From an optimization exercise on the open Yosys and OpenROAD flow, aimed at small area; shortcuts taken in it are not production practice.
At most, simulation tests tie the RTL to the original design; equivalence was not proved.
Some runs may be left out. An edit can pass the tests and still lose a function that they never use.
The RTL of runs 2 to 5 was laid out without a check of its function.
In runs 8 to 12 the design's own scripts or RTL, not TritonCTS, make the clock network.
The flow treats the clock pin as an ideal source. Dropping or thinning the clock tree relies on that and would not hold on a real chip.
Power and IR drop assume default switching activity.

==> flow/config.mk <==
export PLATFORM = sky130hd
export DESIGN_NAME = top
export DESIGN_NICKNAME = top
export VERILOG_FILES = /design/flow/design.v
export SDC_FILE = /design/flow/constraint.sdc
export NUM_CORES = 4
export LEC_CHECK = 0
export CAP_MARGIN = 20
export CORE_MARGIN = 2
export CORE_UTILIZATION = 40
export SLEW_MARGIN = 20
==> flow/design.v <==
module cycle # (
    parameter                   COUNT_WIDTH = 32,
    parameter                   MAX_COUNT = 25_000_000,
    parameter                   OUTPUT_WIDTH = 4       
)(
    input clk,
    input rst,
    output     [OUTPUT_WIDTH-1:0] out
);
    reg [COUNT_WIDTH-1:0] counter;  
    reg [2:0] cycle_index;  
    reg direction;
    reg [3:0] seq;
    assign out = seq;
    always @(posedge clk) begin
        if (rst) begin
            counter <= 0;
            cycle_index <= 3'b000;
            direction <= 0;
            seq <= 4'b0000;
        end
        else
            if (counter < MAX_COUNT)
                counter <= counter + 1;
            else begin
                counter <= 0;
                if (direction)
                    case (cycle_index)
                        3'b000: seq <= 4'b0000;
                        3'b001: seq <= 4'b0001;
                        3'b010: seq <= 4'b0011;
                        3'b011: seq <= 4'b0111;
                        3'b100: seq <= 4'b1111;
                    endcase
                else
                    case (cycle_index)
                        3'b000: seq <= 4'b1111;
                        3'b001: seq <= 4'b0111;
                        3'b010: seq <= 4'b0011;
                        3'b011: seq <= 4'b0001;
                        3'b100: seq <= 4'b0000;
                    endcase
                if (cycle_index == 3'b100) begin
                    cycle_index <= 3'b000;
                    direction <= ~direction;
                end
                else
                    cycle_index <= cycle_index + 1;     
            end
    end
endmodule
module lfsr # (
    parameter                       COUNT_WIDTH = 32,
    parameter   [COUNT_WIDTH-1:0]   MAX_COUNT = 25_000_000,
    parameter                       OUTPUT_WIDTH = 4
)(
    input                           clk,
    input                           rst,
    output    [OUTPUT_WIDTH-1:0]  out 
);
    wire feedback;
    reg [COUNT_WIDTH-1:0] counter;
    reg [OUTPUT_WIDTH-1:0] shift_register;
    assign feedback = ~(shift_register[3] ^ shift_register[2]);
    assign out = shift_register;
    always @(posedge clk) begin
        if (rst) begin
            counter <= 0;
            shift_register <= 0;
        end
        else
            if (counter < MAX_COUNT)  
                counter <= counter + 1;
            else begin
                counter <= 0;
                shift_register <= {shift_register[2:0], feedback};
            end
    end       
endmodule
module blinker # (
    parameter                       COUNT_WIDTH = 32,
    parameter   [COUNT_WIDTH-1:0]   MAX_COUNT = 25_000_000,
    parameter                       OUTPUT_WIDTH = 4
)(
    input                           clk,
    input                           rst,
    output    [OUTPUT_WIDTH-1:0]    out 
);
    reg [COUNT_WIDTH-1:0] counter;
    reg [OUTPUT_WIDTH-1:0] seed;
    assign out = seed;
    always @(posedge clk) begin
        if (rst) begin
            counter <= 0;
            seed <= 0;
        end
        else
            if (counter < MAX_COUNT)  
                counter <= counter + 1;
            else begin
                counter <= 0;
                seed <= ~seed;
            end
    end       
endmodule
module looper # (
    parameter                       COUNT_WIDTH = 32,
    parameter   [COUNT_WIDTH-1:0]   MAX_COUNT = 25_000_000,
    parameter                       OUTPUT_WIDTH = 4
)(
    input                           clk,
    input                           rst,
    output     [OUTPUT_WIDTH-1:0]  out 
);
    integer i;
    reg[OUTPUT_WIDTH-1:0] seed;
    reg [COUNT_WIDTH-1:0] counter;
    assign out = seed;
    always @(posedge clk) begin
        if (rst) begin
            counter <= 0;
            seed <= 4'b0011;
        end
        else
            if (counter < MAX_COUNT)  
                counter <= counter + 1;
            else begin
                counter <= 0;
                for (i=0; i<OUTPUT_WIDTH; i=i+1) begin
                    seed[i+1] <= seed[i];
                end
                seed[0] <= seed[OUTPUT_WIDTH-1];
            end
    end       
endmodule
module cycle_v2 # (
    parameter COUNT_WIDTH = 32,
    parameter MAX_COUNT = 50_000_000,
    parameter OUTPUT_WIDTH = 4       
) (
    input clk,
    input rst,
    output  [OUTPUT_WIDTH-1:0] out
);
    reg [COUNT_WIDTH-1:0] counter;  
    reg [2:0] cycle_index;  
    reg direction;
    reg [3:0] seq;
    assign out = seq;
    always @(posedge clk) begin
        if (rst) begin
            counter <= 0;
            cycle_index <= 3'b000;
            direction <= 1;
            seq <= 4'b0000;
        end
        else
            if (counter < MAX_COUNT)
                counter <= counter + 1;
            else begin
                counter <= 0;
                if (direction)
                    seq <= (seq << 1) + 1;
                else
                    seq <= seq >> 1;
                if (cycle_index == 2'b11) begin
                    cycle_index <= 2'b00;
                    direction <= ~direction;
                end
                else
                    cycle_index <= cycle_index + 1;     
            end
    end
endmodule
module top (
    input               clk,  
    input               rst,  
    input       [3:0]   sw,
    output      [3:0]   led
);
    wire[3:0]   sequence_0, 
                sequence_1, 
                sequence_2, 
                sequence_3, 
                sequence_4;
    reg [3:0]   seq;
    assign led = seq;
    cycle #(.COUNT_WIDTH(15), .MAX_COUNT(25_000)) mode_0 (
        .clk(clk),
        .rst(rst),
        .out(sequence_0)
    );
    lfsr #(.COUNT_WIDTH(15), .MAX_COUNT(25_000)) mode_1 (
        .clk(clk),
        .rst(rst),
        .out(sequence_1)
    );
    blinker #(.COUNT_WIDTH(15), .MAX_COUNT(25_000)) mode_2 (
        .clk(clk),
        .rst(rst),
        .out(sequence_2)
    );
    looper #(.COUNT_WIDTH(15), .MAX_COUNT(25_000)) mode_3 (
        .clk(clk),
        .rst(rst),
        .out(sequence_3)
    );
    cycle_v2 #(.COUNT_WIDTH(16), .MAX_COUNT(50_000)) mode_4 (
        .clk(clk),
        .rst(rst),
        .out(sequence_4)
    );
    always @(*) begin
        case (sw[2:0])
            3'b000: seq = sequence_0;
            3'b001: seq = sequence_1;
            3'b010: seq = sequence_2;
            3'b011: seq = sequence_3;
            3'b100: seq = sequence_4;
            3'b101: seq = sw;
            3'b110: seq = sw;
            3'b111: seq = sw;
        endcase
    end
endmodule
==> flow/run.sh <==
#!/bin/bash
# synth_recipe.tcl (not shown) runs the flow's synth.tcl, then flattens the netlist and writes it again
# the make line also repeats each setting of config.mk as NAME=value (left out here)
make -C /OpenROAD-flow-scripts/flow DESIGN_CONFIG=/design/flow/config.mk WORK_HOME=/design/flow/orfs CLKGATE_MAP_FILE= SYNTH_SCRIPT=/design/flow/synth_recipe.tcl finish
==> flow/constraint.sdc <==
create_clock -name core_clock -period 10.0 [get_ports {clk}]
set_input_delay 2.0000 -clock core_clock [delete_from_list [all_inputs] [get_ports {clk}]]
set_output_delay 2.0000 -clock core_clock [all_outputs]
set_load 0.01 [all_outputs]
Fig. 1: run 1, placement by cell class
Scale bar: 20 um. Fill, decap, tap and diode cells in gray.
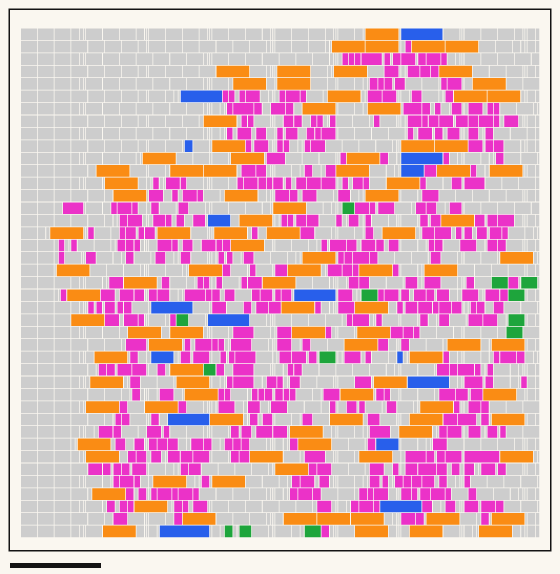
color	class	cells	share of their area
magenta	combinational and other logic	484	55%
orange	sequential cells	104	38%
green	remaining buffers and delay cells	13	2.1%
blue	clock drivers and dummy loads	16	5.8%

Fig. 2: run 1, a small window of the routed layout
Window x 44 to 74, y 20 to 50 um. Cells in gray, sequential cells in the stronger gray; small squares are vias.
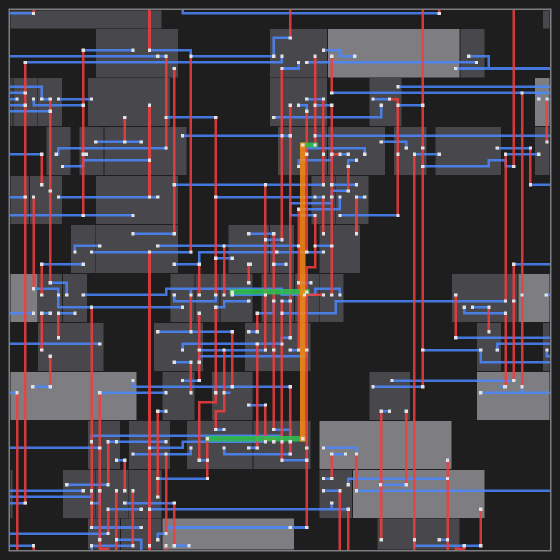
color	layer
red	metal 2
blue	metal 1
orange	metal 4
green	metal 3
sequential cells in the window	6
most frequent	nand2_1 (7)
netlist names of flops here include	mode_4.counter (2)
cells with their middle in the window	57

==> summary.txt, run 1 <==
Run status
  • Status: no timing/DRC/antenna violations

Detailed routing
  • Routed vias/inst: 5.280
  • DRC Markers: 0
  • Final WL: 10110 um
  • 1st-pass router iterations: 4

Synth
  • Fraction of registers with async set/reset: 0%
  • Mux contribution to synthesized area: 3.863%
  • Syn Area/Cell: 8.507 um^2
  • Xor and xnor area share after synthesis: 9.909%
  • Largest area contributor in the netlist: dfxtp_1
  • Main area contributors after synthesis: dfxtp_1 40%, xnor2_1 6.4%, nor3_1 4.6%
  • Compound-Gate Fraction of Synth Area: 12.14%
  • Yosys warns: 8
  • Syn nets: 630
  • Simple logic cell fraction of the synthesized area: 27.54%
  • Dominant cell by count in the synthesized netlist: dfxtp_1
  • Post-Synth Adder-Cell Area: 2.639%
  • Proportion of netlist area held by the largest area contributor: 39.92%
  • Mapped Cells: 613
  • Post-synthesis cell type count: 62

Power and ir drop
  • Worst VDD drop: 0.08934 mV
  • Pleak: 2.107 nW

STA
  • Setup TNS: 0 ns
  • Worst slew margin: 41.59%
  • RSZ-0062 raised after global routing: false
  • Worst-margin pin slew: 0.8682 ns

Clock network
  • CTS sink cnt: 104
  • Clock Tree Root: clkbuf_16
  • Post-CTS Resized: 0
  • Post-CTS Setup Bufs: 0
  • CTS HTree Levels: 3
  • Clock slew seen by the registers of the worst setup and hold paths: 0.07 ns
  • Hold_buf cts: 0

Placement
  • Placed cell areas: 5420 um^2
  • Port Buffers: 9
  • Routability cong.: 0.8612

Die
  • I/O pins: 10
  • Die Wd: 118.2 um
  • Starting Density: 41.16%
  • Die height: 118.2 um

Final layout
  • Area grow syn2layout: 10.24%
  • Finished Core Util: 45.37%
  • Final nets: 629

Worst hold path
  • Hold Startpoint: mode_4.cycle_index[2]$_SDFFE_PP0P_
  • HP Class: reg2reg

GRT
  • Largest net degree at the start of global routing: 59
  • Initial antenna violation count: 1
  • Grt ovf: 0
  • First-pass GRT wire length: 17610 um
  • Vias in the first global route: 3801

Setup path
  • CP Capture Type: primary output
  • Crit-path leading delay family: buffers and inverters
  • Critical Path Max Stage Delay: 0.68 ns
  • Most used cell, CP: clkdlybuf4s50_1
  • R2R Path Start: mode_4.counter[4]$_SDFF_PP0_
  • Crit Path Class: in2out
  • Worst EP required: 8.00 ns
  • Worst Path Buf+Inv: 2

Job
  • MaxCap Viol Count: 0
Fig. 3: run 1, clock nets
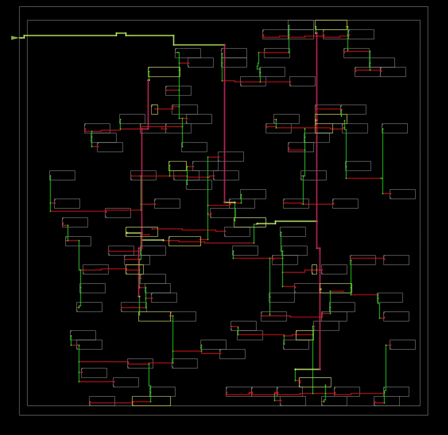
Clock Skew: 0.005552 ns
Num CTS Buffers: 9
clock latency (worst-skew pair): 0.35 ns

[run 1: layout by cell type (no fill, tap or decap), types with 4 or more instances in the layout]
master	count
dfxtp_1	104
nor2_1	63
nand2_1	49
nor3_1	48
xnor2_1	38
nand3_1	31
inv_1	24
xor2_1	21
mux2i_1	19
a21oi_1	17
nor4_1	17
nand4_1	17
nor2b_1	14
o21ai_0	14
and3_1	11
ha_1	11
clkbuf_16	9
clkdlybuf4s50_1	8
a211oi_1	6
a22oi_1	6
a21o_1	5
or4_1	5
nand2b_1	4
o21a_1	4
and4_1	4
o211ai_1	4
clkbuf_8	4
buf_4	4
[run 1: worst reg2reg max path: cells and delay by family (launching register included)]
family,cells,cell delay (ns)
multiplexers,1,0.25
flip-flops,1,0.49
AO/OA/AOI/OAI,3,1.11
[run 1: power breakdown]
group / total [mW] / switching [mW] / internal (mW)
Combinational: 0.0720 / 0.0379 / 0.0341
Sequential: 0.467 / 0.0277 / 0.439
Clock: 0.369 / 0.148 / 0.221
Total: 0.908 / 0.214 / 0.695
[run 1: per-stage QoR]
stage                     worst slack (ns)  hold WS (ns)  power (mW)
after floorplan                      5.045        0.4123      0.5280
after global placement               3.954        0.4200      0.5449
after detailed placement             3.890        0.4251      0.5485
after CTS                            3.870        0.4372      0.9215
after global routing                 3.752        0.4678      0.9545
final                                3.905        0.4376      0.9081
[run 1: sequential cells by signal, indices dropped and copies added (netlist names), 15 cells and up]
name            flops
mode_4.counter     16
mode_1.counter     15
mode_2.counter     15
mode_0.counter     15
mode_3.counter     15
[run 1: metal layers]
metal  vias up  wire, um  global-route usage (%)
met5         -         0                       0
met4         0       228                   7.681
met3        15       347                   3.330
met2        45      4335                   22.76
met1      1927      5197                   20.49
li1       2184         -                       -
[run 1: path summary, 6_finish.rpt]
| kind | endpoint | slack (ns) | cells past startpoint |
|---|---|---|---|
| setup reg to reg | mode_4.seq[3]$_SDFFE_PP0P_ | 8.09 | 4 |
| hold / removal | mode_4.cycle_index[2]$_SDFFE_PP0P_ | 0.44 | 2 |
| hold reg to reg | mode_4.cycle_index[2]$_SDFFE_PP0P_ | 0.44 | 2 |
| setup / recovery | led[1] | 3.90 | 5 |
[run 1: final cells by class]
class	instances	share of cell area, %
clock buffers	14	4.940
diodes	1	0.04353
repair buffers	13	2.002
inverters	24	1.567
clock inverters	2	0.6094
well taps	172	3.743
multi-input cells	460	50.88
flip-flops and latches	104	36.21
Fig. 4: run 1, signal wires by layer
Two of the layers only.
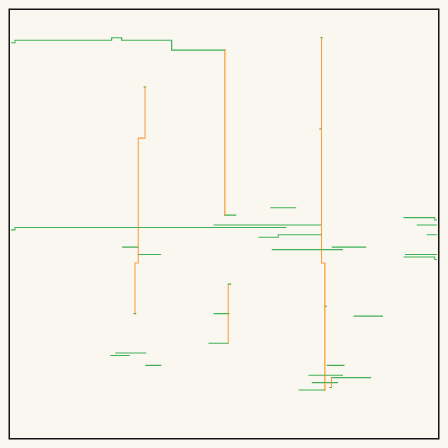

==> inputs of run 2 (changes only) <==
==> flow/design.v (replaced) <==
module top (
    input               clk,  
    input               rst,  
    input       [3:0]   sw,
    output      [3:0]   led
);
    localparam [14:0] A_MASK = 15'h2AAA;    
    localparam [14:0] A_INIT = 15'h7BA4;    
    localparam [14:0] A_K    = 15'h2AFF;    
    localparam [14:0] A_LAST = 15'h0000;    
    reg  [14:0] a_q;
    wire [14:0] a_t = a_q ^ A_MASK;
    wire        a_tc = (a_t & A_K) == A_LAST;
    wire        a_ld = rst | a_tc;
    always @(posedge clk)
        a_q <= (a_ld ? A_INIT : {a_t[13:0], a_t[14] ^ a_t[0]}) ^ A_MASK;
    localparam [15:0] B_MASK = 16'hAAAA;
    localparam [15:0] B_INIT = 16'hB312;
    localparam [15:0] B_K    = 16'h5EBF;
    localparam [15:0] B_LAST = 16'h0000;
    reg  [15:0] b_q;
    wire [15:0] b_t = b_q ^ B_MASK;
    wire        b_tc = (b_t & B_K) == B_LAST;
    wire        b_ld = rst | b_tc;
    always @(posedge clk)
        b_q <= (b_ld ? B_INIT : {b_t[14:0], b_t[15] ^ b_t[6]}) ^ B_MASK;
    reg  [3:0] lf;       
    reg  [1:0] g;        
    reg        fresh;    
    always @(posedge clk) begin
        if (rst) begin
            lf    <= 4'b0000;
            g     <= 2'b00;
            fresh <= 1'b1;
        end else if (a_tc) begin
            lf    <= {lf[2:0], ~(lf[3] ^ lf[2])};
            g     <= {g[0], ~g[1]};
            fresh <= 1'b0;
        end
    end
    reg [4:0] j0;
    always @(posedge clk) begin
        if (rst)
            j0 <= 5'b01111;
        else if (a_tc)
            j0 <= {j0[3:0], ~j0[4]};
    end
    wire [3:0] cyc = {j0[3] & j0[0], j0[2] & j0[1], j0[2] | j0[1], j0[3] | j0[0]};
    wire [3:0] seq0 = fresh ? 4'b0000 : cyc;
    wire [3:0] seq3 = {g[1], g[0], ~g[1], ~g[0]};
    wire       blink = g[1] ^ g[0];
    reg  [3:0] j;
    always @(posedge clk) begin
        if (rst)
            j <= 4'b0000;
        else if (b_tc)
            j <= {j[2:0], ~j[3]};
    end
    wire [3:0] seq4 = {j[3] & j[0], j[2] & j[1], j[2] | j[1], j[3] | j[0]};
    reg [3:0] seq;
    assign led = seq;
    always @(*) begin
        case (sw[2:0])
            3'b000: seq = seq0;
            3'b001: seq = lf;
            3'b010: seq = {4{blink}};
            3'b011: seq = seq3;
            3'b100: seq = seq4;
            default: seq = sw;
        endcase
    end
endmodule
--- a/flow/config.mk
+++ b/flow/config.mk
@@ -8,4 +8,6 @@
 export CAP_MARGIN = 20
 export CORE_MARGIN = 2
-export CORE_UTILIZATION = 40
+export CORE_UTILIZATION = 60
+export CTS_CLUSTER_DIAMETER = 500
+export CTS_CLUSTER_SIZE = 60
 export SLEW_MARGIN = 20
Fig. 5: run 2, signal wires by layer
Two of the layers only.
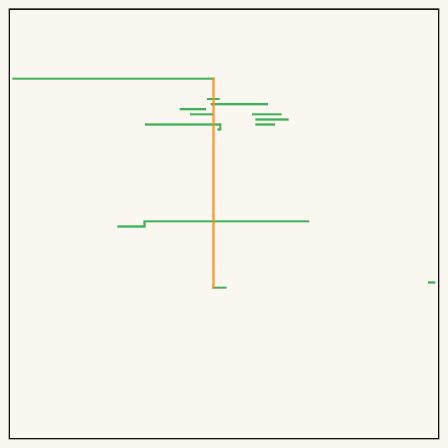
color	layer	wire length
green	metal 3	90.6 um
orange	metal 4	27.9 um

Fig. 6: run 2, a small window of the routed layout
Window x 14 to 44, y 2 to 32 um. Cells in gray, sequential cells in the stronger gray; small squares are vias.
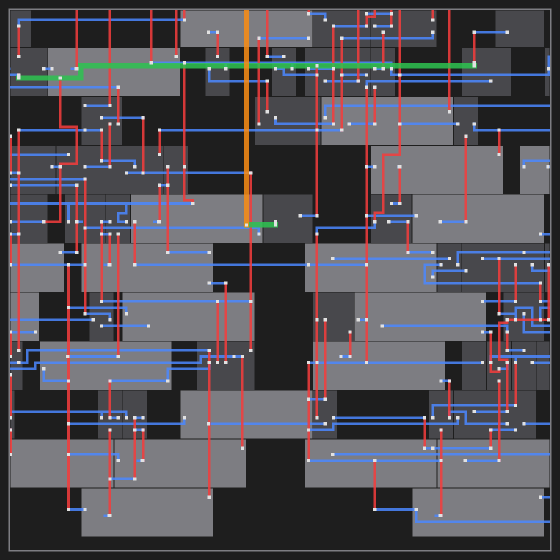
color	layer
orange	metal 4
blue	metal 1
red	metal 2
green	metal 3
most frequent	dfxtp_1 (19), nor2_1 (10), clkbuf_4 (5)
netlist names of flops here include	b_q (9), a_q (7), lf (2)
cells with their middle in the window	54
sequential cells in the window	19

==> summary.txt, run 2 <==
Run status
  • Status: no timing/DRC/antenna violations (unchanged)

Setup path
  • Crit Path Class: in2out (unchanged)
  • Worst r2r path cells: 4 (unchanged)

Synth
  • Syn nets: 173 (was 630)
  • Fraction of registers with async set/reset: 0% (unchanged)
  • Proportion of netlist area held by the largest area contributor: 55.62% (was 39.92%)
  • Dominant cell by count in the synthesized netlist: dfxtp_1 (unchanged)
  • Syn Area/Cell: 10.13 um^2 (was 8.507 um^2)
  • Yosys warns: 1 (was 8)

Clock network
  • Clock Tree Root: clkbuf_4 (was clkbuf_16)
  • Clock slew seen by the registers of the worst setup and hold paths: 0.12 ns (was 0.07 ns)
  • Clock latency (worst-skew pair): 0.33 ns (was 0.35 ns)
  • CTS sink cnt: 47 (was 104)
  • Post-CTS Setup Bufs: 0 (unchanged)
  • Num CTS Buffers: 5 (was 9)

Detailed routing
  • 1st-pass router iterations: 4 (unchanged)

GRT
  • Initial antenna violation count: 0 (was 1)
  • Largest net degree at the start of global routing: 34 (was 59)
  • Vias in the first global route: 1136 (was 3801)

Power and ir drop
  • Combinational Power Share: 6.8% (was 7.9%)
  • Pleak: 0.7128 nW (was 2.107 nW)
  • Flop pwr share: 66.2% (was 51.4%)
  • Internal power: 0.2328 mW (was 0.6945 mW)
  • Total power: 0.3001 mW (was 0.9081 mW)
  • Switching power: 0.06725 mW (was 0.2135 mW)

Final layout
  • Most frequent cells in the layout: 47 x dfxtp_1, 31 x nor2_1, 12 x nand2_1 (was 104 x dfxtp_1, 63 x nor2_1, 49 x nand2_1)
  • Number of flip-flops in the largest register: 16 (unchanged)
  • Top Registers: b_q: 16 flops, a_q: 15 flops, j0: 5 flops
  • Diode count: 0 (was 1)
  • Area grow syn2layout: 9.468% (was 10.24%)

Die
  • Die height: 57.10 um (was 118.2 um)
  • Die Wd: 57.10 um (was 118.2 um)

Job
  • MaxCap Viol Count: 0 (unchanged)

Placement
  • Routability cong.: 0.9687 (was 0.8612)

Worst hold path
  • Hold Path Stages: 1 (was 2)
Fig. 7: run 2, routed clock nets over the placement
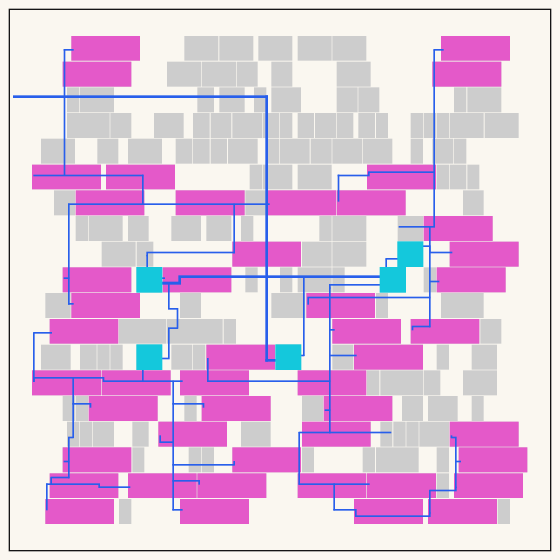
[magenta] flip-flops | count: 47
[cyan] clock drivers | count: 5
[blue] clock wires | length: 428 um
routed clock nets	6

-- run 2: cell types whose count changed after synthesis, moves of 15 or more --
cell,previous run,this run
nor4_1,17,2
nor3_1,48,2
nand4_1,17,0
dfxtp_1,104,47
nor2_1,63,31
inv_1,24,2
xor2_1,21,2
xnor2_1,38,2
nand2_1,49,12
nand3_1,31,5
-- run 2: power groups by stage --
stage          clock, mW  sequential (mW)  combinational (mW)
2_1_floorplan          0            0.202              0.0133
3_3_place_gp           0            0.203              0.0201
3_5_place_dp           0            0.203              0.0207
4_1_cts           0.0844            0.199              0.0207
5_1_grt           0.0921            0.200              0.0230
6_report          0.0809            0.199              0.0205
-- run 2: area by class of cell --
class | count | share of cell area, %
flip-flops and latches | 47 | 50.81
multi-input cells | 113 | 38.51
clock buffers | 6 | 2.230
clock inverters | 2 | 0.6757
well taps | 31 | 2.095
repair buffers | 10 | 5.270
inverters | 2 | 0.4054
-- run 2: critical path: stages --
cell and delay (ns):
clkdlybuf4s50_1 0.53, nor4_1 0.51, o21ai_0 0.22, o311ai_0 0.15, a22o_1 0.20, clkdlybuf4s50_1 0.52
-- run 2: logic make-up after synthesis --
| group | Yosys count |
|---|---|
| multiplexers | 10 |
| AO/OA/AOI/OAI | 22 |
| flip-flops | 47 |
| AND/OR/NAND/NOR | 77 |
| XOR/XNOR | 4 |
| buffers and inverters | 7 |
-- run 2: layer usage --
metal | vias up | wire length (um) | track usage, %
met4 | 0 | 27 | 6.645
li1 | 605 | - | -
met1 | 546 | 1319 | 26.28
met2 | 22 | 1194 | 28.74
met3 | 2 | 90 | 7.256
met5 | - | 0 | 0
-- run 2: worst paths after layout --
path / slack [ns] / startpoint / to
worst min register to register: 0.39 / a_q[1]$_DFF_P_ / a_q[2]$_SDFF_PP1_
worst max register to register: 7.86 / a_q[0]$_SDFF_PP0_ / j0[0]$_SDFFE_PP1N_
worst min-delay path: 0.39 / a_q[1]$_DFF_P_ / a_q[2]$_SDFF_PP1_
worst max-delay path: 3.87 / sw[2] / led[0]
-- run 2: through the flow --
step / util, % / hold WS [ns] / setup WS [ns] / cells
floorplan: - / 0.3533 / 4.939 / 167
global placement: 66.34 / 0.3591 / 3.979 / 203
detailed placement: 66.34 / 0.3624 / 3.879 / 203
CTS: 68.33 / 0.3921 / 3.876 / 211
global route: 68.33 / 0.4030 / 3.620 / 211
finish: 68.33 / 0.3886 / 3.875 / 211
Fig. 8: run 2, placement by cell class
Scale bar: 20 um. Fill, decap, tap and diode cells in gray.
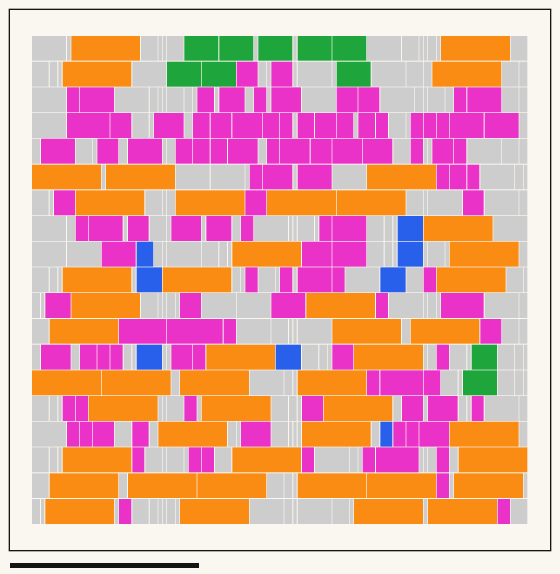

==> inputs of run 3 (changes only) <==
--- a/flow/design.v
+++ b/flow/design.v
@@ -39,12 +39,70 @@
         end
     end
-    reg [4:0] j0;
-    always @(posedge clk) begin
-        if (rst)
-            j0 <= 5'b01111;
-        else if (a_tc)
-            j0 <= {j0[3:0], ~j0[4]};
+    reg [3:0] cyc;
+    always @(*) begin
+        case ({lf, g})
+            6'b000101: cyc = 4'b1111;  
+            6'b001111: cyc = 4'b0111;  
+            6'b011110: cyc = 4'b0011;  
+            6'b111000: cyc = 4'b0001;  
+            6'b110101: cyc = 4'b0000;  
+            6'b101111: cyc = 4'b0000;  
+            6'b011010: cyc = 4'b0001;  
+            6'b110000: cyc = 4'b0011;  
+            6'b100101: cyc = 4'b0111;  
+            6'b001011: cyc = 4'b1111;  
+            6'b010110: cyc = 4'b1111;  
+            6'b101000: cyc = 4'b0111;  
+            6'b010001: cyc = 4'b0011;  
+            6'b100011: cyc = 4'b0001;  
+            6'b000010: cyc = 4'b0000;  
+            6'b000100: cyc = 4'b0000;  
+            6'b001101: cyc = 4'b0001;  
+            6'b011111: cyc = 4'b0011;  
+            6'b111010: cyc = 4'b0111;  
+            6'b110100: cyc = 4'b1111;  
+            6'b101101: cyc = 4'b1111;  
+            6'b011011: cyc = 4'b0111;  
+            6'b110010: cyc = 4'b0011;  
+            6'b100100: cyc = 4'b0001;  
+            6'b001001: cyc = 4'b0000;  
+            6'b010111: cyc = 4'b0000;  
+            6'b101010: cyc = 4'b0001;  
+            6'b010000: cyc = 4'b0011;  
+            6'b100001: cyc = 4'b0111;  
+            6'b000011: cyc = 4'b1111;  
+            6'b000110: cyc = 4'b1111;  
+            6'b001100: cyc = 4'b0111;  
+            6'b011101: cyc = 4'b0011;  
+            6'b111011: cyc = 4'b0001;  
+            6'b110110: cyc = 4'b0000;  
+            6'b101100: cyc = 4'b0000;  
+            6'b011001: cyc = 4'b0001;  
+            6'b110011: cyc = 4'b0011;  
+            6'b100110: cyc = 4'b0111;  
+            6'b001000: cyc = 4'b1111;  
+            6'b010101: cyc = 4'b1111;  
+            6'b101011: cyc = 4'b0111;  
+            6'b010010: cyc = 4'b0011;  
+            6'b100000: cyc = 4'b0001;  
+            6'b000001: cyc = 4'b0000;  
+            6'b000111: cyc = 4'b0000;  
+            6'b001110: cyc = 4'b0001;  
+            6'b011100: cyc = 4'b0011;  
+            6'b111001: cyc = 4'b0111;  
+            6'b110111: cyc = 4'b1111;  
+            6'b101110: cyc = 4'b1111;  
+            6'b011000: cyc = 4'b0111;  
+            6'b110001: cyc = 4'b0011;  
+            6'b100111: cyc = 4'b0001;  
+            6'b001010: cyc = 4'b0000;  
+            6'b010100: cyc = 4'b0000;  
+            6'b101001: cyc = 4'b0001;  
+            6'b010011: cyc = 4'b0011;  
+            6'b100010: cyc = 4'b0111;  
+            6'b000000: cyc = 4'b1111;  
+            default: cyc = 4'bxxxx;
+        endcase
     end
-    wire [3:0] cyc = {j0[3] & j0[0], j0[2] & j0[1], j0[2] | j0[1], j0[3] | j0[0]};
     wire [3:0] seq0 = fresh ? 4'b0000 : cyc;
     wire [3:0] seq3 = {g[1], g[0], ~g[1], ~g[0]};
--- a/flow/config.mk
+++ b/flow/config.mk
@@ -8,6 +8,4 @@
 export CAP_MARGIN = 20
 export CORE_MARGIN = 2
-export CORE_UTILIZATION = 60
-export CTS_CLUSTER_DIAMETER = 500
-export CTS_CLUSTER_SIZE = 60
+export CORE_UTILIZATION = 40
 export SLEW_MARGIN = 20
Fig. 9: run 3, placement by cell class
Scale bar: 20 um. Fill, decap, tap and diode cells in gray.
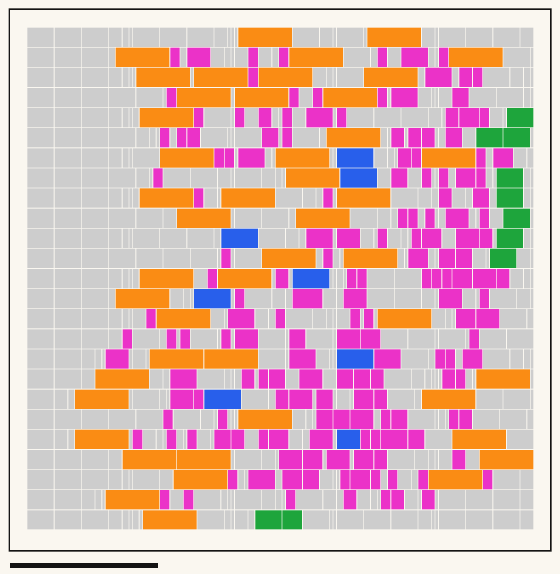
color	class	cells	share of their area
blue	clock drivers and dummy loads	8	5.1%
magenta	combinational and other logic	167	45%
orange	sequential cells	46	45%
green	remaining buffers and delay cells	10	4.8%

Fig. 10: run 3, a small window of the routed layout
Window x 22 to 52, y 7 to 37 um. Cells in gray, sequential cells in the stronger gray; small squares are vias.
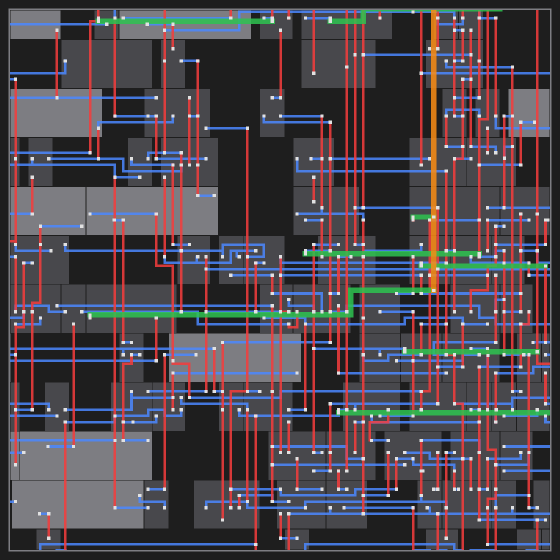
color	layer
blue	metal 1
green	metal 3
orange	metal 4
red	metal 2
sequential cells in the window	7
netlist names of flops here include	a_q (7)
most frequent	nand2_1 (10), nor2_1 (9), dfxtp_1 (7)
cells with their middle in the window	73

Fig. 11: run 3, routed clock nets over the placement
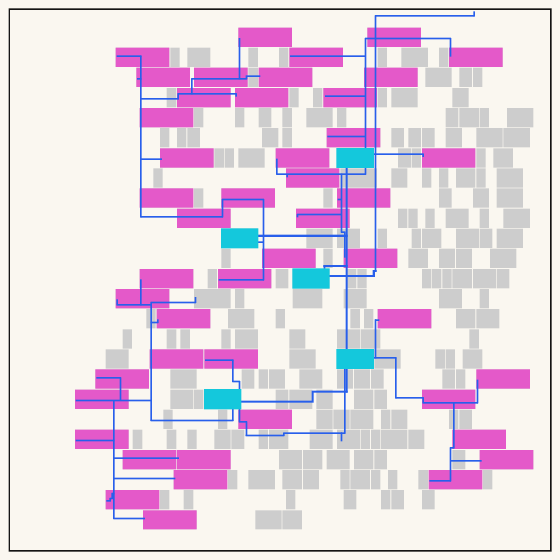
[cyan] clock drivers | count: 5
[magenta] flip-flops | count: 46
[blue] clock wires | length: 525 um
routed clock nets	6

==> summary.txt, run 3 <==
Synth
  • Main area contributors after synthesis: dfxtp_1 48%, nor2_1 7.9%, nand2_1 6.9% (was dfxtp_1 56%, nor2_1 6.9%, mux2i_1 5.9%)
  • Mapped Cells: 227 (was 167)
  • Yosys warns: 1 (unchanged)
  • Proportion of netlist area held by the largest area contributor: 48.29% (was 55.62%)
  • Syn nets: 233 (was 173)
  • Post-synthesis cell type count: 46 (was 36)
  • Fraction of registers with async set/reset: 0% (unchanged)
  • Syn Area/Cell: 8.400 um^2 (was 10.13 um^2)

Power and ir drop
  • Switch share: 22.22% (was 22.41%)
  • Combinational Power Share: 6.0% (was 6.8%)
  • Pleak: 0.8313 nW (was 0.7128 nW)
  • Flop pwr share: 57.5% (was 66.2%)
  • Internal power: 0.2634 mW (was 0.2328 mW)

Final layout
  • Largest register by flop count: b_q (unchanged)
  • Top Registers: b_q: 16 flops, a_q: 15 flops (was b_q: 16 flops, a_q: 15 flops, j0: 5 flops)
  • Diode count: 0 (unchanged)
  • Area grow syn2layout: 11.29% (was 9.468%)
  • Number of flip-flops in the largest register: 16 (unchanged)
  • Final nets: 236 (was 185)

Clock network
  • Clock latency (worst-skew pair): 0.30 ns (was 0.33 ns)
  • Clock Tree Root: clkbuf_8 (was clkbuf_4)
  • Clock slew seen by the registers of the worst setup and hold paths: 0.08 ns (was 0.12 ns)
  • CTS sink cnt: 46 (was 47)
  • Hold_buf cts: 0 (unchanged)
  • Post-CTS Resized: 0 (unchanged)
  • Num CTS Buffers: 5 (unchanged)

Setup path
  • Crit Path Class: in2out (unchanged)
  • CP Capture Type: primary output (unchanged)
  • Critical Path Max Stage Delay: 0.71 ns (was 0.53 ns)
  • Worst EP required: 8.00 ns (about the same)
  • Crit-path slowest cell: clkdlybuf4s50_1 (unchanged)

Run status
  • Status: no timing/DRC/antenna violations (unchanged)

Detailed routing
  • Routed vias/inst: 5.411 (was 5.569)
  • Final WL: 3666 um (was 2631 um)

Die
  • Die height: 73.05 um (was 57.10 um)
  • I/O pins: 10 (unchanged)
  • Die Wd: 73.05 um (was 57.10 um)

Placement
  • Port Buffers: 9 (unchanged)
  • Routability cong.: 0.8218 (was 0.9687)
  • Dpl cells: 277 (was 203)
  • Setup slack at placement: 4.165 ns (was 3.879 ns)

STA
  • Worst slew margin: 49.12% (was 47.21%)
  • Setup TNS: 0 ns (unchanged)
  • Worst-margin pin slew: 0.7590 ns (was 0.7894 ns)
  • Setup WS post-layout: 4.166 ns (was 3.875 ns)
  • Clock Skew: 0.004720 ns (was 0.005662 ns)

Worst hold path
  • HP Class: reg2reg (unchanged)

GRT
  • Grt ovf: 0 (unchanged)
  • Met1 Resource Use GR: 19.86% (was 26.28%)
  • Vias in the first global route: 1386 (was 1136)
  • Largest net degree at the start of global routing: 23 (was 34)
  • GRT Max-Usage Layer: met2 (unchanged)

Job
  • MaxCap Viol Count: 0 (unchanged)
==> run 3: cells by family after synthesis <==
group	share of synthesized area [%]
AOI/OAI and AO/OA	15.29
buffers and inverters	3.674
DFF	48.29
muxes	3.215
xor gates and xnor gates	3.215
and+or+nand+nor	26.31
==> run 3: final timing paths <==
path / from / endpoint / slack (ns) / depth (start not counted)
worst max-delay path: sw[0] / led[2] / 4.17 / 7
worst min-delay path: b_q[7]$_DFF_P_ / b_q[8]$_SDFF_PP1_ / 0.38 / 1
worst max register to register: a_q[2]$_SDFF_PP1_ / cyc[1]$_DFF_P_ / 7.48 / 5
worst min register to register: b_q[7]$_DFF_P_ / b_q[8]$_SDFF_PP1_ / 0.38 / 1
==> run 3: area by class of cell <==
type                            instances  area, um^2
Timing Repair Buffer                   10       97.59
Clock inverter                          1       8.758
Clock buffer                            7       96.34
Tap cell                               54       67.56
Fill cell                             463        2539
Sequential cell                        46       920.9
Multi-Input combinational cell        163       915.9
Inverter                                4       15.01
==> run 3: power groups by stage <==
stage	clock network (mW)	registers (mW)	logic, mW
4_1_cts	0.128	0.195	0.0207
3_5_place_dp	0	0.199	0.0206
3_3_place_gp	0	0.199	0.0205
6_report	0.124	0.195	0.0203
2_1_floorplan	0	0.198	0.0133
5_1_grt	0.134	0.196	0.0230
==> run 3: layer usage <==
metal	part of all wire [%]	vias up
met5	0	-
met4	1.3	0
li1	-	792
met2	46	29
met3	3.7	7
met1	49	714
==> run 3: metrics by stage <==
step / total power [mW] / utilization [%] / hold slack, ns
global placement: 0.2196 / 43.28 / 0.3606
finish: 0.3387 / 45.53 / 0.3822
detailed placement: 0.2198 / 43.28 / 0.3683
floorplan: 0.2114 / - / 0.3528
global route: 0.3532 / 45.53 / 0.3905
CTS: 0.3435 / 45.53 / 0.3859
==> run 3: worst max-delay path: cells and delay by family <==
kind                      cells  cell delay [ns]
AOI/OAI and AO/OA             2             0.28
xor gates and xnor gates      1             0.14
buffers and inverters         2             1.26
and+or+nand+nor               2             0.16
Fig. 12: run 3, signal wires by layer
Two of the layers only.
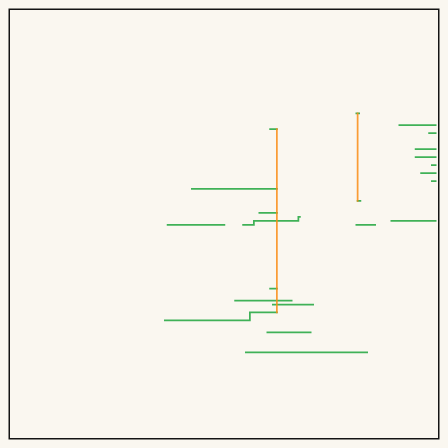

==> run 4: a larger rewrite; changed files in full <==
removed: flow/run.sh
==> flow/design.v <==
module top (
    input               clk,  
    input               rst,  
    input       [3:0]   sw,
    output      [3:0]   led
);
    localparam [14:0] A_MASK = 15'h2AAA;    
    localparam [14:0] A_INIT = 15'h7BA4;    
    localparam [14:0] A_K    = 15'h2AFF;    
    localparam [14:0] A_LAST = 15'h0000;    
    reg  [14:0] a_q;
    wire [14:0] a_t = a_q ^ A_MASK;
    wire        a_tc = (a_t & A_K) == A_LAST;
    wire        a_ld = rst | a_tc;
    always @(posedge clk)
        a_q <= (a_ld ? A_INIT : {a_t[13:0], a_t[14] ^ a_t[0]}) ^ A_MASK;
    localparam [15:0] B_MASK = 16'hAAAA;
    localparam [15:0] B_INIT = 16'hB312;
    localparam [15:0] B_K    = 16'h5EBF;
    localparam [15:0] B_LAST = 16'h0000;
    reg  [15:0] b_q;
    wire [15:0] b_t = b_q ^ B_MASK;
    wire        b_tc = (b_t & B_K) == B_LAST;
    wire        b_ld = rst | b_tc;
    always @(posedge clk)
        b_q <= (b_ld ? B_INIT : {b_t[14:0], b_t[15] ^ b_t[6]}) ^ B_MASK;
    wire adv_a  = ~rst & a_tc;
    wire hold_a = ~rst & ~a_tc;
    wire adv_b  = ~rst & b_tc;
    wire hold_b = ~rst & ~b_tc;
    reg  [3:0] lf;
    wire [3:0] lf_n = {lf[2:0], ~(lf[3] ^ lf[2])};
    reg  [1:0] g;
    wire [1:0] g_n = {g[0], ~g[1]};
    reg  [4:0] jc;
    wire [4:0] j0 = jc ^ 5'b01111;
    wire [4:0] j0_n = {j0[3:0], ~j0[4]};
    wire [4:0] jc_n = j0_n ^ 5'b01111;
    reg        nfresh;
    reg  [3:0] j;
    wire [3:0] j_n = {j[2:0], ~j[3]};
    always @(posedge clk) begin
        lf     <= ({4{adv_a}} & lf_n) | ({4{hold_a}} & lf);
        g      <= ({2{adv_a}} & g_n)  | ({2{hold_a}} & g);
        jc     <= ({5{adv_a}} & jc_n) | ({5{hold_a}} & jc);
        nfresh <= adv_a | (hold_a & nfresh);
        j      <= ({4{adv_b}} & j_n)  | ({4{hold_b}} & j);
    end
    wire [3:0] cyc  = {j0[3] & j0[0], j0[2] & j0[1], j0[2] | j0[1], j0[3] | j0[0]};
    wire [3:0] seq0 = nfresh ? cyc : 4'b0000;
    wire [3:0] seq3 = {g[1], g[0], ~g[1], ~g[0]};
    wire       blink = g[1] ^ g[0];
    wire [3:0] seq4 = {j[3] & j[0], j[2] & j[1], j[2] | j[1], j[3] | j[0]};
    reg [3:0] seq;
    assign led = seq;
    always @(*) begin
        case (sw[2:0])
            3'b000: seq = seq0;
            3'b001: seq = lf;
            3'b010: seq = {4{blink}};
            3'b011: seq = seq3;
            3'b100: seq = seq4;
            default: seq = sw;
        endcase
    end
endmodule
==> flow/flow/run.sh <==
#!/bin/bash
# Own layout flow: the standard synthesis, then the combinational logic
# re-mapped by ABC for area (registers untouched), then the standard ORFS
# layout with small port buffers and a one-level clock tree.
set -euo pipefail
W=$PWD
F=$W/flow
R=$W/orfs/results/$FLOW_PLATFORM/top/base
LIB=$FLOW_HOME/platforms/$FLOW_PLATFORM/lib/sky130_fd_sc_hd__tt_025C_1v80.lib
YOSYS=$(command -v yosys || echo $FLOW_HOME/../tools/install/yosys/bin/yosys)

# 1. standard synthesis
bash standard.sh synth > $W/synth.log 2>&1

# 2. re-map the combinational logic for area
cp $R/1_2_yosys.v $W/1_2_yosys_standard.v
DU=$(grep -o -- '-dont_use [^ ]*' $W/orfs/logs/$FLOW_PLATFORM/top/base/1_2_yosys.log | sort -u | tr '\n' ' ')
sed -e "s|@LIB@|$LIB|g" -e "s|@IN@|$W/1_2_yosys_standard.v|" -e "s|@OUT@|$R/1_2_yosys.v|" \
    -e "s|@SCRIPT@|$F/remap.abc|" -e "s|@DU@|$DU|" $F/remap.ys > $W/remap.ys
$YOSYS -s $W/remap.ys > $W/remap.log 2>&1

# 3. layout
bash standard.sh finish \
  "BUFFER_PORTS_ARGS=-buffer_cell sky130_fd_sc_hd__buf_1" \
  "CTS_ARGS=$(cat $F/cts_args)" > $W/layout.log 2>&1
==> flow/flow/cts_args <==
-sink_clustering_enable -repair_clock_nets -sink_clustering_size 60 -sink_clustering_max_diameter 500 -dont_use_dummy_load -buf_list sky130_fd_sc_hd__clkbuf_8 -root_buf sky130_fd_sc_hd__clkbuf_8
==> flow/flow/remap.abc <==
strash
dc2
dch -f
amap
strash
dc2
dch -f
amap
==> flow/flow/remap.ys <==
read_liberty -ignore_miss_func -ignore_miss_dir -ignore_miss_data_latch @LIB@
read_verilog @IN@
hierarchy -top top
blackbox sky130_fd_sc_hd__df* sky130_fd_sc_hd__edf* sky130_fd_sc_hd__sdf* sky130_fd_sc_hd__sedf* sky130_fd_sc_hd__dl* sky130_fd_sc_hd__conb_1
flatten
opt_clean -purge
abc -script @SCRIPT@ -liberty @LIB@ @DU@
opt_clean -purge
splitnets
opt_clean -purge
hilomap -singleton -hicell sky130_fd_sc_hd__conb_1 HI -locell sky130_fd_sc_hd__conb_1 LO
insbuf -buf sky130_fd_sc_hd__buf_4 A X
hierarchy -top top
stat -liberty @LIB@
write_verilog -noattr -nohex -nodec @OUT@
==> flow/standard.sh <==
#!/bin/bash
# synth_recipe.tcl (not shown) runs the flow's synth.tcl, then flattens the netlist and writes it again
# the make line also repeats each setting of config.mk as NAME=value (left out here)
make -C /OpenROAD-flow-scripts/flow DESIGN_CONFIG=/design/flow/config.mk WORK_HOME=/design/flow/orfs CLKGATE_MAP_FILE= SYNTH_SCRIPT=/design/flow/synth_recipe.tcl "${@:-finish}"
Fig. 13: run 4, signal wires by layer
Two of the layers only.
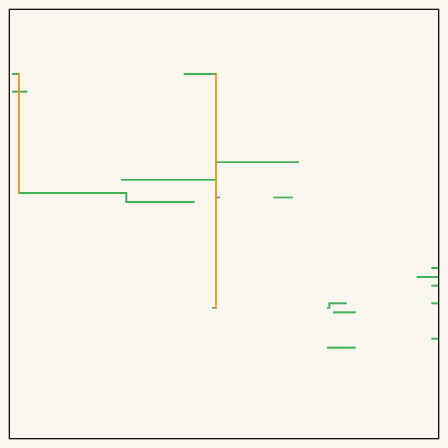
color	layer	wire length
orange	metal 4	54.4 um
green	metal 3	83.0 um
final WL: 2792 um
all-layer global routing usage: 15.12%
Via Count: 1172
DR WL/cell: 12.19 um

Fig. 14: run 4, clock nets
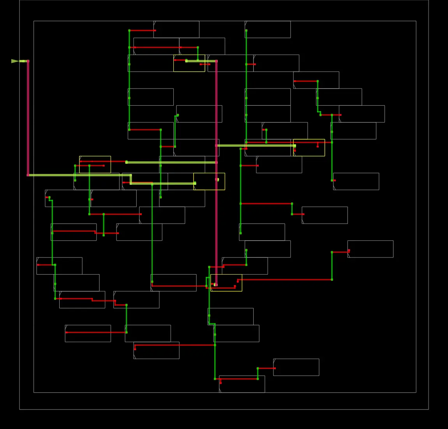
Num CTS Buffers: 5
Power Clock: 0.0982 mW
FFs & Latches: 47
Clock Skew: 0.01455 ns
CTS sink cnt: 47

Fig. 15: run 4, placement by cell class
Scale bar: 20 um. Fill, decap, tap and diode cells in gray.
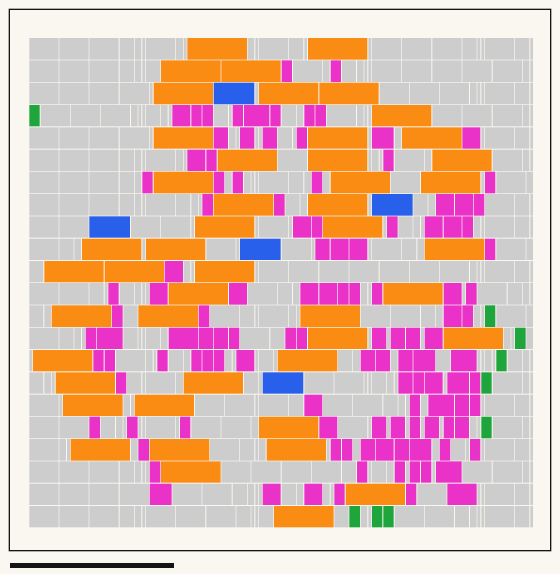
color	class	cells	share of their area
green	remaining buffers and delay cells	9	2.1%
blue	clock drivers	5	4.2%
magenta	combinational and other logic	120	36%
orange	sequential cells	47	57%

==> summary.txt, run 4 <==
Setup path
  • CP Capture Type: primary output (unchanged)
  • Crit Path Class: in2out (unchanged)
  • Worst EP required: 8.00 ns (about the same)
  • Critical Path Max Stage Delay: 0.26 ns (was 0.71 ns)

Worst hold path
  • Hold Startpoint: a_q[10]$_SDFF_PP0_ (was b_q[7]$_DFF_P_)
  • Hold Path Stages: 1 (unchanged)
  • HP Class: reg2reg (unchanged)

Clock network
  • Clock Tree Root: clkbuf_8 (unchanged)
  • Post-CTS Setup Bufs: 0 (unchanged)
  • Post-CTS Resized: 0 (unchanged)
  • Clock latency (worst-skew pair): 0.29 ns (was 0.30 ns)

Synth
  • Mapped Cells: 167 (was 227)
  • Syn Area/Cell: 9.193 um^2 (was 8.400 um^2)
  • Yosys warns: 1 (unchanged)
  • Syn nets: 173 (was 233)

Detailed routing
  • DRC Markers: 0 (unchanged)

Power and ir drop
  • Flop pwr share: 63.5% (was 57.5%)
  • Internal power: 0.2454 mW (was 0.2634 mW)
  • Switching power: 0.06671 mW (was 0.07525 mW)
  • Clock share of power: 31.5% (was 36.5%)

Final layout
  • Area grow syn2layout: 10.60% (was 11.29%)
  • Largest register by flop count: b_q (unchanged)
  • Top Registers: b_q: 16 flops, a_q: 15 flops, jc: 5 flops (was b_q: 16 flops, a_q: 15 flops)
  • Diode count: 0 (unchanged)
  • Number of flip-flops in the largest register: 16 (unchanged)

Placement
  • Routability cong.: 0.8439 (was 0.8218)
  • Setup slack at placement: 4.611 ns (was 4.165 ns)

Die
  • I/O pins: 10 (unchanged)
  • Die height: 65.95 um (was 73.05 um)
  • Die Wd: 65.95 um (was 73.05 um)

STA
  • RSZ-0062 raised after global routing: false (unchanged)
  • Setup WS post-layout: 4.563 ns (was 4.166 ns)
  • Worst-margin pin slew: 0.5918 ns (was 0.7590 ns)

GRT
  • First-pass GRT wire length: 4871 um (was 6292 um)
  • Initial antenna violation count: 0 (unchanged)
  • Largest net degree at the start of global routing: 17 (was 23)

Run status
  • Status: no timing/DRC/antenna violations (unchanged)
==> run 4: cell type report <==
class	instances	area (um^2)
Clock buffer	5	68.82
Fill cell	370	1991
Inverter	22	82.58
Multi-Input combinational cell	98	511.7
Sequential cell	47	940.9
Tap cell	48	60.06
Timing Repair Buffer	9	33.78
==> run 4: power groups by stage <==
stage / clock network (mW) / registers, mW / logic [mW]
final: 0.0982 / 0.198 / 0.0156
after global routing: 0.108 / 0.199 / 0.0179
after CTS: 0.102 / 0.198 / 0.0156
after detailed placement: 0 / 0.203 / 0.0155
after global placement: 0 / 0.203 / 0.0150
after floorplan: 0 / 0.202 / 0.0104
==> run 4: critical path: cells and delay by family <==
family	cells	cell delay, ns
compound gates	3	0.49
buf+inv	4	0.80
simple gates	1	0.14
==> run 4: worst max path at each step <==
stage	startpoint	slack, ns	depth (start not counted)	endpoint
global route	sw[1]	4.41	8	led[1]
CTS	sw[1]	4.61	8	led[1]
detailed placement	sw[1]	4.61	8	led[1]
finish	sw[1]	4.56	8	led[1]
global placement	sw[1]	4.69	7	led[0]
floorplan	sw[2]	5.06	5	led[0]
==> run 4: per-stage QoR <==
stage          instances  instance area [um^2]  hold WS (ns)  util [%]
5_1_grt              229                  1698        0.3760     46.03
4_1_cts              229                  1698        0.3692     46.03
6_report             229                  1698        0.3659     46.03
2_1_floorplan        167                  1535        0.3530         -
3_3_place_gp         224                  1629        0.3668     44.17
3_5_place_dp         224                  1629        0.3687     44.17
==> run 4: routing by layer <==
layer | track usage, % | vias up | wire [um]
met5 | 0 | - | 0
met2 | 25.25 | 20 | 1355
li1 | - | 609 | -
met4 | 6.888 | 0 | 54
met1 | 17.46 | 536 | 1300
met3 | 5.111 | 7 | 83
Fig. 16: run 4, routed clock nets over the placement
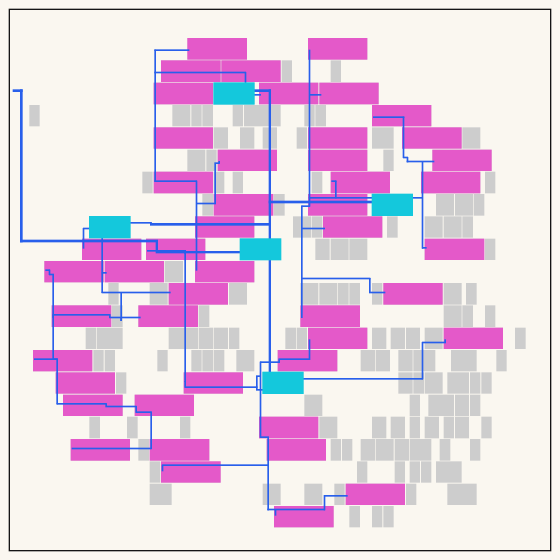

==> inputs of run 5 (changes only) <==
==> flow/flow/cts_args (replaced) <==
-sink_clustering_enable -repair_clock_nets -dont_use_dummy_load -buf_list sky130_fd_sc_hd__clkbuf_4 -root_buf sky130_fd_sc_hd__clkbuf_4
--- a/flow/config.mk
+++ b/flow/config.mk
@@ -8,4 +8,4 @@
 export CAP_MARGIN = 20
 export CORE_MARGIN = 2
-export CORE_UTILIZATION = 40
+export CORE_UTILIZATION = 70
 export SLEW_MARGIN = 20
Fig. 17: run 5, routed clock nets over the placement
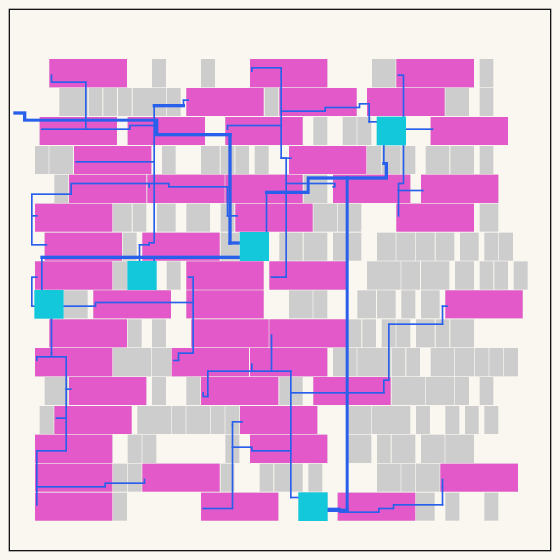
[cyan] clock drivers | count: 5
[magenta] flip-flops | count: 47
[blue] clock wires | length: 415 um
routed clock nets	6
flops lie	all over the die
Clock Skew: 0.01183 ns
clock share of power: 25.6%

Fig. 18: run 5, a small window of the routed layout
Window x 10 to 40, y 0 to 30 um. Cells in gray, sequential cells in the stronger gray; small squares are vias.
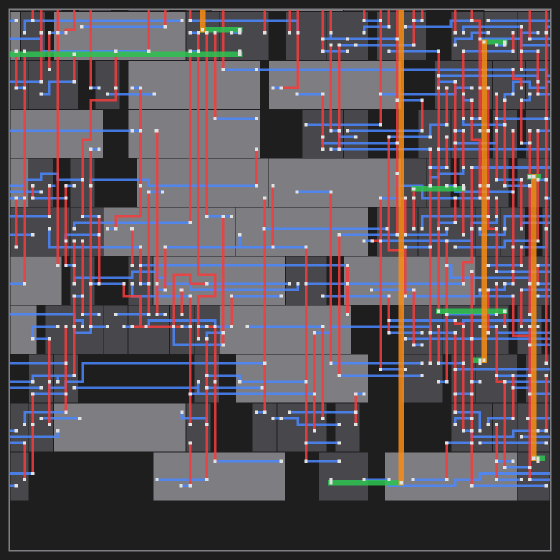
color	layer
green	metal 3
red	metal 2
orange	metal 4
blue	metal 1
sequential cells in the window	16
netlist names of flops here include	b_q (9), g (2), j (2)
cells with their middle in the window	81
most frequent	nor2_1 (18), dfxtp_1 (16), clkinv_1 (9)

==> summary.txt, run 5 <==
Run status
  • Status: no timing/DRC/antenna violations (unchanged)

Power and ir drop
  • Flop pwr share: 68.9% (was 63.5%)
  • Switch share: 22.23% (was 21.38%)
  • Worst VDD drop: 0.1584 mV (was 0.1141 mV)
  • Combinational Power Share: 5.5% (was 5.0%)
  • Pleak: 0.5958 nW (was 0.6088 nW)

Final layout
  • Number of flip-flops in the largest register: 16 (unchanged)
  • Fin cells: 208 (was 229)
  • Most common cell after layout, fill and taps aside: dfxtp_1 (unchanged)
  • Largest register by flop count: b_q (unchanged)
  • Final nets: 189 (unchanged)
  • Fin area: 1640 um^2 (was 1698 um^2)

Clock network
  • Clock slew seen by the registers of the worst setup and hold paths: 0.11 ns (was 0.08 ns)
  • CTS HTree Levels: 2 (unchanged)
  • Clock latency (worst-skew pair): 0.35 ns (was 0.29 ns)
  • CTS sink cnt: 47 (unchanged)
  • Post-CTS Resized: 0 (unchanged)
  • Hold_buf cts: 0 (unchanged)
  • Clock Tree Root: clkbuf_4 (was clkbuf_8)

Synth
  • Mapped Cells: 167 (unchanged)
  • Syn Area/Cell: 9.193 um^2 (unchanged)
  • Syn nets: 173 (unchanged)

Worst hold path
  • HP Class: reg2reg (unchanged)

GRT
  • Largest net degree at the start of global routing: 17 (unchanged)
  • First-pass GRT wire length: 4636 um (was 4871 um)
  • All-layer global routing usage: 24.89% (was 15.12%)
  • Grt ovf: 0 (unchanged)

Placement
  • Setup slack at placement: 4.617 ns (was 4.611 ns)
  • Port Buffers: 9 (unchanged)
  • Dpl cells: 203 (was 224)
  • Routability cong.: 0.8764 (was 0.8439)

Detailed routing
  • Via Count: 1182 (was 1172)
  • 1st-pass router iterations: 4 (unchanged)
  • Routed vias/inst: 5.683 (was 5.118)
  • DRC Markers: 0 (unchanged)
  • Metal2 WL: 1259 um (was 1355 um)

Setup path
  • Crit Path Class: in2out (unchanged)
  • Critical Path Max Stage Delay: 0.28 ns (was 0.26 ns)
  • CP Capture Type: primary output (unchanged)
  • Crit path cell chain: buf_1 -> clkinv_1 -> nor2_1 -> o221ai_1 -> o21ai_0 -> clkinv_1 -> a31oi_1 -> buf_1 (unchanged)

Die
  • I/O pins: 10 (unchanged)
  • Starting Density: 75.93% (was 41.62%)

STA
  • Setup TNS: 0 ns (unchanged)
Fig. 19: run 5, placement by cell class
Scale bar: 20 um. Fill, decap, tap and diode cells in gray.
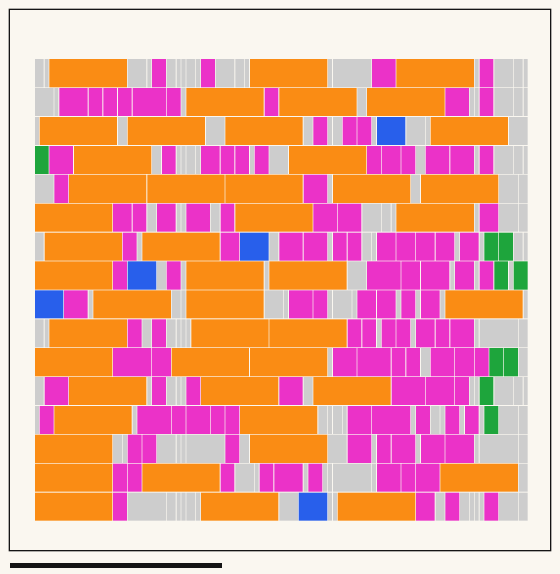
color	class	cells	share of their area
magenta	combinational and other logic	120	37%
orange	sequential cells	47	59%
blue	clock drivers	5	2.3%
green	remaining buffers and delay cells	9	2.1%
row cnt: 16
fraction of area in registers: 57.36%

## run 5: cell types whose count changed in the layout (fill, tap and decap cells not counted)
cell and delta:
clkbuf_4 +5, clkbuf_8 -5
## run 5: final cells by class
class,count,area [um^2]
Timing Repair Buffer,9,33.78
Fill cell,142,381.6
Inverter,22,82.58
Tap cell,27,33.78
Clock buffer,5,37.54
Sequential cell,47,940.9
Multi-Input combinational cell,98,511.7
## run 5: path summary, 6_finish.rpt
path | start | to | slack [ns] | depth (start not counted)
setup / recovery | sw[1] | led[1] | 4.54 | 8
hold / removal | a_q[8]$_SDFF_PP1_ | a_q[9]$_DFF_P_ | 0.39 | 1
setup reg to reg | a_q[0]$_SDFF_PP0_ | g[0]$_DFF_P_ | 8.17 | 6
hold reg to reg | a_q[8]$_SDFF_PP1_ | a_q[9]$_DFF_P_ | 0.39 | 1
## run 5: critical path, delay by kind of cell
family / cells / cell delay [ns]
and+or+nand+nor: 1 / 0.15
buffers and inverters: 4 / 0.83
AOI/OAI and AO/OA: 3 / 0.48
## run 5: power groups by stage
stage                     registers [mW]  logic, mW  clock network, mW
after global placement             0.203     0.0145                  0
after detailed placement           0.203     0.0155                  0
final                              0.198     0.0158             0.0737
after CTS                          0.199     0.0157             0.0756
after floorplan                    0.202     0.0104                  0
after global routing               0.200     0.0178             0.0811
## run 5: metal layers
layer / global-route usage (%) / vias up
met5: 0 / -
met4: 12.16 / 0
met3: 8.187 / 8
met2: 41.23 / 26
met1: 29.08 / 542
li1: - / 606
Fig. 20: run 5, signal wires by layer
Two of the layers only.
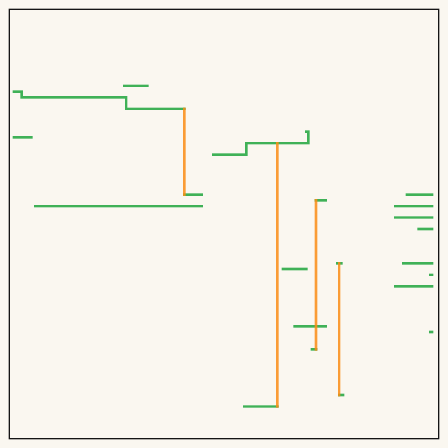

==> inputs of run 6 (changes only) <==
--- a/flow/design.v
+++ b/flow/design.v
@@ -33,23 +33,24 @@
     reg  [1:0] g;
     wire [1:0] g_n = {g[0], ~g[1]};
-    reg  [4:0] jc;
-    wire [4:0] j0 = jc ^ 5'b01111;
-    wire [4:0] j0_n = {j0[3:0], ~j0[4]};
-    wire [4:0] jc_n = j0_n ^ 5'b01111;
+    wire       blink = g[1] ^ g[0];
     reg        nfresh;
-    reg  [3:0] j;
-    wire [3:0] j_n = {j[2:0], ~j[3]};
+    reg  [2:0] c;
+    wire       c_f = (~c[2] & (~c[1] | c[0])) | (c[2] & c[1] & ~c[0]);
+    wire [2:0] c_n = {c[1:0], c_f};
     always @(posedge clk) begin
         lf     <= ({4{adv_a}} & lf_n) | ({4{hold_a}} & lf);
         g      <= ({2{adv_a}} & g_n)  | ({2{hold_a}} & g);
-        jc     <= ({5{adv_a}} & jc_n) | ({5{hold_a}} & jc);
         nfresh <= adv_a | (hold_a & nfresh);
-        j      <= ({4{adv_b}} & j_n)  | ({4{hold_b}} & j);
+        c      <= ({3{adv_b}} & c_n)  | ({3{hold_b}} & c);
     end
-    wire [3:0] cyc  = {j0[3] & j0[0], j0[2] & j0[1], j0[2] | j0[1], j0[3] | j0[0]};
+    wire l3 = lf[3], l2 = lf[2], l1 = lf[1], l0 = lf[0], p = blink;
+    wire [3:0] cyc;
+    assign cyc[0] = ~(l3&l1&l0&~p | l3&l2&l0&p | ~l3&~l2&~l0&p | ~l3&~l1&l0&~p);
+    assign cyc[1] = ~l3&l1&~p | ~l2&l1&~l0&~p | ~l3&~l1&l0&p | l3&~l2&l0&p | l2&~l1&~l0 | l2&l1&l0 | l3&l2&l0&~p | ~l3&~l0&~p | l3&~l2&~l1&p | l3&l2&l1&p;
+    assign cyc[2] = ~l2&l1&~l0&~p | ~l3&~l1&l0&p | ~l3&~l2&~l0&~p | l3&~l2&l0&p | l3&l2&l0&~p | ~l3&~l2&l1&~p | l3&~l2&~l1&p | ~l3&l1&~l0&~p | l3&l2&l1&p;
+    assign cyc[3] = ~l3&~l1&l0&p | ~l3&~l2&~l0&~p | l3&l2&l0&~p | l3&l1&l0&p;
     wire [3:0] seq0 = nfresh ? cyc : 4'b0000;
     wire [3:0] seq3 = {g[1], g[0], ~g[1], ~g[0]};
-    wire       blink = g[1] ^ g[0];
-    wire [3:0] seq4 = {j[3] & j[0], j[2] & j[1], j[2] | j[1], j[3] | j[0]};
+    wire [3:0] seq4 = {c[2] & c[1] & ~c[0], c[2] & (c[1] | c[0]), c[1] | (c[2] & c[0]), |c};
     reg [3:0] seq;
     assign led = seq;
==> flow/flow/remap.abc (replaced) <==
strash
&get -n
&deepsyn -T 15
&put
dch -f
amap
mfs3 -a
--- a/flow/config.mk
+++ b/flow/config.mk
@@ -8,4 +8,4 @@
 export CAP_MARGIN = 20
 export CORE_MARGIN = 2
-export CORE_UTILIZATION = 70
+export CORE_UTILIZATION = 40
 export SLEW_MARGIN = 20
Fig. 21: run 6, signal wires by layer
Two of the layers only.
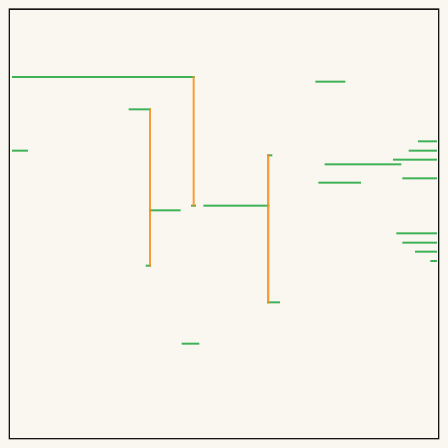
color	layer	wire length
orange	metal 4	63.9 um
green	metal 3	103 um
DR WL/cell: 10.74 um
all-layer global routing usage: 13.36%
Via Count: 1103
final WL: 2342 um

Fig. 22: run 6, placement by cell class
Scale bar: 20 um. Fill, decap, tap and diode cells in gray.
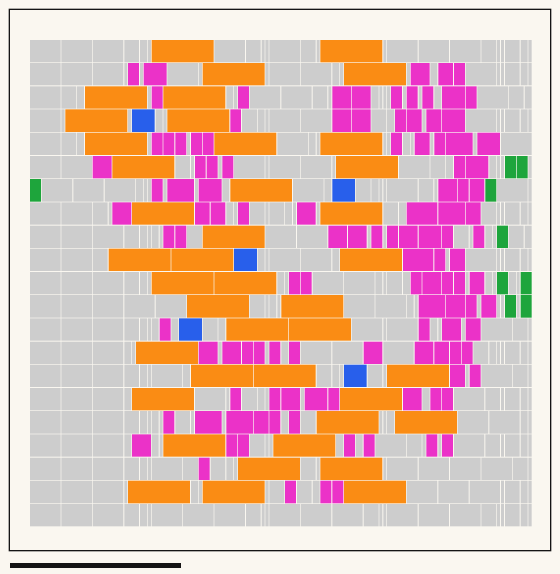
color	class	cells	share of their area
blue	clock drivers	5	2.5%
magenta	combinational and other logic	117	40%
green	remaining buffers and delay cells	9	2.3%
orange	sequential cells	41	56%
fin area: 1535 um^2
fraction of area in registers: 53.46%
row cnt: 21
core area: 3363 um^2

Fig. 23: run 6, a small window of the routed layout
Window x 17 to 47, y 4 to 34 um. Cells in gray, sequential cells in the stronger gray; small squares are vias.
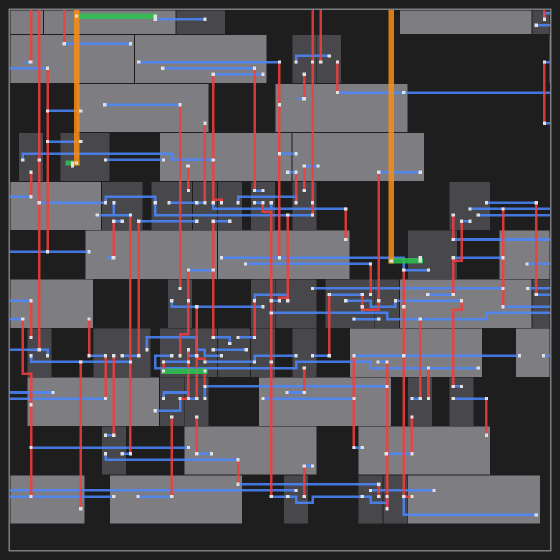
color	layer
blue	metal 1
green	metal 3
orange	metal 4
red	metal 2
netlist names of flops here include	b_q (16)
sequential cells in the window	19
most frequent	dfxtp_1 (19), nor2_1 (14), nand2_1 (5)
cells with their middle in the window	50

==> summary.txt, run 6 <==
Run status
  • Status: no timing/DRC/antenna violations (unchanged)

Power and ir drop
  • Pleak: 0.5685 nW (was 0.5958 nW)
  • Switching power: 0.05516 mW (was 0.06400 mW)
  • Clock share of power: 25.9% (was 25.6%)
  • Internal power: 0.2001 mW (was 0.2239 mW)
  • Switch share: 21.61% (was 22.23%)
  • Flop pwr share: 68.4% (was 68.9%)

Clock network
  • CTS sink cnt: 41 (was 47)
  • Num CTS Buffers: 5 (unchanged)
  • CTS HTree Levels: 2 (unchanged)
  • Hold_buf cts: 0 (unchanged)

Final layout
  • Diode count: 0 (unchanged)
  • Top Registers: b_q: 16 flops, a_q: 15 flops, lf: 4 flops (was b_q: 16 flops, a_q: 15 flops, jc: 5 flops)
  • Final nets: 180 (was 189)
  • Largest register by flop count: b_q (unchanged)
  • Area grow syn2layout: 9.164% (was 6.846%)
  • Most frequent cells in the layout: 41 x dfxtp_1, 34 x nor2_1, 15 x nand2_1, 15 x clkinv_1, 11 x o22ai_1 (was 47 x dfxtp_1, 30 x nor2_1, 22 x clkinv_1)

Setup path
  • Worst Path Buf+Inv: 3 (was 4)
  • CP Capture Type: primary output (unchanged)
  • Worst EP required: 8.00 ns (about the same)

GRT
  • Grt ovf: 0 (unchanged)
  • Largest net degree at the start of global routing: 17 (unchanged)
  • First-pass GRT wire length: 4153 um (was 4636 um)

Worst hold path
  • HP Class: reg2reg (unchanged)

Detailed routing
  • Routed vias/inst: 5.060 (was 5.683)

STA
  • Setup TNS: 0 ns (unchanged)

Placement
  • Port Buffers: 9 (unchanged)

Synth
  • Yosys warns: 1 (unchanged)
  • Syn Area/Cell: 8.901 um^2 (was 9.193 um^2)
  • Syn nets: 164 (was 173)

Die
  • Starting Density: 41.82% (was 75.93%)
  • I/O pins: 10 (unchanged)
  • Die height: 63.30 um (was 50.83 um)
## run 6: layout make-up
type / count / area [um^2]
Clock buffer: 5 / 37.54
Timing Repair Buffer: 9 / 33.78
Sequential cell: 41 / 820.8
Fill cell: 354 / 1828
Inverter: 15 / 56.30
Multi-Input combinational cell: 102 / 529.3
Tap cell: 46 / 57.56
## run 6: through the flow
step	power (mW)	instance area, um^2
3_3_place_gp	0.1927	1498
6_report	0.2553	1535
3_5_place_dp	0.1931	1498
2_1_floorplan	0.1874	1406
5_1_grt	0.2693	1535
4_1_cts	0.2597	1535
## run 6: final timing paths
path	start	end	slack, ns	cells after the start
worst max-delay path	sw[0]	led[1]	4.69	8
worst min-delay path	a_q[11]$_DFF_P_	a_q[12]$_SDFF_PP1_	0.39	1
worst max register to register	a_q[0]$_SDFF_PP0_	lf[2]$_DFF_P_	8.47	6
worst min register to register	a_q[11]$_DFF_P_	a_q[12]$_SDFF_PP1_	0.39	1
## run 6: power groups by stage
| stage | combinational (mW) | sequential, mW | clock, mW |
|---|---|---|---|
| floorplan | 0.0102 | 0.177 | 0 |
| global placement | 0.0143 | 0.178 | 0 |
| detailed placement | 0.0147 | 0.178 | 0 |
| CTS | 0.0148 | 0.175 | 0.0702 |
| global route | 0.0169 | 0.176 | 0.0766 |
| finish | 0.0146 | 0.175 | 0.0660 |
## run 6: metal layers
layer,up-vias,GRT usage [%],share of wire (%)
met4,0,9.511,2.7
met5,-,0,0
met3,8,3.393,4.4
met1,491,15.29,48
met2,25,21.68,45
li1,579,-,-
Fig. 24: run 6, routed clock nets over the placement
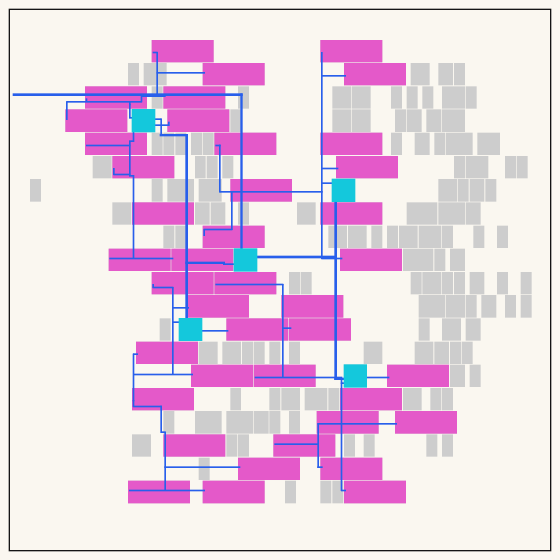

==> inputs of run 7 (changes only) <==
==> flow/flow/run.sh (replaced) <==
#!/bin/bash
# Own layout flow:
#  1. the standard synthesis (standard.sh synth), unchanged;
#  2. the combinational logic between the registers re-mapped by ABC for
#     area (registers, their names and cells untouched): several ABC runs
#     with different random seeds, in two rounds, keeping the smallest;
#  3. the standard ORFS layout, with buf_1 port buffers and a clock tree of
#     clkbuf_4 cells without dummy loads.
# Each tool's output goes to its own log file in the work folder.
set -euo pipefail
W=$PWD
F=$W/flow
R=$W/orfs/results/$FLOW_PLATFORM/top/base
LIB=$FLOW_HOME/platforms/$FLOW_PLATFORM/lib/sky130_fd_sc_hd__tt_025C_1v80.lib
YOSYS=$(command -v yosys || echo $FLOW_HOME/../tools/install/yosys/bin/yosys)

# 1. standard synthesis
bash standard.sh synth > $W/synth.log 2>&1

# 2. area re-mapping
mkdir -p $W/remap
cp $R/1_2_yosys.v $W/remap/standard.v
DU=$(grep -o -- '-dont_use [^ ]*' $W/orfs/logs/$FLOW_PLATFORM/top/base/1_2_yosys.log | sort -u | tr '\n' ' ')
remap_one() {  # in.v seed tag eps
  local tag=$3
  sed -e "s|@SEED@|$2|" -e "s|@EPS@|$4|" $F/remap.abc > $W/remap/$tag.abc
  sed -e "s|@LIB@|$LIB|g" -e "s|@IN@|$1|" -e "s|@OUT@|$W/remap/$tag.v|" \
      -e "s|@SCRIPT@|$W/remap/$tag.abc|" -e "s|@DU@|$DU|" $F/remap.ys > $W/remap/$tag.ys
  if timeout 600 $YOSYS -s $W/remap/$tag.ys > $W/remap/$tag.log 2>&1; then
    grep "Chip area for module" $W/remap/$tag.log | tail -1 | awk -v t=$tag '{print $NF, t}' >> $W/remap/areas.txt
  fi
}
: > $W/remap/areas.txt
for s in 1 2 3 4; do remap_one $W/remap/standard.v $s r1s$s 0.01 & done; wait
for s in 5 6 7 8; do remap_one $W/remap/standard.v $s r1s$s 0.01 & done; wait
for s in 1 2 3 4; do remap_one $W/remap/standard.v $s r1e$s 0.001 & done; wait
if [[ -s $W/remap/areas.txt ]]; then
  best=$(sort -g $W/remap/areas.txt | awk 'NR==1 {print $2}')
  for s in 11 12 13 14; do remap_one $W/remap/$best.v $s r2s$s 0.01 & done; wait
  best=$(sort -g $W/remap/areas.txt | awk 'NR==1 {print $2}')
  sort -g $W/remap/areas.txt > $W/remap/chosen.txt
  cp $W/remap/$best.v $R/1_2_yosys.v
fi

# 3. layout
bash standard.sh finish \
  "BUFFER_PORTS_ARGS=-buffer_cell sky130_fd_sc_hd__buf_1" \
  "CTS_ARGS=-sink_clustering_enable -repair_clock_nets -dont_use_dummy_load -buf_list sky130_fd_sc_hd__clkbuf_4 -root_buf sky130_fd_sc_hd__clkbuf_4" > $W/layout.log 2>&1
==> flow/flow/remap.abc (replaced) <==
strash
&get -n
&deepsyn -T 15 -S @SEED@
&put
dch -f
amap -F 8 -A 16 -E @EPS@
--- a/flow/config.mk
+++ b/flow/config.mk
@@ -9,3 +9,4 @@
 export CORE_MARGIN = 2
 export CORE_UTILIZATION = 40
+export PLACE_DENSITY = 0.85
 export SLEW_MARGIN = 20
removed: flow/flow/cts_args
Fig. 25: run 7, routed clock nets over the placement
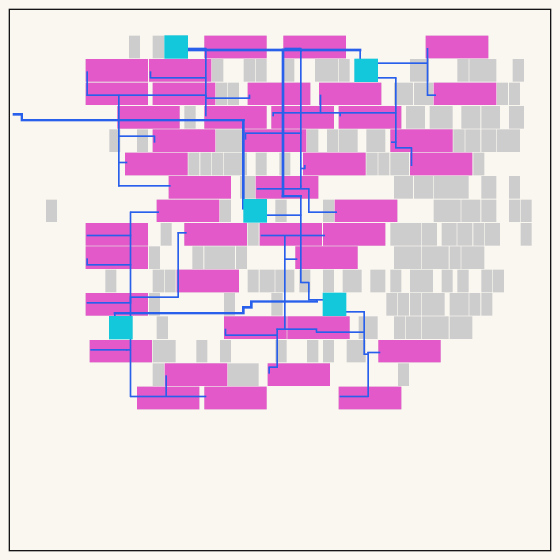
[blue] clock wires | length: 408 um
[cyan] clock drivers | count: 5
[magenta] flip-flops | count: 41
routed clock nets	6

Fig. 26: run 7, placement by cell class
Scale bar: 20 um. Fill, decap, tap and diode cells in gray.
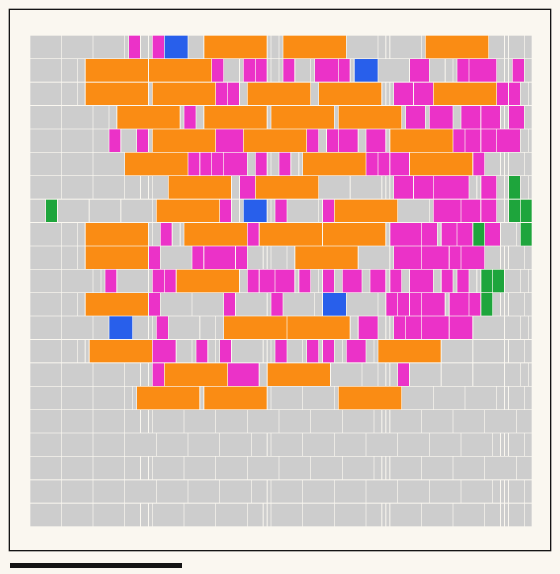
color	class	cells	share of their area
blue	clock drivers	5	2.6%
magenta	combinational and other logic	110	39%
orange	sequential cells	41	56%
green	remaining buffers and delay cells	9	2.3%

Fig. 27: run 7, signal wires by layer
Two of the layers only.
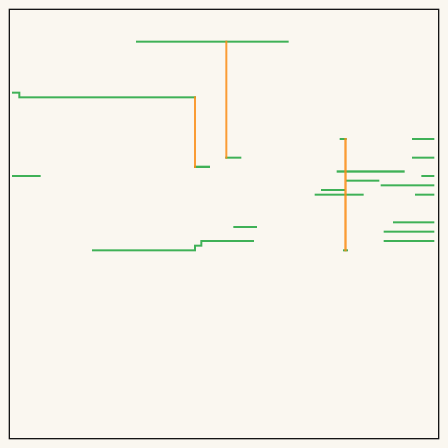
color	layer	wire length
green	metal 3	149 um
orange	metal 4	43.5 um

==> summary.txt, run 7 <==
Clock network
  • Num CTS Buffers: 5 (unchanged)
  • Hold_buf cts: 0 (unchanged)
  • CTS HTree Levels: 2 (unchanged)
  • Post-CTS Resized: 0 (unchanged)
  • Clock latency (worst-skew pair): 0.34 ns (was 0.33 ns)
  • Post-CTS Setup Bufs: 0 (unchanged)

GRT
  • All-layer global routing usage: 13.99% (was 13.36%)
  • Initial antenna violation count: 0 (unchanged)
  • Vias in the first global route: 1028 (was 1022)
  • First-pass GRT wire length: 4264 um (was 4153 um)
  • Grt ovf: 0 (unchanged)

Job
  • MaxCap Viol Count: 0 (unchanged)

Detailed routing
  • 1st-pass router iterations: 4 (was 5)
  • Routed vias/inst: 5.213 (was 5.060)
  • DRC Markers: 0 (unchanged)
  • Final WL: 2375 um (was 2342 um)
  • Via Count: 1100 (was 1103)

Die
  • I/O pins: 10 (unchanged)
  • Die Wd: 62.79 um (was 63.30 um)

Setup path
  • R2R Path Start: a_q[3]$_DFF_P_ (was a_q[0]$_SDFF_PP0_)
  • Crit Path Class: in2out (unchanged)
  • CP Capture Type: primary output (unchanged)
  • Reg2reg end: lf[2]$_DFF_P_ (unchanged)
  • R2r setup slk: 8.22 ns (was 8.47 ns)

Synth
  • Syn Area/Cell: 9.156 um^2 (was 8.901 um^2)
  • Yosys warns: 1 (unchanged)

Final layout
  • Most frequent cells in the layout: 41 x dfxtp_1, 27 x nor2_1, 18 x nand2_1 (was 41 x dfxtp_1, 34 x nor2_1, 15 x nand2_1, 15 x clkinv_1, 11 x o22ai_1)
  • Final nets: 173 (was 180)
  • Largest register by flop count: b_q (unchanged)
  • Number of flip-flops in the largest register: 16 (unchanged)
  • Top Registers: b_q: 16 flops, a_q: 15 flops, lf: 4 flops (unchanged)
  • Area grow syn2layout: 9.321% (was 9.164%)
  • Most common cell after layout, fill and taps aside: dfxtp_1 (unchanged)

Worst hold path
  • HP Class: reg2reg (unchanged)
  • Worst hold endpoint: a_q[14]$_SDFF_PP1_ (was a_q[12]$_SDFF_PP1_)
  • Hold Startpoint: a_q[13]$_DFF_P_ (was a_q[11]$_DFF_P_)
  • Hold Path Stages: 1 (unchanged)

Power and ir drop
  • Total power: 0.2576 mW (was 0.2553 mW)
  • Pleak: 0.5451 nW (was 0.5685 nW)

Run status
  • Status: no timing/DRC/antenna violations (unchanged)

Placement
  • Placed cell areas: 1474 um^2 (was 1498 um^2)

STA
  • RSZ-0062 raised after global routing: false (unchanged)
  • Worst slew margin: 70.08% (was 62.94%)
  • Clock Skew: 0.02226 ns (was 0.01114 ns)
  • Setup TNS: 0 ns (unchanged)
## run 7: how the worst max path moves through the flow
stage | depth (start not counted) | startpoint | endpoint | slack [ns]
CTS | 7 | sw[0] | led[1] | 4.82
global route | 7 | sw[0] | led[1] | 4.63
detailed placement | 7 | sw[0] | led[1] | 4.83
floorplan | 5 | sw[0] | led[0] | 5.15
global placement | 7 | sw[0] | led[1] | 4.83
finish | 7 | sw[0] | led[1] | 4.82
## run 7: layer usage
metal / up-vias / GRT usage [%] / wire length (um)
met5: - / 0 / 0
met4: 0 / 6.944 / 43
met2: 27 / 21.64 / 1065
met3: 6 / 6.486 / 148
met1: 505 / 16.32 / 1118
li1: 562 / - / -
## run 7: final cells by class
type / count / area (um^2)
Clock buffer: 5 / 37.54
Fill cell: 325 / 1826
Inverter: 16 / 60.06
Multi-Input combinational cell: 94 / 501.7
Sequential cell: 41 / 820.8
Tap cell: 46 / 57.56
Timing Repair Buffer: 9 / 33.78
## run 7: critical path: stages
cell,delay (ns)
buf_1,0.15
clkinv_1,0.11
or2_0,0.31
o22ai_1,0.20
o221ai_1,0.12
o211ai_1,0.12
buf_1,0.17
## run 7: report_power, final
group | internal (mW) | switching (mW) | leakage [nW] | total (mW)
Clock | 0.0235 | 0.0453 | 0.0230 | 0.0689
Sequential | 0.171 | 0.00372 | 0.339 | 0.175
Combinational | 0.00539 | 0.00881 | 0.183 | 0.0142
## run 7: per-stage QoR
step | cells | util, % | hold slack [ns] | worst slack, ns
final | 211 | 45.29 | 0.3855 | 4.819
after global routing | 211 | 45.29 | 0.4037 | 4.629
after CTS | 211 | 45.29 | 0.3885 | 4.822
after detailed placement | 206 | 44.17 | 0.3662 | 4.832
after global placement | 206 | 44.17 | 0.3611 | 4.829
after floorplan | 151 | - | 0.3538 | 5.151
Fig. 28: run 7, a small window of the routed layout
Window x 16 to 46, y 4 to 34 um. Cells in gray, sequential cells in the stronger gray; small squares are vias.
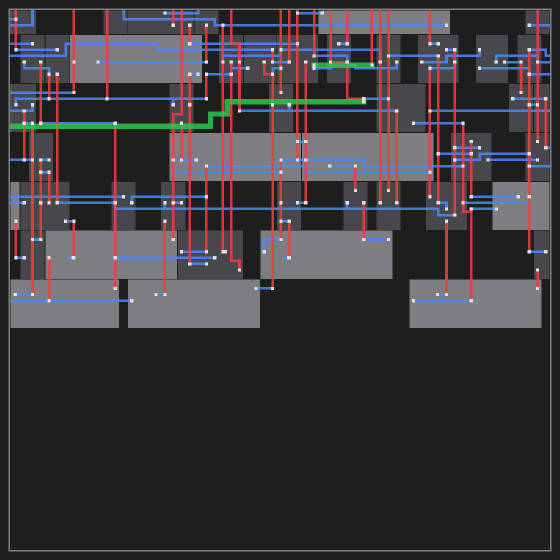

==> inputs of run 8 (changes only) <==
--- a/flow/flow/run.sh
+++ b/flow/flow/run.sh
@@ -5,6 +5,7 @@
 #     area (registers, their names and cells untouched): several ABC runs
 #     with different random seeds, in two rounds, keeping the smallest;
-#  3. the standard ORFS layout, with buf_1 port buffers and a clock tree of
-#     clkbuf_4 cells without dummy loads.
+#  3. the standard ORFS layout, with buf_1 port buffers and, after CTS, the
+#     clock tree replaced by a few leaf buffers driven by the clock port
+#     (flow/clock_tree.tcl).
 # Each tool's output goes to its own log file in the work folder.
 set -euo pipefail
@@ -46,3 +47,4 @@
 bash standard.sh finish \
   "BUFFER_PORTS_ARGS=-buffer_cell sky130_fd_sc_hd__buf_1" \
-  "CTS_ARGS=-sink_clustering_enable -repair_clock_nets -dont_use_dummy_load -buf_list sky130_fd_sc_hd__clkbuf_4 -root_buf sky130_fd_sc_hd__clkbuf_4" > $W/layout.log 2>&1
+  "CTS_ARGS=-sink_clustering_enable -repair_clock_nets -dont_use_dummy_load -buf_list sky130_fd_sc_hd__clkbuf_4 -root_buf sky130_fd_sc_hd__clkbuf_4" \
+  "POST_CTS_TCL=$F/clock_tree.tcl" > $W/layout.log 2>&1
==> flow/flow/clock_tree.tcl (new file) <==
# Runs after clock_tree_synthesis (POST_CTS_TCL). Replaces the tree it built
# with NLEAF leaf buffers driven straight from the clock port, each driving
# the register clock pins of one cluster (k-means on pin position, equal
# weights). Every register still gets the clock through exactly one buffer.
set leaf_cell sky130_fd_sc_hd__clkbuf_8
set nleaf 2
set block [ord::get_db_block]
set clknet [$block findNet clk]
set sinks {}
foreach inst [$block getInsts] {
  if { [[$inst getMaster] isSequential] } {
    set loc [$inst getLocation]
    lappend sinks [list [$inst findITerm CLK] [lindex $loc 0] [lindex $loc 1]]
  }
}
foreach inst [$block getInsts] {
  set name [$inst getName]
  if { [string match clkbuf_* $name] || [string match clkload* $name] } {
    puts "clock_tree.tcl: removing [$inst getName] ([[$inst getMaster] getName])"
    odb::dbInst_destroy $inst
  }
}
foreach net [$block getNets] {
  if { [string match clknet_* [$net getName]] } { odb::dbNet_destroy $net }
}
foreach s $sinks {
  set it [lindex $s 0]
  if { [$it getNet] ne "NULL" } { $it disconnect }
}
# k-means, seeded with sinks spread along x
set sorted [lsort -integer -index 1 $sinks]
set n [llength $sorted]
set cx {}; set cy {}
for { set g 0 } { $g < $nleaf } { incr g } {
  set s [lindex $sorted [expr {($g * $n + $n / 2) / $nleaf}]]
  lappend cx [lindex $s 1]; lappend cy [lindex $s 2]
}
for { set iter 0 } { $iter < 20 } { incr iter } {
  set assign {}
  foreach s $sinks {
    set bg 0; set bd -1
    for { set g 0 } { $g < $nleaf } { incr g } {
      set dx [expr {[lindex $s 1] - [lindex $cx $g]}]
      set dy [expr {[lindex $s 2] - [lindex $cy $g]}]
      set d [expr {double($dx) * $dx + double($dy) * $dy}]
      if { $bd < 0 || $d < $bd } { set bd $d; set bg $g }
    }
    lappend assign $bg
  }
  set ncx {}; set ncy {}
  for { set g 0 } { $g < $nleaf } { incr g } {
    set sx 0; set sy 0; set k 0
    foreach s $sinks a $assign {
      if { $a == $g } { set sx [expr {$sx + [lindex $s 1]}]; set sy [expr {$sy + [lindex $s 2]}]; incr k }
    }
    if { $k > 0 } { lappend ncx [expr {$sx / $k}]; lappend ncy [expr {$sy / $k}] } else { lappend ncx [lindex $cx $g]; lappend ncy [lindex $cy $g] }
  }
  set cx $ncx; set cy $ncy
}
set master [[ord::get_db] findMaster $leaf_cell]
for { set g 0 } { $g < $nleaf } { incr g } {
  set leaf [odb::dbInst_create $block $master clkbuf_leaf_$g]
  set lnet [odb::dbNet_create $block clknet_leaf_$g]
  $lnet setSigType CLOCK
  [$leaf findITerm A] connect $clknet
  [$leaf findITerm X] connect $lnet
  set k 0
  foreach s $sinks a $assign {
    if { $a == $g } { [lindex $s 0] connect $lnet; incr k }
  }
  $leaf setLocation [lindex $cx $g] [lindex $cy $g]
  $leaf setPlacementStatus PLACED
  puts "clock_tree.tcl: $leaf_cell clkbuf_leaf_$g drives $k clock pins"
}
detailed_placement
estimate_parasitics -placement
Fig. 29: run 8, a small window of the routed layout
Window x 16 to 46, y 4 to 34 um. Cells in gray, sequential cells in the stronger gray; small squares are vias.
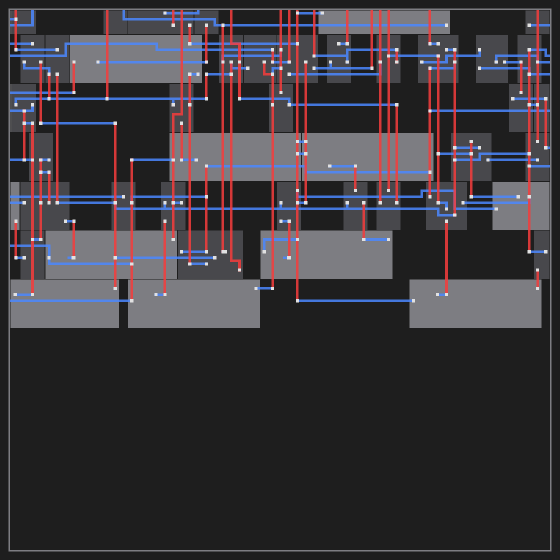
color	layer
red	metal 2
blue	metal 1
netlist names of flops here include	b_q (7), c (1)
cells with their middle in the window	36
most frequent	nor2_1 (10), dfxtp_1 (8)
sequential cells in the window	8

Fig. 30: run 8, signal wires by layer
Two of the layers only.
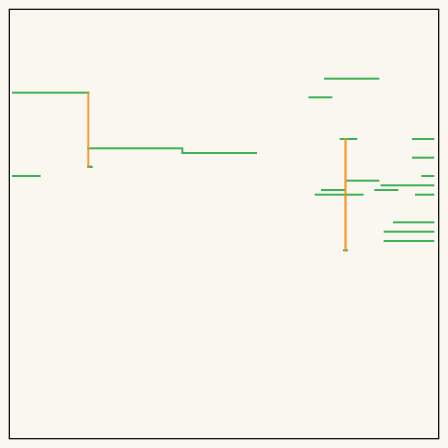
color	layer	wire length
green	metal 3	110 um
orange	metal 4	27.2 um

==> summary.txt, run 8 <==
Detailed routing
  • Final WL: 2306 um (was 2375 um)
  • DRC Markers: 0 (unchanged)
  • Routed vias/inst: 5.250 (was 5.213)
  • DR WL/cell: 11.09 um (was 11.26 um)
  • 1st-pass router iterations: 4 (unchanged)
  • Via Count: 1092 (was 1100)

Run status
  • Status: no timing/DRC/antenna violations (unchanged)

Synth
  • Syn nets: 157 (unchanged)
  • Yosys warns: 1 (unchanged)
  • Syn Area/Cell: 9.156 um^2 (unchanged)

STA
  • Worst-margin pin slew: 0.4398 ns (was 0.4489 ns)
  • Clock Skew: 0.001577 ns (was 0.02226 ns)
  • Worst slew margin: 70.68% (was 70.08%)

Setup path
  • Crit Path Class: in2out (unchanged)
  • Reg2reg end: g[0]$_DFF_P_ (was lf[2]$_DFF_P_)
  • Worst r2r path cells: 6 (unchanged)
  • CP Capture Type: primary output (unchanged)

Final layout
  • Top Registers: b_q: 16 flops, a_q: 15 flops, lf: 4 flops (unchanged)
  • Multi-input gate area: 501.7 um^2 (unchanged)
  • Final nets: 170 (was 173)
  • Area grow syn2layout: 8.597% (was 9.321%)
  • Largest register by flop count: b_q (unchanged)
  • Number of flip-flops in the largest register: 16 (unchanged)
  • Most common cell after layout, fill and taps aside: dfxtp_1 (unchanged)
  • FILL cells: 327 (was 325)

Die
  • I/O pins: 10 (unchanged)
  • Die height: 62.79 um (unchanged)
  • Row cnt: 21 (unchanged)
  • Core area: 3337 um^2 (unchanged)

GRT
  • Vias in the first global route: 1010 (was 1028)
  • Initial antenna violation count: 0 (unchanged)
  • Largest net degree at the start of global routing: 22 (was 13)
  • All-layer global routing usage: 12.69% (was 13.99%)
  • First-pass GRT wire length: 4126 um (was 4264 um)

Clock network
  • Clock latency (worst-skew pair): 0.16 ns (was 0.34 ns)
  • CTS sink cnt: 41 (unchanged)
  • Clock slew seen by the registers of the worst setup and hold paths: 0.11 ns (was 0.12 ns)

Power and ir drop
  • Worst VDD drop: 0.1362 mV (was 0.07295 mV)
  • Total power: 0.2453 mW (was 0.2576 mW)

Worst hold path
  • Hold Path Stages: 1 (unchanged)

Placement
  • Routability cong.: 0.8766 (unchanged)

Job
  • MaxCap Viol Count: 0 (unchanged)
Fig. 31: run 8, placement by cell class
Scale bar: 20 um. Fill, decap, tap and diode cells in gray.
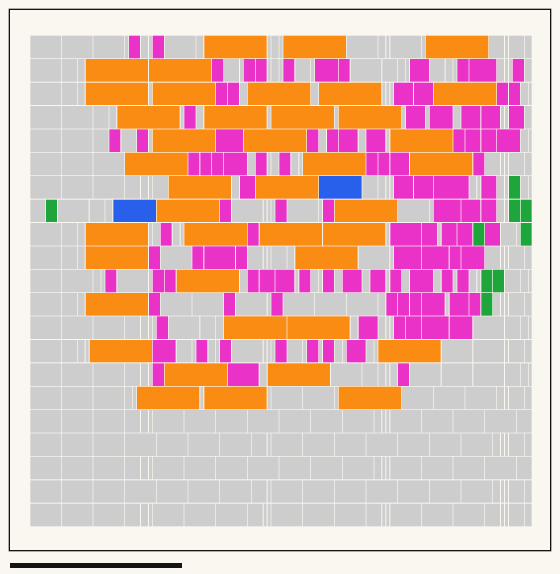
color	class	cells	share of their area
blue	clock drivers	2	1.9%
orange	sequential cells	41	57%
magenta	combinational and other logic	110	39%
green	remaining buffers and delay cells	9	2.3%

[run 8: cell count changes in the layout (fill, tap and decap cells not counted)]
cell / before / now
clkbuf_8: 0 / 2
clkbuf_4: 5 / 0
[run 8: power breakdown]
part	switching, mW	internal, mW
combinational	0.00881	0.00539
clock	0.0378	0.0187
sequential	0.00370	0.171
[run 8: layer usage]
metal  global-route usage (%)  share of wire, %
met2                    21.77                46
met5                        0                 0
met1                    16.09                48
met3                    3.243               4.7
met4                    2.778               1.2
[run 8: worst max path at each step]
stage | from | to | slack (ns) | depth (start not counted)
finish | sw[0] | led[1] | 4.82 | 7
global route | sw[0] | led[1] | 4.63 | 7
detailed placement | sw[0] | led[1] | 4.83 | 7
global placement | sw[0] | led[1] | 4.83 | 7
floorplan | sw[0] | led[0] | 5.15 | 5
[run 8: final cells by class]
cell class	instances	area share, %
Sequential cell	41	54.67
Multi-Input combinational cell	94	33.42
Inverter	16	4.000
Tap cell	46	3.833
Timing Repair Buffer	9	2.250
Buffer	2	1.833
[run 8: critical path, cell delays in order]
cell,delay (ns)
buf_1,0.15
clkinv_1,0.11
or2_0,0.31
o22ai_1,0.20
o221ai_1,0.12
o211ai_1,0.12
buf_1,0.17
[run 8: per-stage QoR]
step | instance area, um^2 | std cells | hold WS, ns | util (%) | setup WS, ns
floorplan | 1383 | 151 | 0.3538 | - | 5.151
finish | 1501 | 208 | 0.3882 | 44.99 | 4.821
global placement | 1474 | 206 | 0.3611 | 44.17 | 4.829
global route | 1501 | 208 | 0.4043 | 44.99 | 4.629
detailed placement | 1474 | 206 | 0.3662 | 44.17 | 4.832
Fig. 32: run 8, routed clock nets over the placement
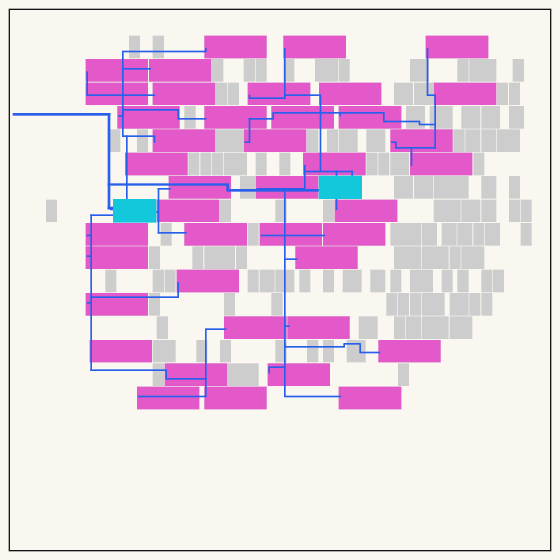

==> inputs of run 9 (changes only) <==
--- a/flow/flow/run.sh
+++ b/flow/flow/run.sh
@@ -23,7 +23,7 @@
 cp $R/1_2_yosys.v $W/remap/standard.v
 DU=$(grep -o -- '-dont_use [^ ]*' $W/orfs/logs/$FLOW_PLATFORM/top/base/1_2_yosys.log | sort -u | tr '\n' ' ')
-remap_one() {  # in.v seed tag eps
+remap_one() {  # in.v seed tag
   local tag=$3
-  sed -e "s|@SEED@|$2|" -e "s|@EPS@|$4|" $F/remap.abc > $W/remap/$tag.abc
+  sed -e "s|@SEED@|$2|" $F/remap.abc > $W/remap/$tag.abc
   sed -e "s|@LIB@|$LIB|g" -e "s|@IN@|$1|" -e "s|@OUT@|$W/remap/$tag.v|" \
       -e "s|@SCRIPT@|$W/remap/$tag.abc|" -e "s|@DU@|$DU|" $F/remap.ys > $W/remap/$tag.ys
@@ -33,10 +33,9 @@
 }
 : > $W/remap/areas.txt
-for s in 1 2 3 4; do remap_one $W/remap/standard.v $s r1s$s 0.01 & done; wait
-for s in 5 6 7 8; do remap_one $W/remap/standard.v $s r1s$s 0.01 & done; wait
-for s in 1 2 3 4; do remap_one $W/remap/standard.v $s r1e$s 0.001 & done; wait
+for s in 1 2 3 4; do remap_one $W/remap/standard.v $s r1s$s & done; wait
+for s in 5 6 7 8; do remap_one $W/remap/standard.v $s r1s$s & done; wait
 if [[ -s $W/remap/areas.txt ]]; then
   best=$(sort -g $W/remap/areas.txt | awk 'NR==1 {print $2}')
-  for s in 11 12 13 14; do remap_one $W/remap/$best.v $s r2s$s 0.01 & done; wait
+  for s in 11 12 13 14; do remap_one $W/remap/$best.v $s r2s$s & done; wait
   best=$(sort -g $W/remap/areas.txt | awk 'NR==1 {print $2}')
   sort -g $W/remap/areas.txt > $W/remap/chosen.txt
==> flow/flow/remap.abc (replaced) <==
strash
&get -n
&deepsyn -T 15 -S @SEED@
&put
dch -f
amap
mfs3 -a
--- a/flow/config.mk
+++ b/flow/config.mk
@@ -9,4 +9,3 @@
 export CORE_MARGIN = 2
 export CORE_UTILIZATION = 40
-export PLACE_DENSITY = 0.85
 export SLEW_MARGIN = 20
Fig. 33: run 9, routed clock nets over the placement
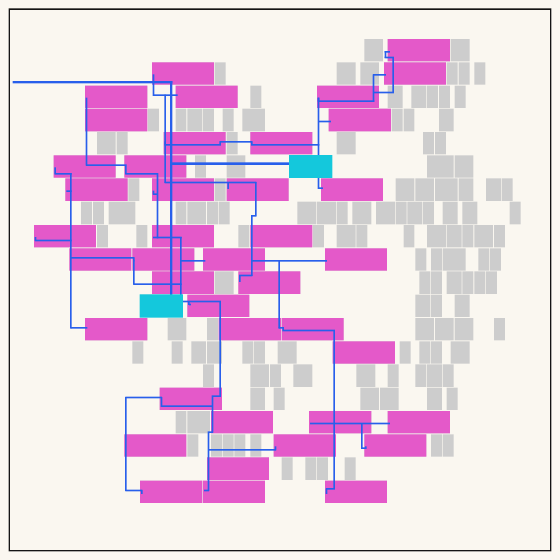
[cyan] clock drivers | count: 2
[magenta] flip-flops | count: 41
[blue] clock wires | length: 353 um
routed clock nets	3

Fig. 34: run 9, a small window of the routed layout
Window x 17 to 47, y 4 to 34 um. Cells in gray, sequential cells in the stronger gray; small squares are vias.
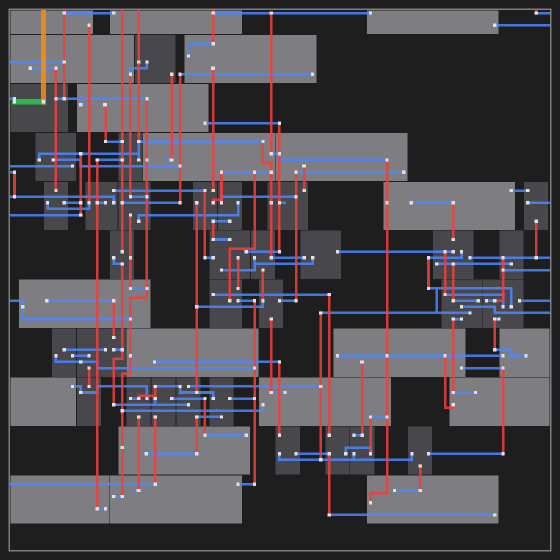
color	layer
blue	metal 1
red	metal 2
green	metal 3
orange	metal 4
cells with their middle in the window	48
sequential cells in the window	16
most frequent	dfxtp_1 (16), nor2_1 (10), nand2_1 (5)
netlist names of flops here include	b_q (14), c (2)

Fig. 35: run 9, placement by cell class
Scale bar: 20 um. Fill, decap, tap and diode cells in gray.
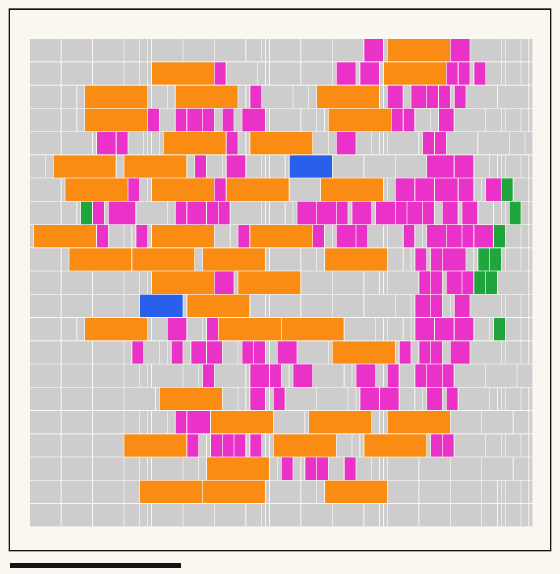
color	class	cells	share of their area
orange	sequential cells	41	56%
magenta	combinational and other logic	122	40%
green	remaining buffers and delay cells	9	2.3%
blue	clock drivers	2	1.9%

==> summary.txt, run 9 <==
Final layout
  • FILL cells: 369 (was 327)
  • Final nets: 182 (was 170)
  • Most common cell after layout, fill and taps aside: dfxtp_1 (unchanged)
  • Area grow syn2layout: 8.482% (was 8.597%)
  • Finished Core Util: 45.20% (was 44.99%)
  • Top Registers: b_q: 16 flops, a_q: 15 flops, lf: 4 flops (unchanged)
  • Number of flip-flops in the largest register: 16 (unchanged)

Placement
  • Routability cong.: 0.8724 (was 0.8766)
  • Port Buffers: 9 (unchanged)
  • Setup slack at placement: 4.215 ns (was 4.832 ns)

Synth
  • Syn Area/Cell: 8.597 um^2 (was 9.156 um^2)
  • Yosys warns: 1 (unchanged)

Clock network
  • Clock slew seen by the registers of the worst setup and hold paths: 0.11 ns (about the same)
  • CTS sink cnt: 41 (unchanged)

Setup path
  • Worst r2r path cells: 6 (unchanged)
  • Crit Path Class: in2out (unchanged)
  • Worst EP required: 8.00 ns (about the same)
  • CP Capture Type: primary output (unchanged)

Die
  • Row cnt: 21 (unchanged)
  • Starting Density: 41.67% (was 41.43%)
  • I/O pins: 10 (unchanged)
  • Die Wd: 63.19 um (was 62.79 um)
  • Die height: 63.19 um (was 62.79 um)

Detailed routing
  • 1st-pass router iterations: 4 (unchanged)
  • Via Count: 1077 (was 1092)
  • Routed vias/inst: 4.895 (was 5.250)

STA
  • Setup WS post-layout: 4.211 ns (was 4.821 ns)
  • Setup TNS: 0 ns (unchanged)
  • WHS: 0.3921 ns (was 0.3882 ns)
  • RSZ-0062 raised after global routing: false (unchanged)
  • Worst-margin pin slew: 0.5546 ns (was 0.4398 ns)

Run status
  • Status: no timing/DRC/antenna violations (unchanged)

GRT
  • Grt ovf: 0 (unchanged)
  • All-layer global routing usage: 12.68% (was 12.69%)
  • First-pass GRT wire length: 4202 um (was 4126 um)

Power and ir drop
  • Pleak: 0.5517 nW (was 0.5364 nW)
## run 9: power by group
part	internal, mW	total [mW]	switching (mW)
sequential	0.171	0.175	0.00374
combinational	0.00542	0.0144	0.00895
clock	0.0187	0.0563	0.0376
## run 9: layout make-up
cell class | instances | area, um^2 | area share (%)
buffer | 2 | 27.53 | 1.811
inverter | 16 | 60.06 | 3.951
multi-input combinational | 106 | 520.5 | 34.24
sequential | 41 | 820.8 | 53.99
tap | 46 | 57.56 | 3.786
timing repair buffer | 9 | 33.78 | 2.222
## run 9: final timing paths
check	start	endpoint	slack, ns
setup reg to reg	a_q[0]$_SDFF_PP0_	lf[0]$_DFF_P_	8.35
hold reg to reg	a_q[12]$_SDFF_PP1_	a_q[13]$_DFF_P_	0.39
hold / removal	a_q[12]$_SDFF_PP1_	a_q[13]$_DFF_P_	0.39
setup / recovery	sw[1]	led[3]	4.21
## run 9: worst max-delay path: stages
cell and delay [ns]:
buf_1 0.15, nor2_1 0.13, nand2_1 0.08, a2111oi_0 0.44, nor2_1 0.13, nor2_1 0.12
a21oi_1 0.04, or3_1 0.35, o21ai_0 0.17, buf_1 0.16
## run 9: per-stage QoR
stage               instances  cell area, um^2  total power, mW
floorplan                 163             1401           0.1870
global placement          218             1493           0.1922
detailed placement        218             1493           0.1927
global route              220             1520           0.2576
finish                    220             1520           0.2453
## run 9: routing by layer
layer  part of all wire, %  global-route usage, %  wire length [um]
met2                    48                  23.40              1142
met4                   1.1                  2.446                25
met5                     0                      0                 0
met1                    47                  15.41              1113
met3                   3.5                  2.321                83
==> inputs of run 10 (changes only) <==
--- a/flow/flow/run.sh
+++ b/flow/flow/run.sh
@@ -36,8 +36,8 @@
 for s in 5 6 7 8; do remap_one $W/remap/standard.v $s r1s$s & done; wait
 if [[ -s $W/remap/areas.txt ]]; then
-  best=$(sort -g $W/remap/areas.txt | awk 'NR==1 {print $2}')
+  best=$(sort -g $W/remap/areas.txt | head -1 | awk '{print $2}')
   for s in 11 12 13 14; do remap_one $W/remap/$best.v $s r2s$s & done; wait
-  best=$(sort -g $W/remap/areas.txt | awk 'NR==1 {print $2}')
-  sort -g $W/remap/areas.txt > $W/remap/chosen.txt
+  best=$(sort -g $W/remap/areas.txt | head -1 | awk '{print $2}')
+  echo "using $best: $(sort -g $W/remap/areas.txt | head -1)" > $W/remap/chosen.txt
   cp $W/remap/$best.v $R/1_2_yosys.v
 fi
Fig. 36: run 10, signal wires by layer
Two of the layers only.
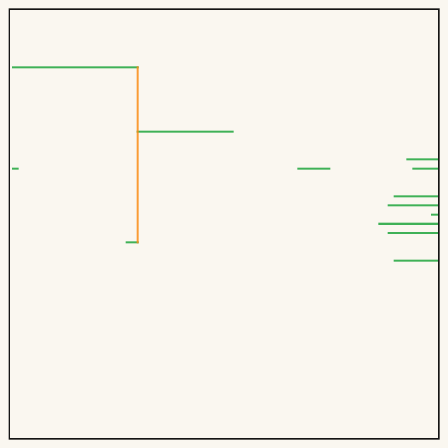
color	layer	wire length
orange	metal 4	25.8 um
green	metal 3	83.0 um
Via Count: 1077
DR WL/cell: 10.75 um
all-layer global routing usage: 12.68%
final WL: 2364 um

==> summary.txt, run 10 <==
Run status
  • Status: no timing/DRC/antenna violations (unchanged)

Final layout
  • Number of flip-flops in the largest register: 16 (unchanged)
  • FILL cells: 369 (unchanged)
  • Most common cell after layout, fill and taps aside: dfxtp_1 (unchanged)
  • Finished Core Util: 45.20% (unchanged)
  • Top Registers: b_q: 16 flops, a_q: 15 flops, lf: 4 flops (unchanged)
  • Largest register by flop count: b_q (unchanged)
  • Final nets: 182 (unchanged)
  • Most frequent cells in the layout: 41 x dfxtp_1, 36 x nor2_1, 16 x o22ai_1, 16 x nand2_1, 16 x clkinv_1 (unchanged)
  • Diode count: 0 (unchanged)

Setup path
  • CP Capture Type: primary output (unchanged)
  • Worst EP required: 8.00 ns (about the same)
  • Crit Path Class: in2out (unchanged)
  • R2r setup slk: 8.35 ns (about the same)

Synth
  • Mapped Cells: 163 (unchanged)
  • Syn nets: 169 (unchanged)
  • Yosys warns: 1 (unchanged)

Detailed routing
  • 1st-pass router iterations: 4 (unchanged)
  • DRC Markers: 0 (unchanged)
  • Routed vias/inst: 4.895 (unchanged)

STA
  • Setup TNS: 0 ns (unchanged)
  • Clock Skew: 0.007586 ns (unchanged)
  • RSZ-0062 raised after global routing: false (unchanged)
  • Count of final setup violators: 0 (unchanged)
  • Worst slew margin: 62.07% (unchanged)
  • Setup WS post-layout: 4.211 ns (unchanged)
  • FMAX: 172.7 MHz (unchanged)

Power and ir drop
  • Pleak: 0.5517 nW (unchanged)
  • Total power: 0.2453 mW (unchanged)

Die
  • Die height: 63.19 um (unchanged)
  • Core area: 3363 um^2 (unchanged)
  • Die Wd: 63.19 um (unchanged)
  • Row cnt: 21 (unchanged)
  • Starting Density: 41.67% (unchanged)
  • I/O pins: 10 (unchanged)

Placement
  • Routability cong.: 0.8724 (unchanged)
  • Port Buffers: 9 (unchanged)
  • Setup slack at placement: 4.215 ns (unchanged)

Clock network
  • CTS sink cnt: 41 (unchanged)
  • Clock latency (worst-skew pair): 0.17 ns (about the same)

GRT
  • Largest net degree at the start of global routing: 23 (unchanged)
  • First-pass GRT wire length: 4202 um (unchanged)
  • Vias in the first global route: 1017 (unchanged)
  • Initial antenna violation count: 0 (unchanged)

Job
  • MaxCap Viol Count: 0 (unchanged)

Worst hold path
  • HP Class: reg2reg (unchanged)
[run 10: final timing paths]
| kind | startpoint | to | cells past startpoint |
|---|---|---|---|
| hold reg to reg | a_q[12]$_SDFF_PP1_ | a_q[13]$_DFF_P_ | 1 |
| setup reg to reg | a_q[0]$_SDFF_PP0_ | lf[0]$_DFF_P_ | 6 |
| setup / recovery | sw[1] | led[3] | 10 |
| hold / removal | a_q[12]$_SDFF_PP1_ | a_q[13]$_DFF_P_ | 1 |
[run 10: final cells by class]
type	instances	area (um^2)	area share, %
plain buffers	2	27.53	1.811
well taps	46	57.56	3.786
flip-flops and latches	41	820.8	53.99
repair buffers	9	33.78	2.222
inverters	16	60.06	3.951
multi-input cells	106	520.5	34.24
[run 10: layer usage]
layer,vias up,GRT usage [%],part of all wire [%]
met5,-,0,0
met4,0,2.446,1.1
met3,3,2.321,3.5
met2,13,23.40,48
met1,485,15.41,47
li1,576,-,-
[run 10: metrics by stage]
| stage | cell area (um^2) | instances | hold slack [ns] |
|---|---|---|---|
| global placement | 1493 | 218 | 0.3680 |
| floorplan | 1401 | 163 | 0.3580 |
| finish | 1520 | 220 | 0.3921 |
| detailed placement | 1493 | 218 | 0.3681 |
| global route | 1520 | 220 | 0.4025 |
[run 10: critical path: stages]
cell and delay (ns):
buf_1 0.15, nor2_1 0.13, nand2_1 0.08, a2111oi_0 0.44
nor2_1 0.13, nor2_1 0.12, a21oi_1 0.04, or3_1 0.35
o21ai_0 0.17, buf_1 0.16
[run 10: power breakdown]
group	internal [mW]	switching [mW]	leakage (nW)
registers	0.171	0.00374	0.339
logic	0.00542	0.00895	0.198
clock network	0.0187	0.0376	0.0144
==> inputs of run 11 (changes only) <==
==> flow/flow/run.sh (replaced) <==
#!/bin/bash
# Own layout flow:
#  1. the standard synthesis (standard.sh synth), unchanged;
#  3. the standard ORFS layout, with buf_1 port buffers and, after CTS, the
#     clock tree replaced by two leaf buffers driven by the clock port
#     (flow/clock_tree.tcl).
# Each tool's output goes to its own log file in the work folder.
set -euo pipefail
W=$PWD
F=$W/flow
R=$W/orfs/results/$FLOW_PLATFORM/top/base
export LIB=$FLOW_HOME/platforms/$FLOW_PLATFORM/lib/sky130_fd_sc_hd__tt_025C_1v80.lib
export YOSYS=$(command -v yosys || echo $FLOW_HOME/../tools/install/yosys/bin/yosys)
NP=${NUM_CORES:-4}

# 1. standard synthesis
bash standard.sh synth > $W/synth.log 2>&1

# 2. area re-mapping
mkdir -p $W/remap
cp $R/1_2_yosys.v $W/remap/standard.v
export DU=$(grep -o -- '-dont_use [^ ]*' $W/orfs/logs/$FLOW_PLATFORM/top/base/1_2_yosys.log | sort -u | tr '\n' ' ')
: > $W/remap/areas.txt
for s in $(seq 1 32); do echo "$W/remap/standard.v $s r1s$s"; done | xargs -P $NP -L 1 bash $F/remap_one.sh
if [[ -s $W/remap/areas.txt ]]; then
  best=$(sort -g $W/remap/areas.txt | awk 'NR==1 {print $2}')
  for s in $(seq 33 48); do echo "$W/remap/$best.v $s r2s$s"; done | xargs -P $NP -L 1 bash $F/remap_one.sh
  best=$(sort -g $W/remap/areas.txt | awk 'NR==1 {print $2}')
  sort -g $W/remap/areas.txt > $W/remap/chosen.txt
  cp $W/remap/$best.v $R/1_2_yosys.v
fi

# 3. layout
bash standard.sh finish \
  "BUFFER_PORTS_ARGS=-buffer_cell sky130_fd_sc_hd__buf_1" \
  "CTS_ARGS=-sink_clustering_enable -repair_clock_nets -dont_use_dummy_load -buf_list sky130_fd_sc_hd__clkbuf_4 -root_buf sky130_fd_sc_hd__clkbuf_4" \
  "POST_CTS_TCL=$F/clock_tree.tcl" > $W/layout.log 2>&1
==> flow/flow/clock_tree.tcl (replaced) <==
# Runs after clock_tree_synthesis (POST_CTS_TCL). Replaces the tree it built
# with two leaf buffers driven straight from the clock port. The register
# clock pins are split into two halves of equal size along the longer side
# of their bounding box; each leaf sits at its half's centre and drives it.
# Every register still gets the clock through exactly one buffer.
set leaf_cell sky130_fd_sc_hd__clkbuf_8
set block [ord::get_db_block]
set clknet [$block findNet clk]
set sinks {}
foreach inst [$block getInsts] {
  if { [[$inst getMaster] isSequential] } {
    set loc [$inst getLocation]
    lappend sinks [list [$inst findITerm CLK] [lindex $loc 0] [lindex $loc 1]]
  }
}
foreach inst [$block getInsts] {
  set name [$inst getName]
  if { [string match clkbuf_* $name] || [string match clkload* $name] } {
    puts "clock_tree.tcl: removing $name ([[$inst getMaster] getName])"
    odb::dbInst_destroy $inst
  }
}
foreach net [$block getNets] {
  if { [string match clknet_* [$net getName]] } { odb::dbNet_destroy $net }
}
foreach s $sinks {
  set it [lindex $s 0]
  if { [$it getNet] ne "NULL" } { $it disconnect }
}
set xs [lsort -integer [lmap s $sinks {lindex $s 1}]]
set ys [lsort -integer [lmap s $sinks {lindex $s 2}]]
set axis [expr {([lindex $xs end] - [lindex $xs 0]) >= ([lindex $ys end] - [lindex $ys 0]) ? 1 : 2}]
set sorted [lsort -integer -index $axis $sinks]
set n [llength $sorted]
set half [expr {($n + 1) / 2}]
set groups [list [lrange $sorted 0 [expr {$half - 1}]] [lrange $sorted $half end]]
set master [[ord::get_db] findMaster $leaf_cell]
set g 0
foreach grp $groups {
  set leaf [odb::dbInst_create $block $master clkbuf_leaf_$g]
  set lnet [odb::dbNet_create $block clknet_leaf_$g]
  $lnet setSigType CLOCK
  [$leaf findITerm A] connect $clknet
  [$leaf findITerm X] connect $lnet
  set sx 0; set sy 0
  foreach s $grp {
    [lindex $s 0] connect $lnet
    set sx [expr {$sx + [lindex $s 1]}]; set sy [expr {$sy + [lindex $s 2]}]
  }
  $leaf setLocation [expr {$sx / [llength $grp]}] [expr {$sy / [llength $grp]}]
  $leaf setPlacementStatus PLACED
  puts "clock_tree.tcl: $leaf_cell clkbuf_leaf_$g drives [llength $grp] clock pins"
  incr g
}
detailed_placement
estimate_parasitics -placement
==> flow/flow/remap.abc (replaced) <==
strash
&get -n
&deepsyn -J 200 -T 60 -S @SEED@
&put
dch -f
amap -F 8 -A 16 -E 0.01
==> flow/flow/remap_one.sh (new file) <==
#!/bin/bash
# remap_one.sh IN.v SEED TAG: one ABC area re-mapping run of IN.v (flow/remap.ys
# with flow/remap.abc, deepsyn seed SEED) into remap/TAG.v; on success
# appends "area TAG" to remap/areas.txt.
set -u
W=$PWD; F=$W/flow; in=$1; seed=$2; tag=$3
sed -e "s|@SEED@|$seed|" $F/remap.abc > $W/remap/$tag.abc
sed -e "s|@LIB@|$LIB|g" -e "s|@IN@|$in|" -e "s|@OUT@|$W/remap/$tag.v|" \
    -e "s|@SCRIPT@|$W/remap/$tag.abc|" -e "s|@DU@|$DU|" $F/remap.ys > $W/remap/$tag.ys
if timeout 600 $YOSYS -s $W/remap/$tag.ys > $W/remap/$tag.log 2>&1; then
  a=$(grep "Chip area for module" $W/remap/$tag.log | tail -1 | awk '{print $NF}')
  [[ -n "$a" ]] && echo "$a $tag" >> $W/remap/areas.txt
fi
exit 0
--- a/flow/config.mk
+++ b/flow/config.mk
@@ -9,3 +9,4 @@
 export CORE_MARGIN = 2
 export CORE_UTILIZATION = 40
+export PLACE_DENSITY = 0.85
 export SLEW_MARGIN = 20
Fig. 37: run 11, a small window of the routed layout
Window x 16 to 46, y 4 to 34 um. Cells in gray, sequential cells in the stronger gray; small squares are vias.
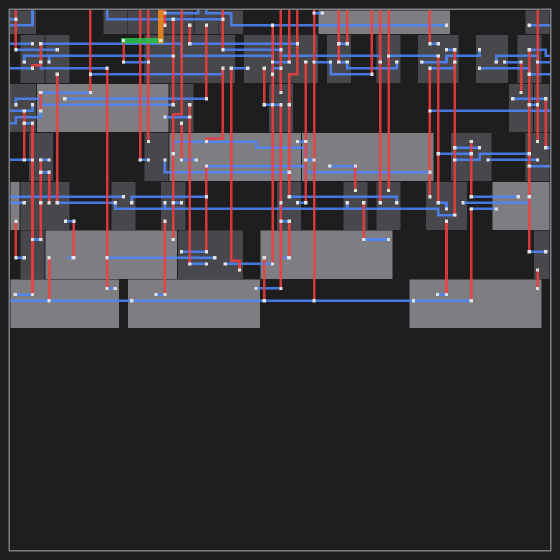
color	layer
orange	metal 4
blue	metal 1
green	metal 3
red	metal 2
sequential cells in the window	8
most frequent	nor2_1 (10), dfxtp_1 (8)
cells with their middle in the window	37
netlist names of flops here include	b_q (7), c (1)

Fig. 38: run 11, routed clock nets over the placement
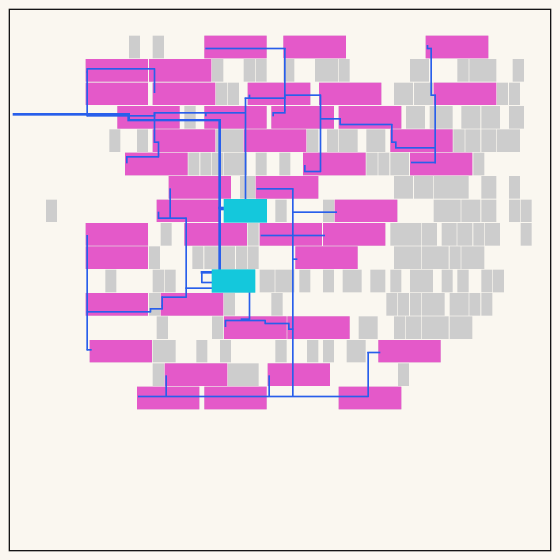
[cyan] clock drivers | count: 2
[blue] clock wires | length: 325 um
[magenta] flip-flops | count: 41
routed clock nets	3
clock share of power: 22.8%
Power Clock: 0.0559 mW
Clock Skew: 0.004920 ns
clock latency (worst-skew pair): 0.17 ns

Fig. 39: run 11, placement by cell class
Scale bar: 20 um. Fill, decap, tap and diode cells in gray.
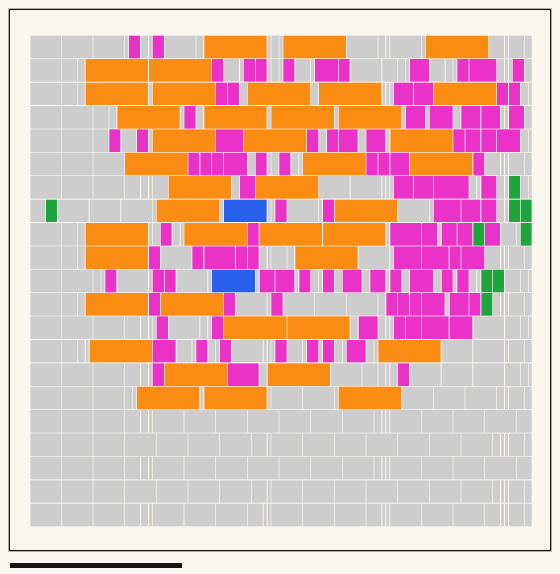
color	class	cells	share of their area
magenta	combinational and other logic	110	39%
blue	clock drivers	2	1.9%
green	remaining buffers and delay cells	9	2.3%
orange	sequential cells	41	57%

==> summary.txt, run 11 <==
GRT
  • Grt ovf: 0 (unchanged)

Setup path
  • Crit-path slowest cell: or2_0 (was a2111oi_0)
  • R2r setup slk: 8.18 ns (was 8.35 ns)
  • Most used cell, CP: buf_1 (was nor2_1)
  • Crit path cell chain: buf_1 -> clkinv_1 -> or2_0 -> o22ai_1 -> o221ai_1 -> o211ai_1 -> buf_1 (was buf_1 -> nor2_1 -> nand2_1 -> a2111oi_0 -> nor2_1 -> nor2_1 -> a21oi_1 -> or3_1 -> o21ai_0 -> buf_1)
  • Worst EP required: 8.00 ns (about the same)

Final layout
  • Most frequent cells in the layout: 41 x dfxtp_1, 27 x nor2_1, 18 x nand2_1 (was 41 x dfxtp_1, 36 x nor2_1, 16 x o22ai_1, 16 x nand2_1, 16 x clkinv_1)
  • Most common cell after layout, fill and taps aside: dfxtp_1 (unchanged)
  • Final nets: 170 (was 182)
  • Number of flip-flops in the largest register: 16 (unchanged)
  • Top Registers: b_q: 16 flops, a_q: 15 flops, lf: 4 flops (unchanged)

Detailed routing
  • DR WL/cell: 11.19 um (was 10.75 um)
  • 1st-pass router iterations: 4 (unchanged)
  • DRC Markers: 0 (unchanged)
  • Final WL: 2328 um (was 2364 um)

STA
  • Count of final setup violators: 0 (unchanged)
  • RSZ-0062 raised after global routing: false (unchanged)
  • FMAX: 193.1 MHz (was 172.7 MHz)

Synth
  • Syn Area/Cell: 9.156 um^2 (was 8.597 um^2)
  • Yosys warns: 1 (unchanged)
  • Syn nets: 157 (was 169)

Run status
  • Status: no timing/DRC/antenna violations (unchanged)

Placement
  • Routability cong.: 0.8766 (was 0.8724)
  • Dpl cells: 206 (was 218)

Job
  • MaxCap Viol Count: 0 (unchanged)

Power and ir drop
  • Total power: 0.2447 mW (was 0.2453 mW)
run 11: power breakdown:
group / internal, mW / switching, mW / leakage, nW
clock network: 0.0187 / 0.0372 / 0.0144
registers: 0.171 / 0.00376 / 0.339
logic: 0.00539 / 0.00884 / 0.183
total: 0.195 / 0.0498 / 0.536
run 11: routing by layer:
layer / track usage [%] / vias to the layer above / routed length (um) / share of wire (%)
met5: 0 / - / 0 / 0
met4: 3.611 / 0 / 34 / 1.5
met3: 2.162 / 5 / 84 / 3.6
met2: 21.91 / 17 / 1079 / 46
met1: 17.24 / 492 / 1130 / 49
li1: - / 556 / - / -
run 11: cell type report:
type                    count  area, um^2
flip-flops and latches     41       820.8
repair buffers              9       33.78
multi-input cells          94       501.7
plain buffers               2       27.53
fillers                   327        1836
inverters                  16       60.06
well taps                  46       57.56
run 11: worst register-to-register path, delay by kind of cell, from the launching register on:
family / cells / cell delay, ns
compound gates: 1 / 0.11
buf+inv: 1 / 0.24
flops: 1 / 0.37
simple gates: 4 / 0.99
run 11: per-stage QoR:
stage	setup WS [ns]	hold WS (ns)	utilization, %	instance area [um^2]
2_1_floorplan	5.151	0.3538	-	1383
3_3_place_gp	4.829	0.3611	44.17	1474
3_5_place_dp	4.832	0.3662	44.17	1474
5_1_grt	4.629	0.4045	44.99	1501
6_report	4.820	0.3882	44.99	1501
run 11: final timing paths:
check | from | end | cells past startpoint
worst max-delay path | sw[0] | led[1] | 7
worst min-delay path | a_q[12]$_SDFF_PP1_ | a_q[13]$_DFF_P_ | 1
worst max register to register | a_q[3]$_DFF_P_ | g[0]$_DFF_P_ | 6
worst min register to register | a_q[12]$_SDFF_PP1_ | a_q[13]$_DFF_P_ | 1
Fig. 40: run 11, signal wires by layer
Two of the layers only.
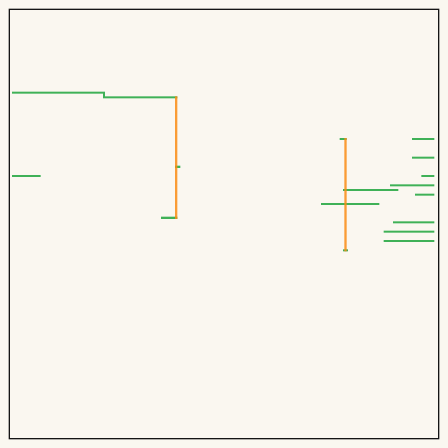

==> inputs of run 12 (changes only) <==
--- a/flow/design.v
+++ b/flow/design.v
@@ -6,6 +6,6 @@
 );
     localparam [14:0] A_MASK = 15'h2AAA;    
-    localparam [14:0] A_INIT = 15'h7BA4;    
-    localparam [14:0] A_K    = 15'h2AFF;    
+    localparam [14:0] A_INIT = 15'h37BA;    
+    localparam [14:0] A_K    = 15'h7AAF;    
     localparam [14:0] A_LAST = 15'h0000;    
     reg  [14:0] a_q;
Fig. 41: run 12, signal wires by layer
Two of the layers only.
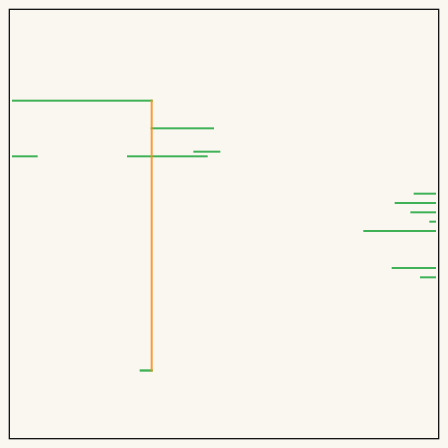
color	layer	wire length
orange	metal 4	39.4 um
green	metal 3	81.0 um

Fig. 42: run 12, routed clock nets over the placement
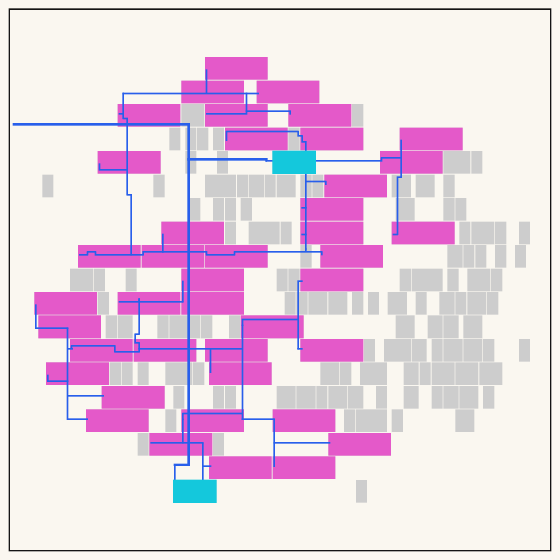
[cyan] clock drivers | count: 2
[blue] clock wires | length: 344 um
[magenta] flip-flops | count: 41
routed clock nets	3

Fig. 43: run 12, a small window of the routed layout
Window x 16 to 46, y 4 to 34 um. Cells in gray, sequential cells in the stronger gray; small squares are vias.
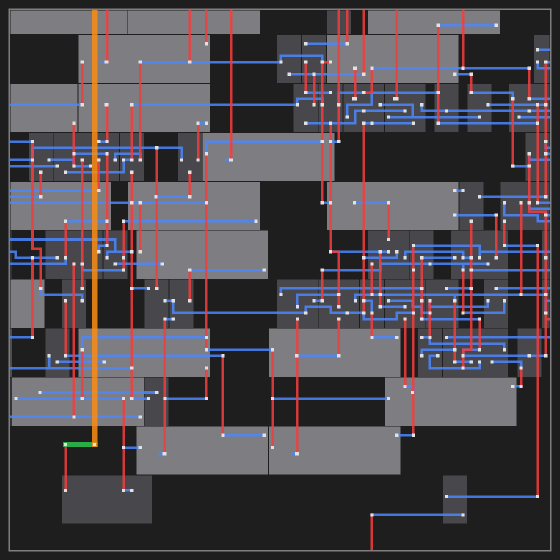
color	layer
orange	metal 4
blue	metal 1
green	metal 3
red	metal 2
most frequent	dfxtp_1 (15), nor2_1 (10)
cells with their middle in the window	54
netlist names of flops here include	a_q (8), lf (4), b_q (2)
sequential cells in the window	15

==> summary.txt, run 12 <==
Clock network
  • CTS sink cnt: 41 (unchanged)
  • Clock slew seen by the registers of the worst setup and hold paths: 0.11 ns (about the same)
  • Clock latency (worst-skew pair): 0.16 ns (was 0.17 ns)

STA
  • WHS: 0.3825 ns (was 0.3882 ns)
  • Worst-margin pin slew: 0.4728 ns (was 0.4555 ns)
  • Setup TNS: 0 ns (unchanged)
  • Count of final setup violators: 0 (unchanged)
  • FMAX: 181.3 MHz (was 193.1 MHz)

Power and ir drop
  • Combinational Power Share: 5.7% (was 5.8%)
  • Internal power: 0.1948 mW (was 0.1950 mW)
  • Switch share: 20.10% (was 20.34%)
  • Flop pwr share: 71.6% (was 71.3%)
  • Switching power: 0.04902 mW (was 0.04979 mW)

Detailed routing
  • 1st-pass router iterations: 4 (unchanged)
  • Routed vias/inst: 4.928 (was 5.144)

GRT
  • GRT Max-Usage Layer: met2 (unchanged)
  • Met1 Resource Use GR: 16.32% (was 17.24%)
  • Initial antenna violation count: 0 (unchanged)

Die
  • Core area: 3311 um^2 (was 3337 um^2)
  • Starting Density: 41.38% (was 41.43%)
  • Row cnt: 21 (unchanged)
  • Die Wd: 62.53 um (was 62.79 um)
  • Die height: 62.53 um (was 62.79 um)

Run status
  • Status: no timing/DRC/antenna violations (unchanged)

Job
  • MaxCap Viol Count: 0 (unchanged)

Final layout
  • Diode count: 0 (unchanged)
  • FILL cells: 342 (was 327)
  • Largest register by flop count: b_q (unchanged)
  • Final nets: 171 (was 170)
  • Top Registers: b_q: 16 flops, a_q: 15 flops, lf: 4 flops (unchanged)

Setup path
  • Crit Path Class: in2out (unchanged)
  • Worst EP required: 8.00 ns (about the same)

Synth
  • Syn nets: 158 (was 157)
  • Yosys warns: 1 (unchanged)

Worst hold path
  • HP Class: reg2reg (unchanged)
[run 12: critical path, stage by stage]
cell and delay, ns:
buf_1 0.12, nor2_1 0.20, nand3_1 0.15, o21bai_1 0.19, nor2_1 0.13, a22oi_1 0.10, nor2_1 0.11, nor2_1 0.07
o21ai_0 0.08, a21oi_1 0.06, o22ai_1 0.15, buf_1 0.17
[run 12: per-layer routing]
layer  wire [um]  share of wire [%]
met1        1121                 51
met2         938                 43
met3          80                3.7
met4          39                1.8
met5           0                  0
[run 12: path summary, 6_finish.rpt]
check,startpoint,to,slack [ns],cells after the start
setup reg to reg,b_q[0]$_SDFF_PP0_,c[0]$_DFF_P_,8.27,5
setup / recovery,sw[1],led[1],4.48,12
hold reg to reg,a_q[10]$_SDFF_PP1_,a_q[11]$_DFF_P_,0.38,1
hold / removal,a_q[10]$_SDFF_PP1_,a_q[11]$_DFF_P_,0.38,1
[run 12: final cells by class]
type,count,area [um^2],share of cell area (%)
flip-flops and latches,41,820.8,55.13
multi-input cells,95,489.2,32.86
inverters,16,60.06,4.034
well taps,46,57.56,3.866
repair buffers,9,33.78,2.269
plain buffers,2,27.53,1.849
[run 12: stage by stage]
stage                     area [um^2]  worst slack, ns  utilization (%)  instances
after global routing             1489            4.343            44.97        209
after detailed placement         1461            4.488            44.14        207
after global placement           1461            4.547            44.14        207
after floorplan                  1370            4.826                -        152
final                            1489            4.483            44.97        209
[run 12: power by group through the flow]
| stage | Sequential, mW | Combinational (mW) | Clock [mW] |
|---|---|---|---|
| detailed placement | 0.178 | 0.0140 | 0 |
| finish | 0.174 | 0.0139 | 0.0555 |
| floorplan | 0.177 | 0.00965 | 0 |
| global placement | 0.178 | 0.0137 | 0 |
| global route | 0.176 | 0.0161 | 0.0650 |

[afterwards: timing with drivers on the ports]
In the flow no input, the clock included, has a driving cell. The finished layouts below were timed again as built, in two steps. Step 1, drivers: a clkbuf_16 drives clk and a buf_2 each remaining input, both assumed. Step 2 also shifts input and output timing later by t, the mid clock arrival at the registers, as if the neighbouring blocks saw the same clock. Slacks: no drivers / after step 1 / after step 2; pairs: no drivers / after step 1.
run | t (ns) | setup slack, ns | hold WS [ns] | worst setup path after step 2 | slew at the worst register clock pin (ns)
run 1 | 0.384 | 3.905 / 3.876 / 3.876 | 0.438 / 0.438 / 0.438 | input to output | 0.07 / 0.07
run 2 | 0.354 | 3.875 / 3.855 / 3.855 | 0.389 / 0.389 / 0.389 | input to output | 0.12 / 0.12
run 3 | 0.319 | 4.166 / 4.139 / 4.139 | 0.382 / 0.382 / 0.382 | input to output | 0.08 / 0.08
run 4 | 0.305 | 4.563 / 4.537 / 4.537 | 0.366 / 0.366 / 0.366 | input to output | 0.08 / 0.08
run 5 | 0.361 | 4.538 / 4.514 / 4.514 | 0.394 / 0.394 / 0.394 | input to output | 0.12 / 0.12
run 6 | 0.342 | 4.694 / 4.670 / 4.670 | 0.387 / 0.387 / 0.387 | input to output | 0.10 / 0.10
run 7 | 0.354 | 4.819 / 4.794 / 4.794 | 0.386 / 0.386 / 0.386 | input to output | 0.12 / 0.12
run 8 | 0.194 | 4.821 / 4.796 / 4.796 | 0.388 / 0.388 / 0.388 | input to output | 0.11 / 0.11
run 9 | 0.196 | 4.211 / 4.190 / 4.190 | 0.392 / 0.392 / 0.392 | input to output | 0.11 / 0.11
run 10 | 0.196 | 4.211 / 4.190 / 4.190 | 0.392 / 0.392 / 0.392 | input to output | 0.11 / 0.11
run 11 | 0.193 | 4.820 / 4.795 / 4.795 | 0.388 / 0.388 / 0.388 | input to output | 0.11 / 0.11
run 12 | 0.198 | 4.483 / 4.461 / 4.461 | 0.383 / 0.383 / 0.383 | input to output | 0.11 / 0.11
After both steps every run listed still meets setup and hold. The setup slack of run 1, which loses most, moves by -0.029 ns with the drivers and by -0.029 ns with both steps.
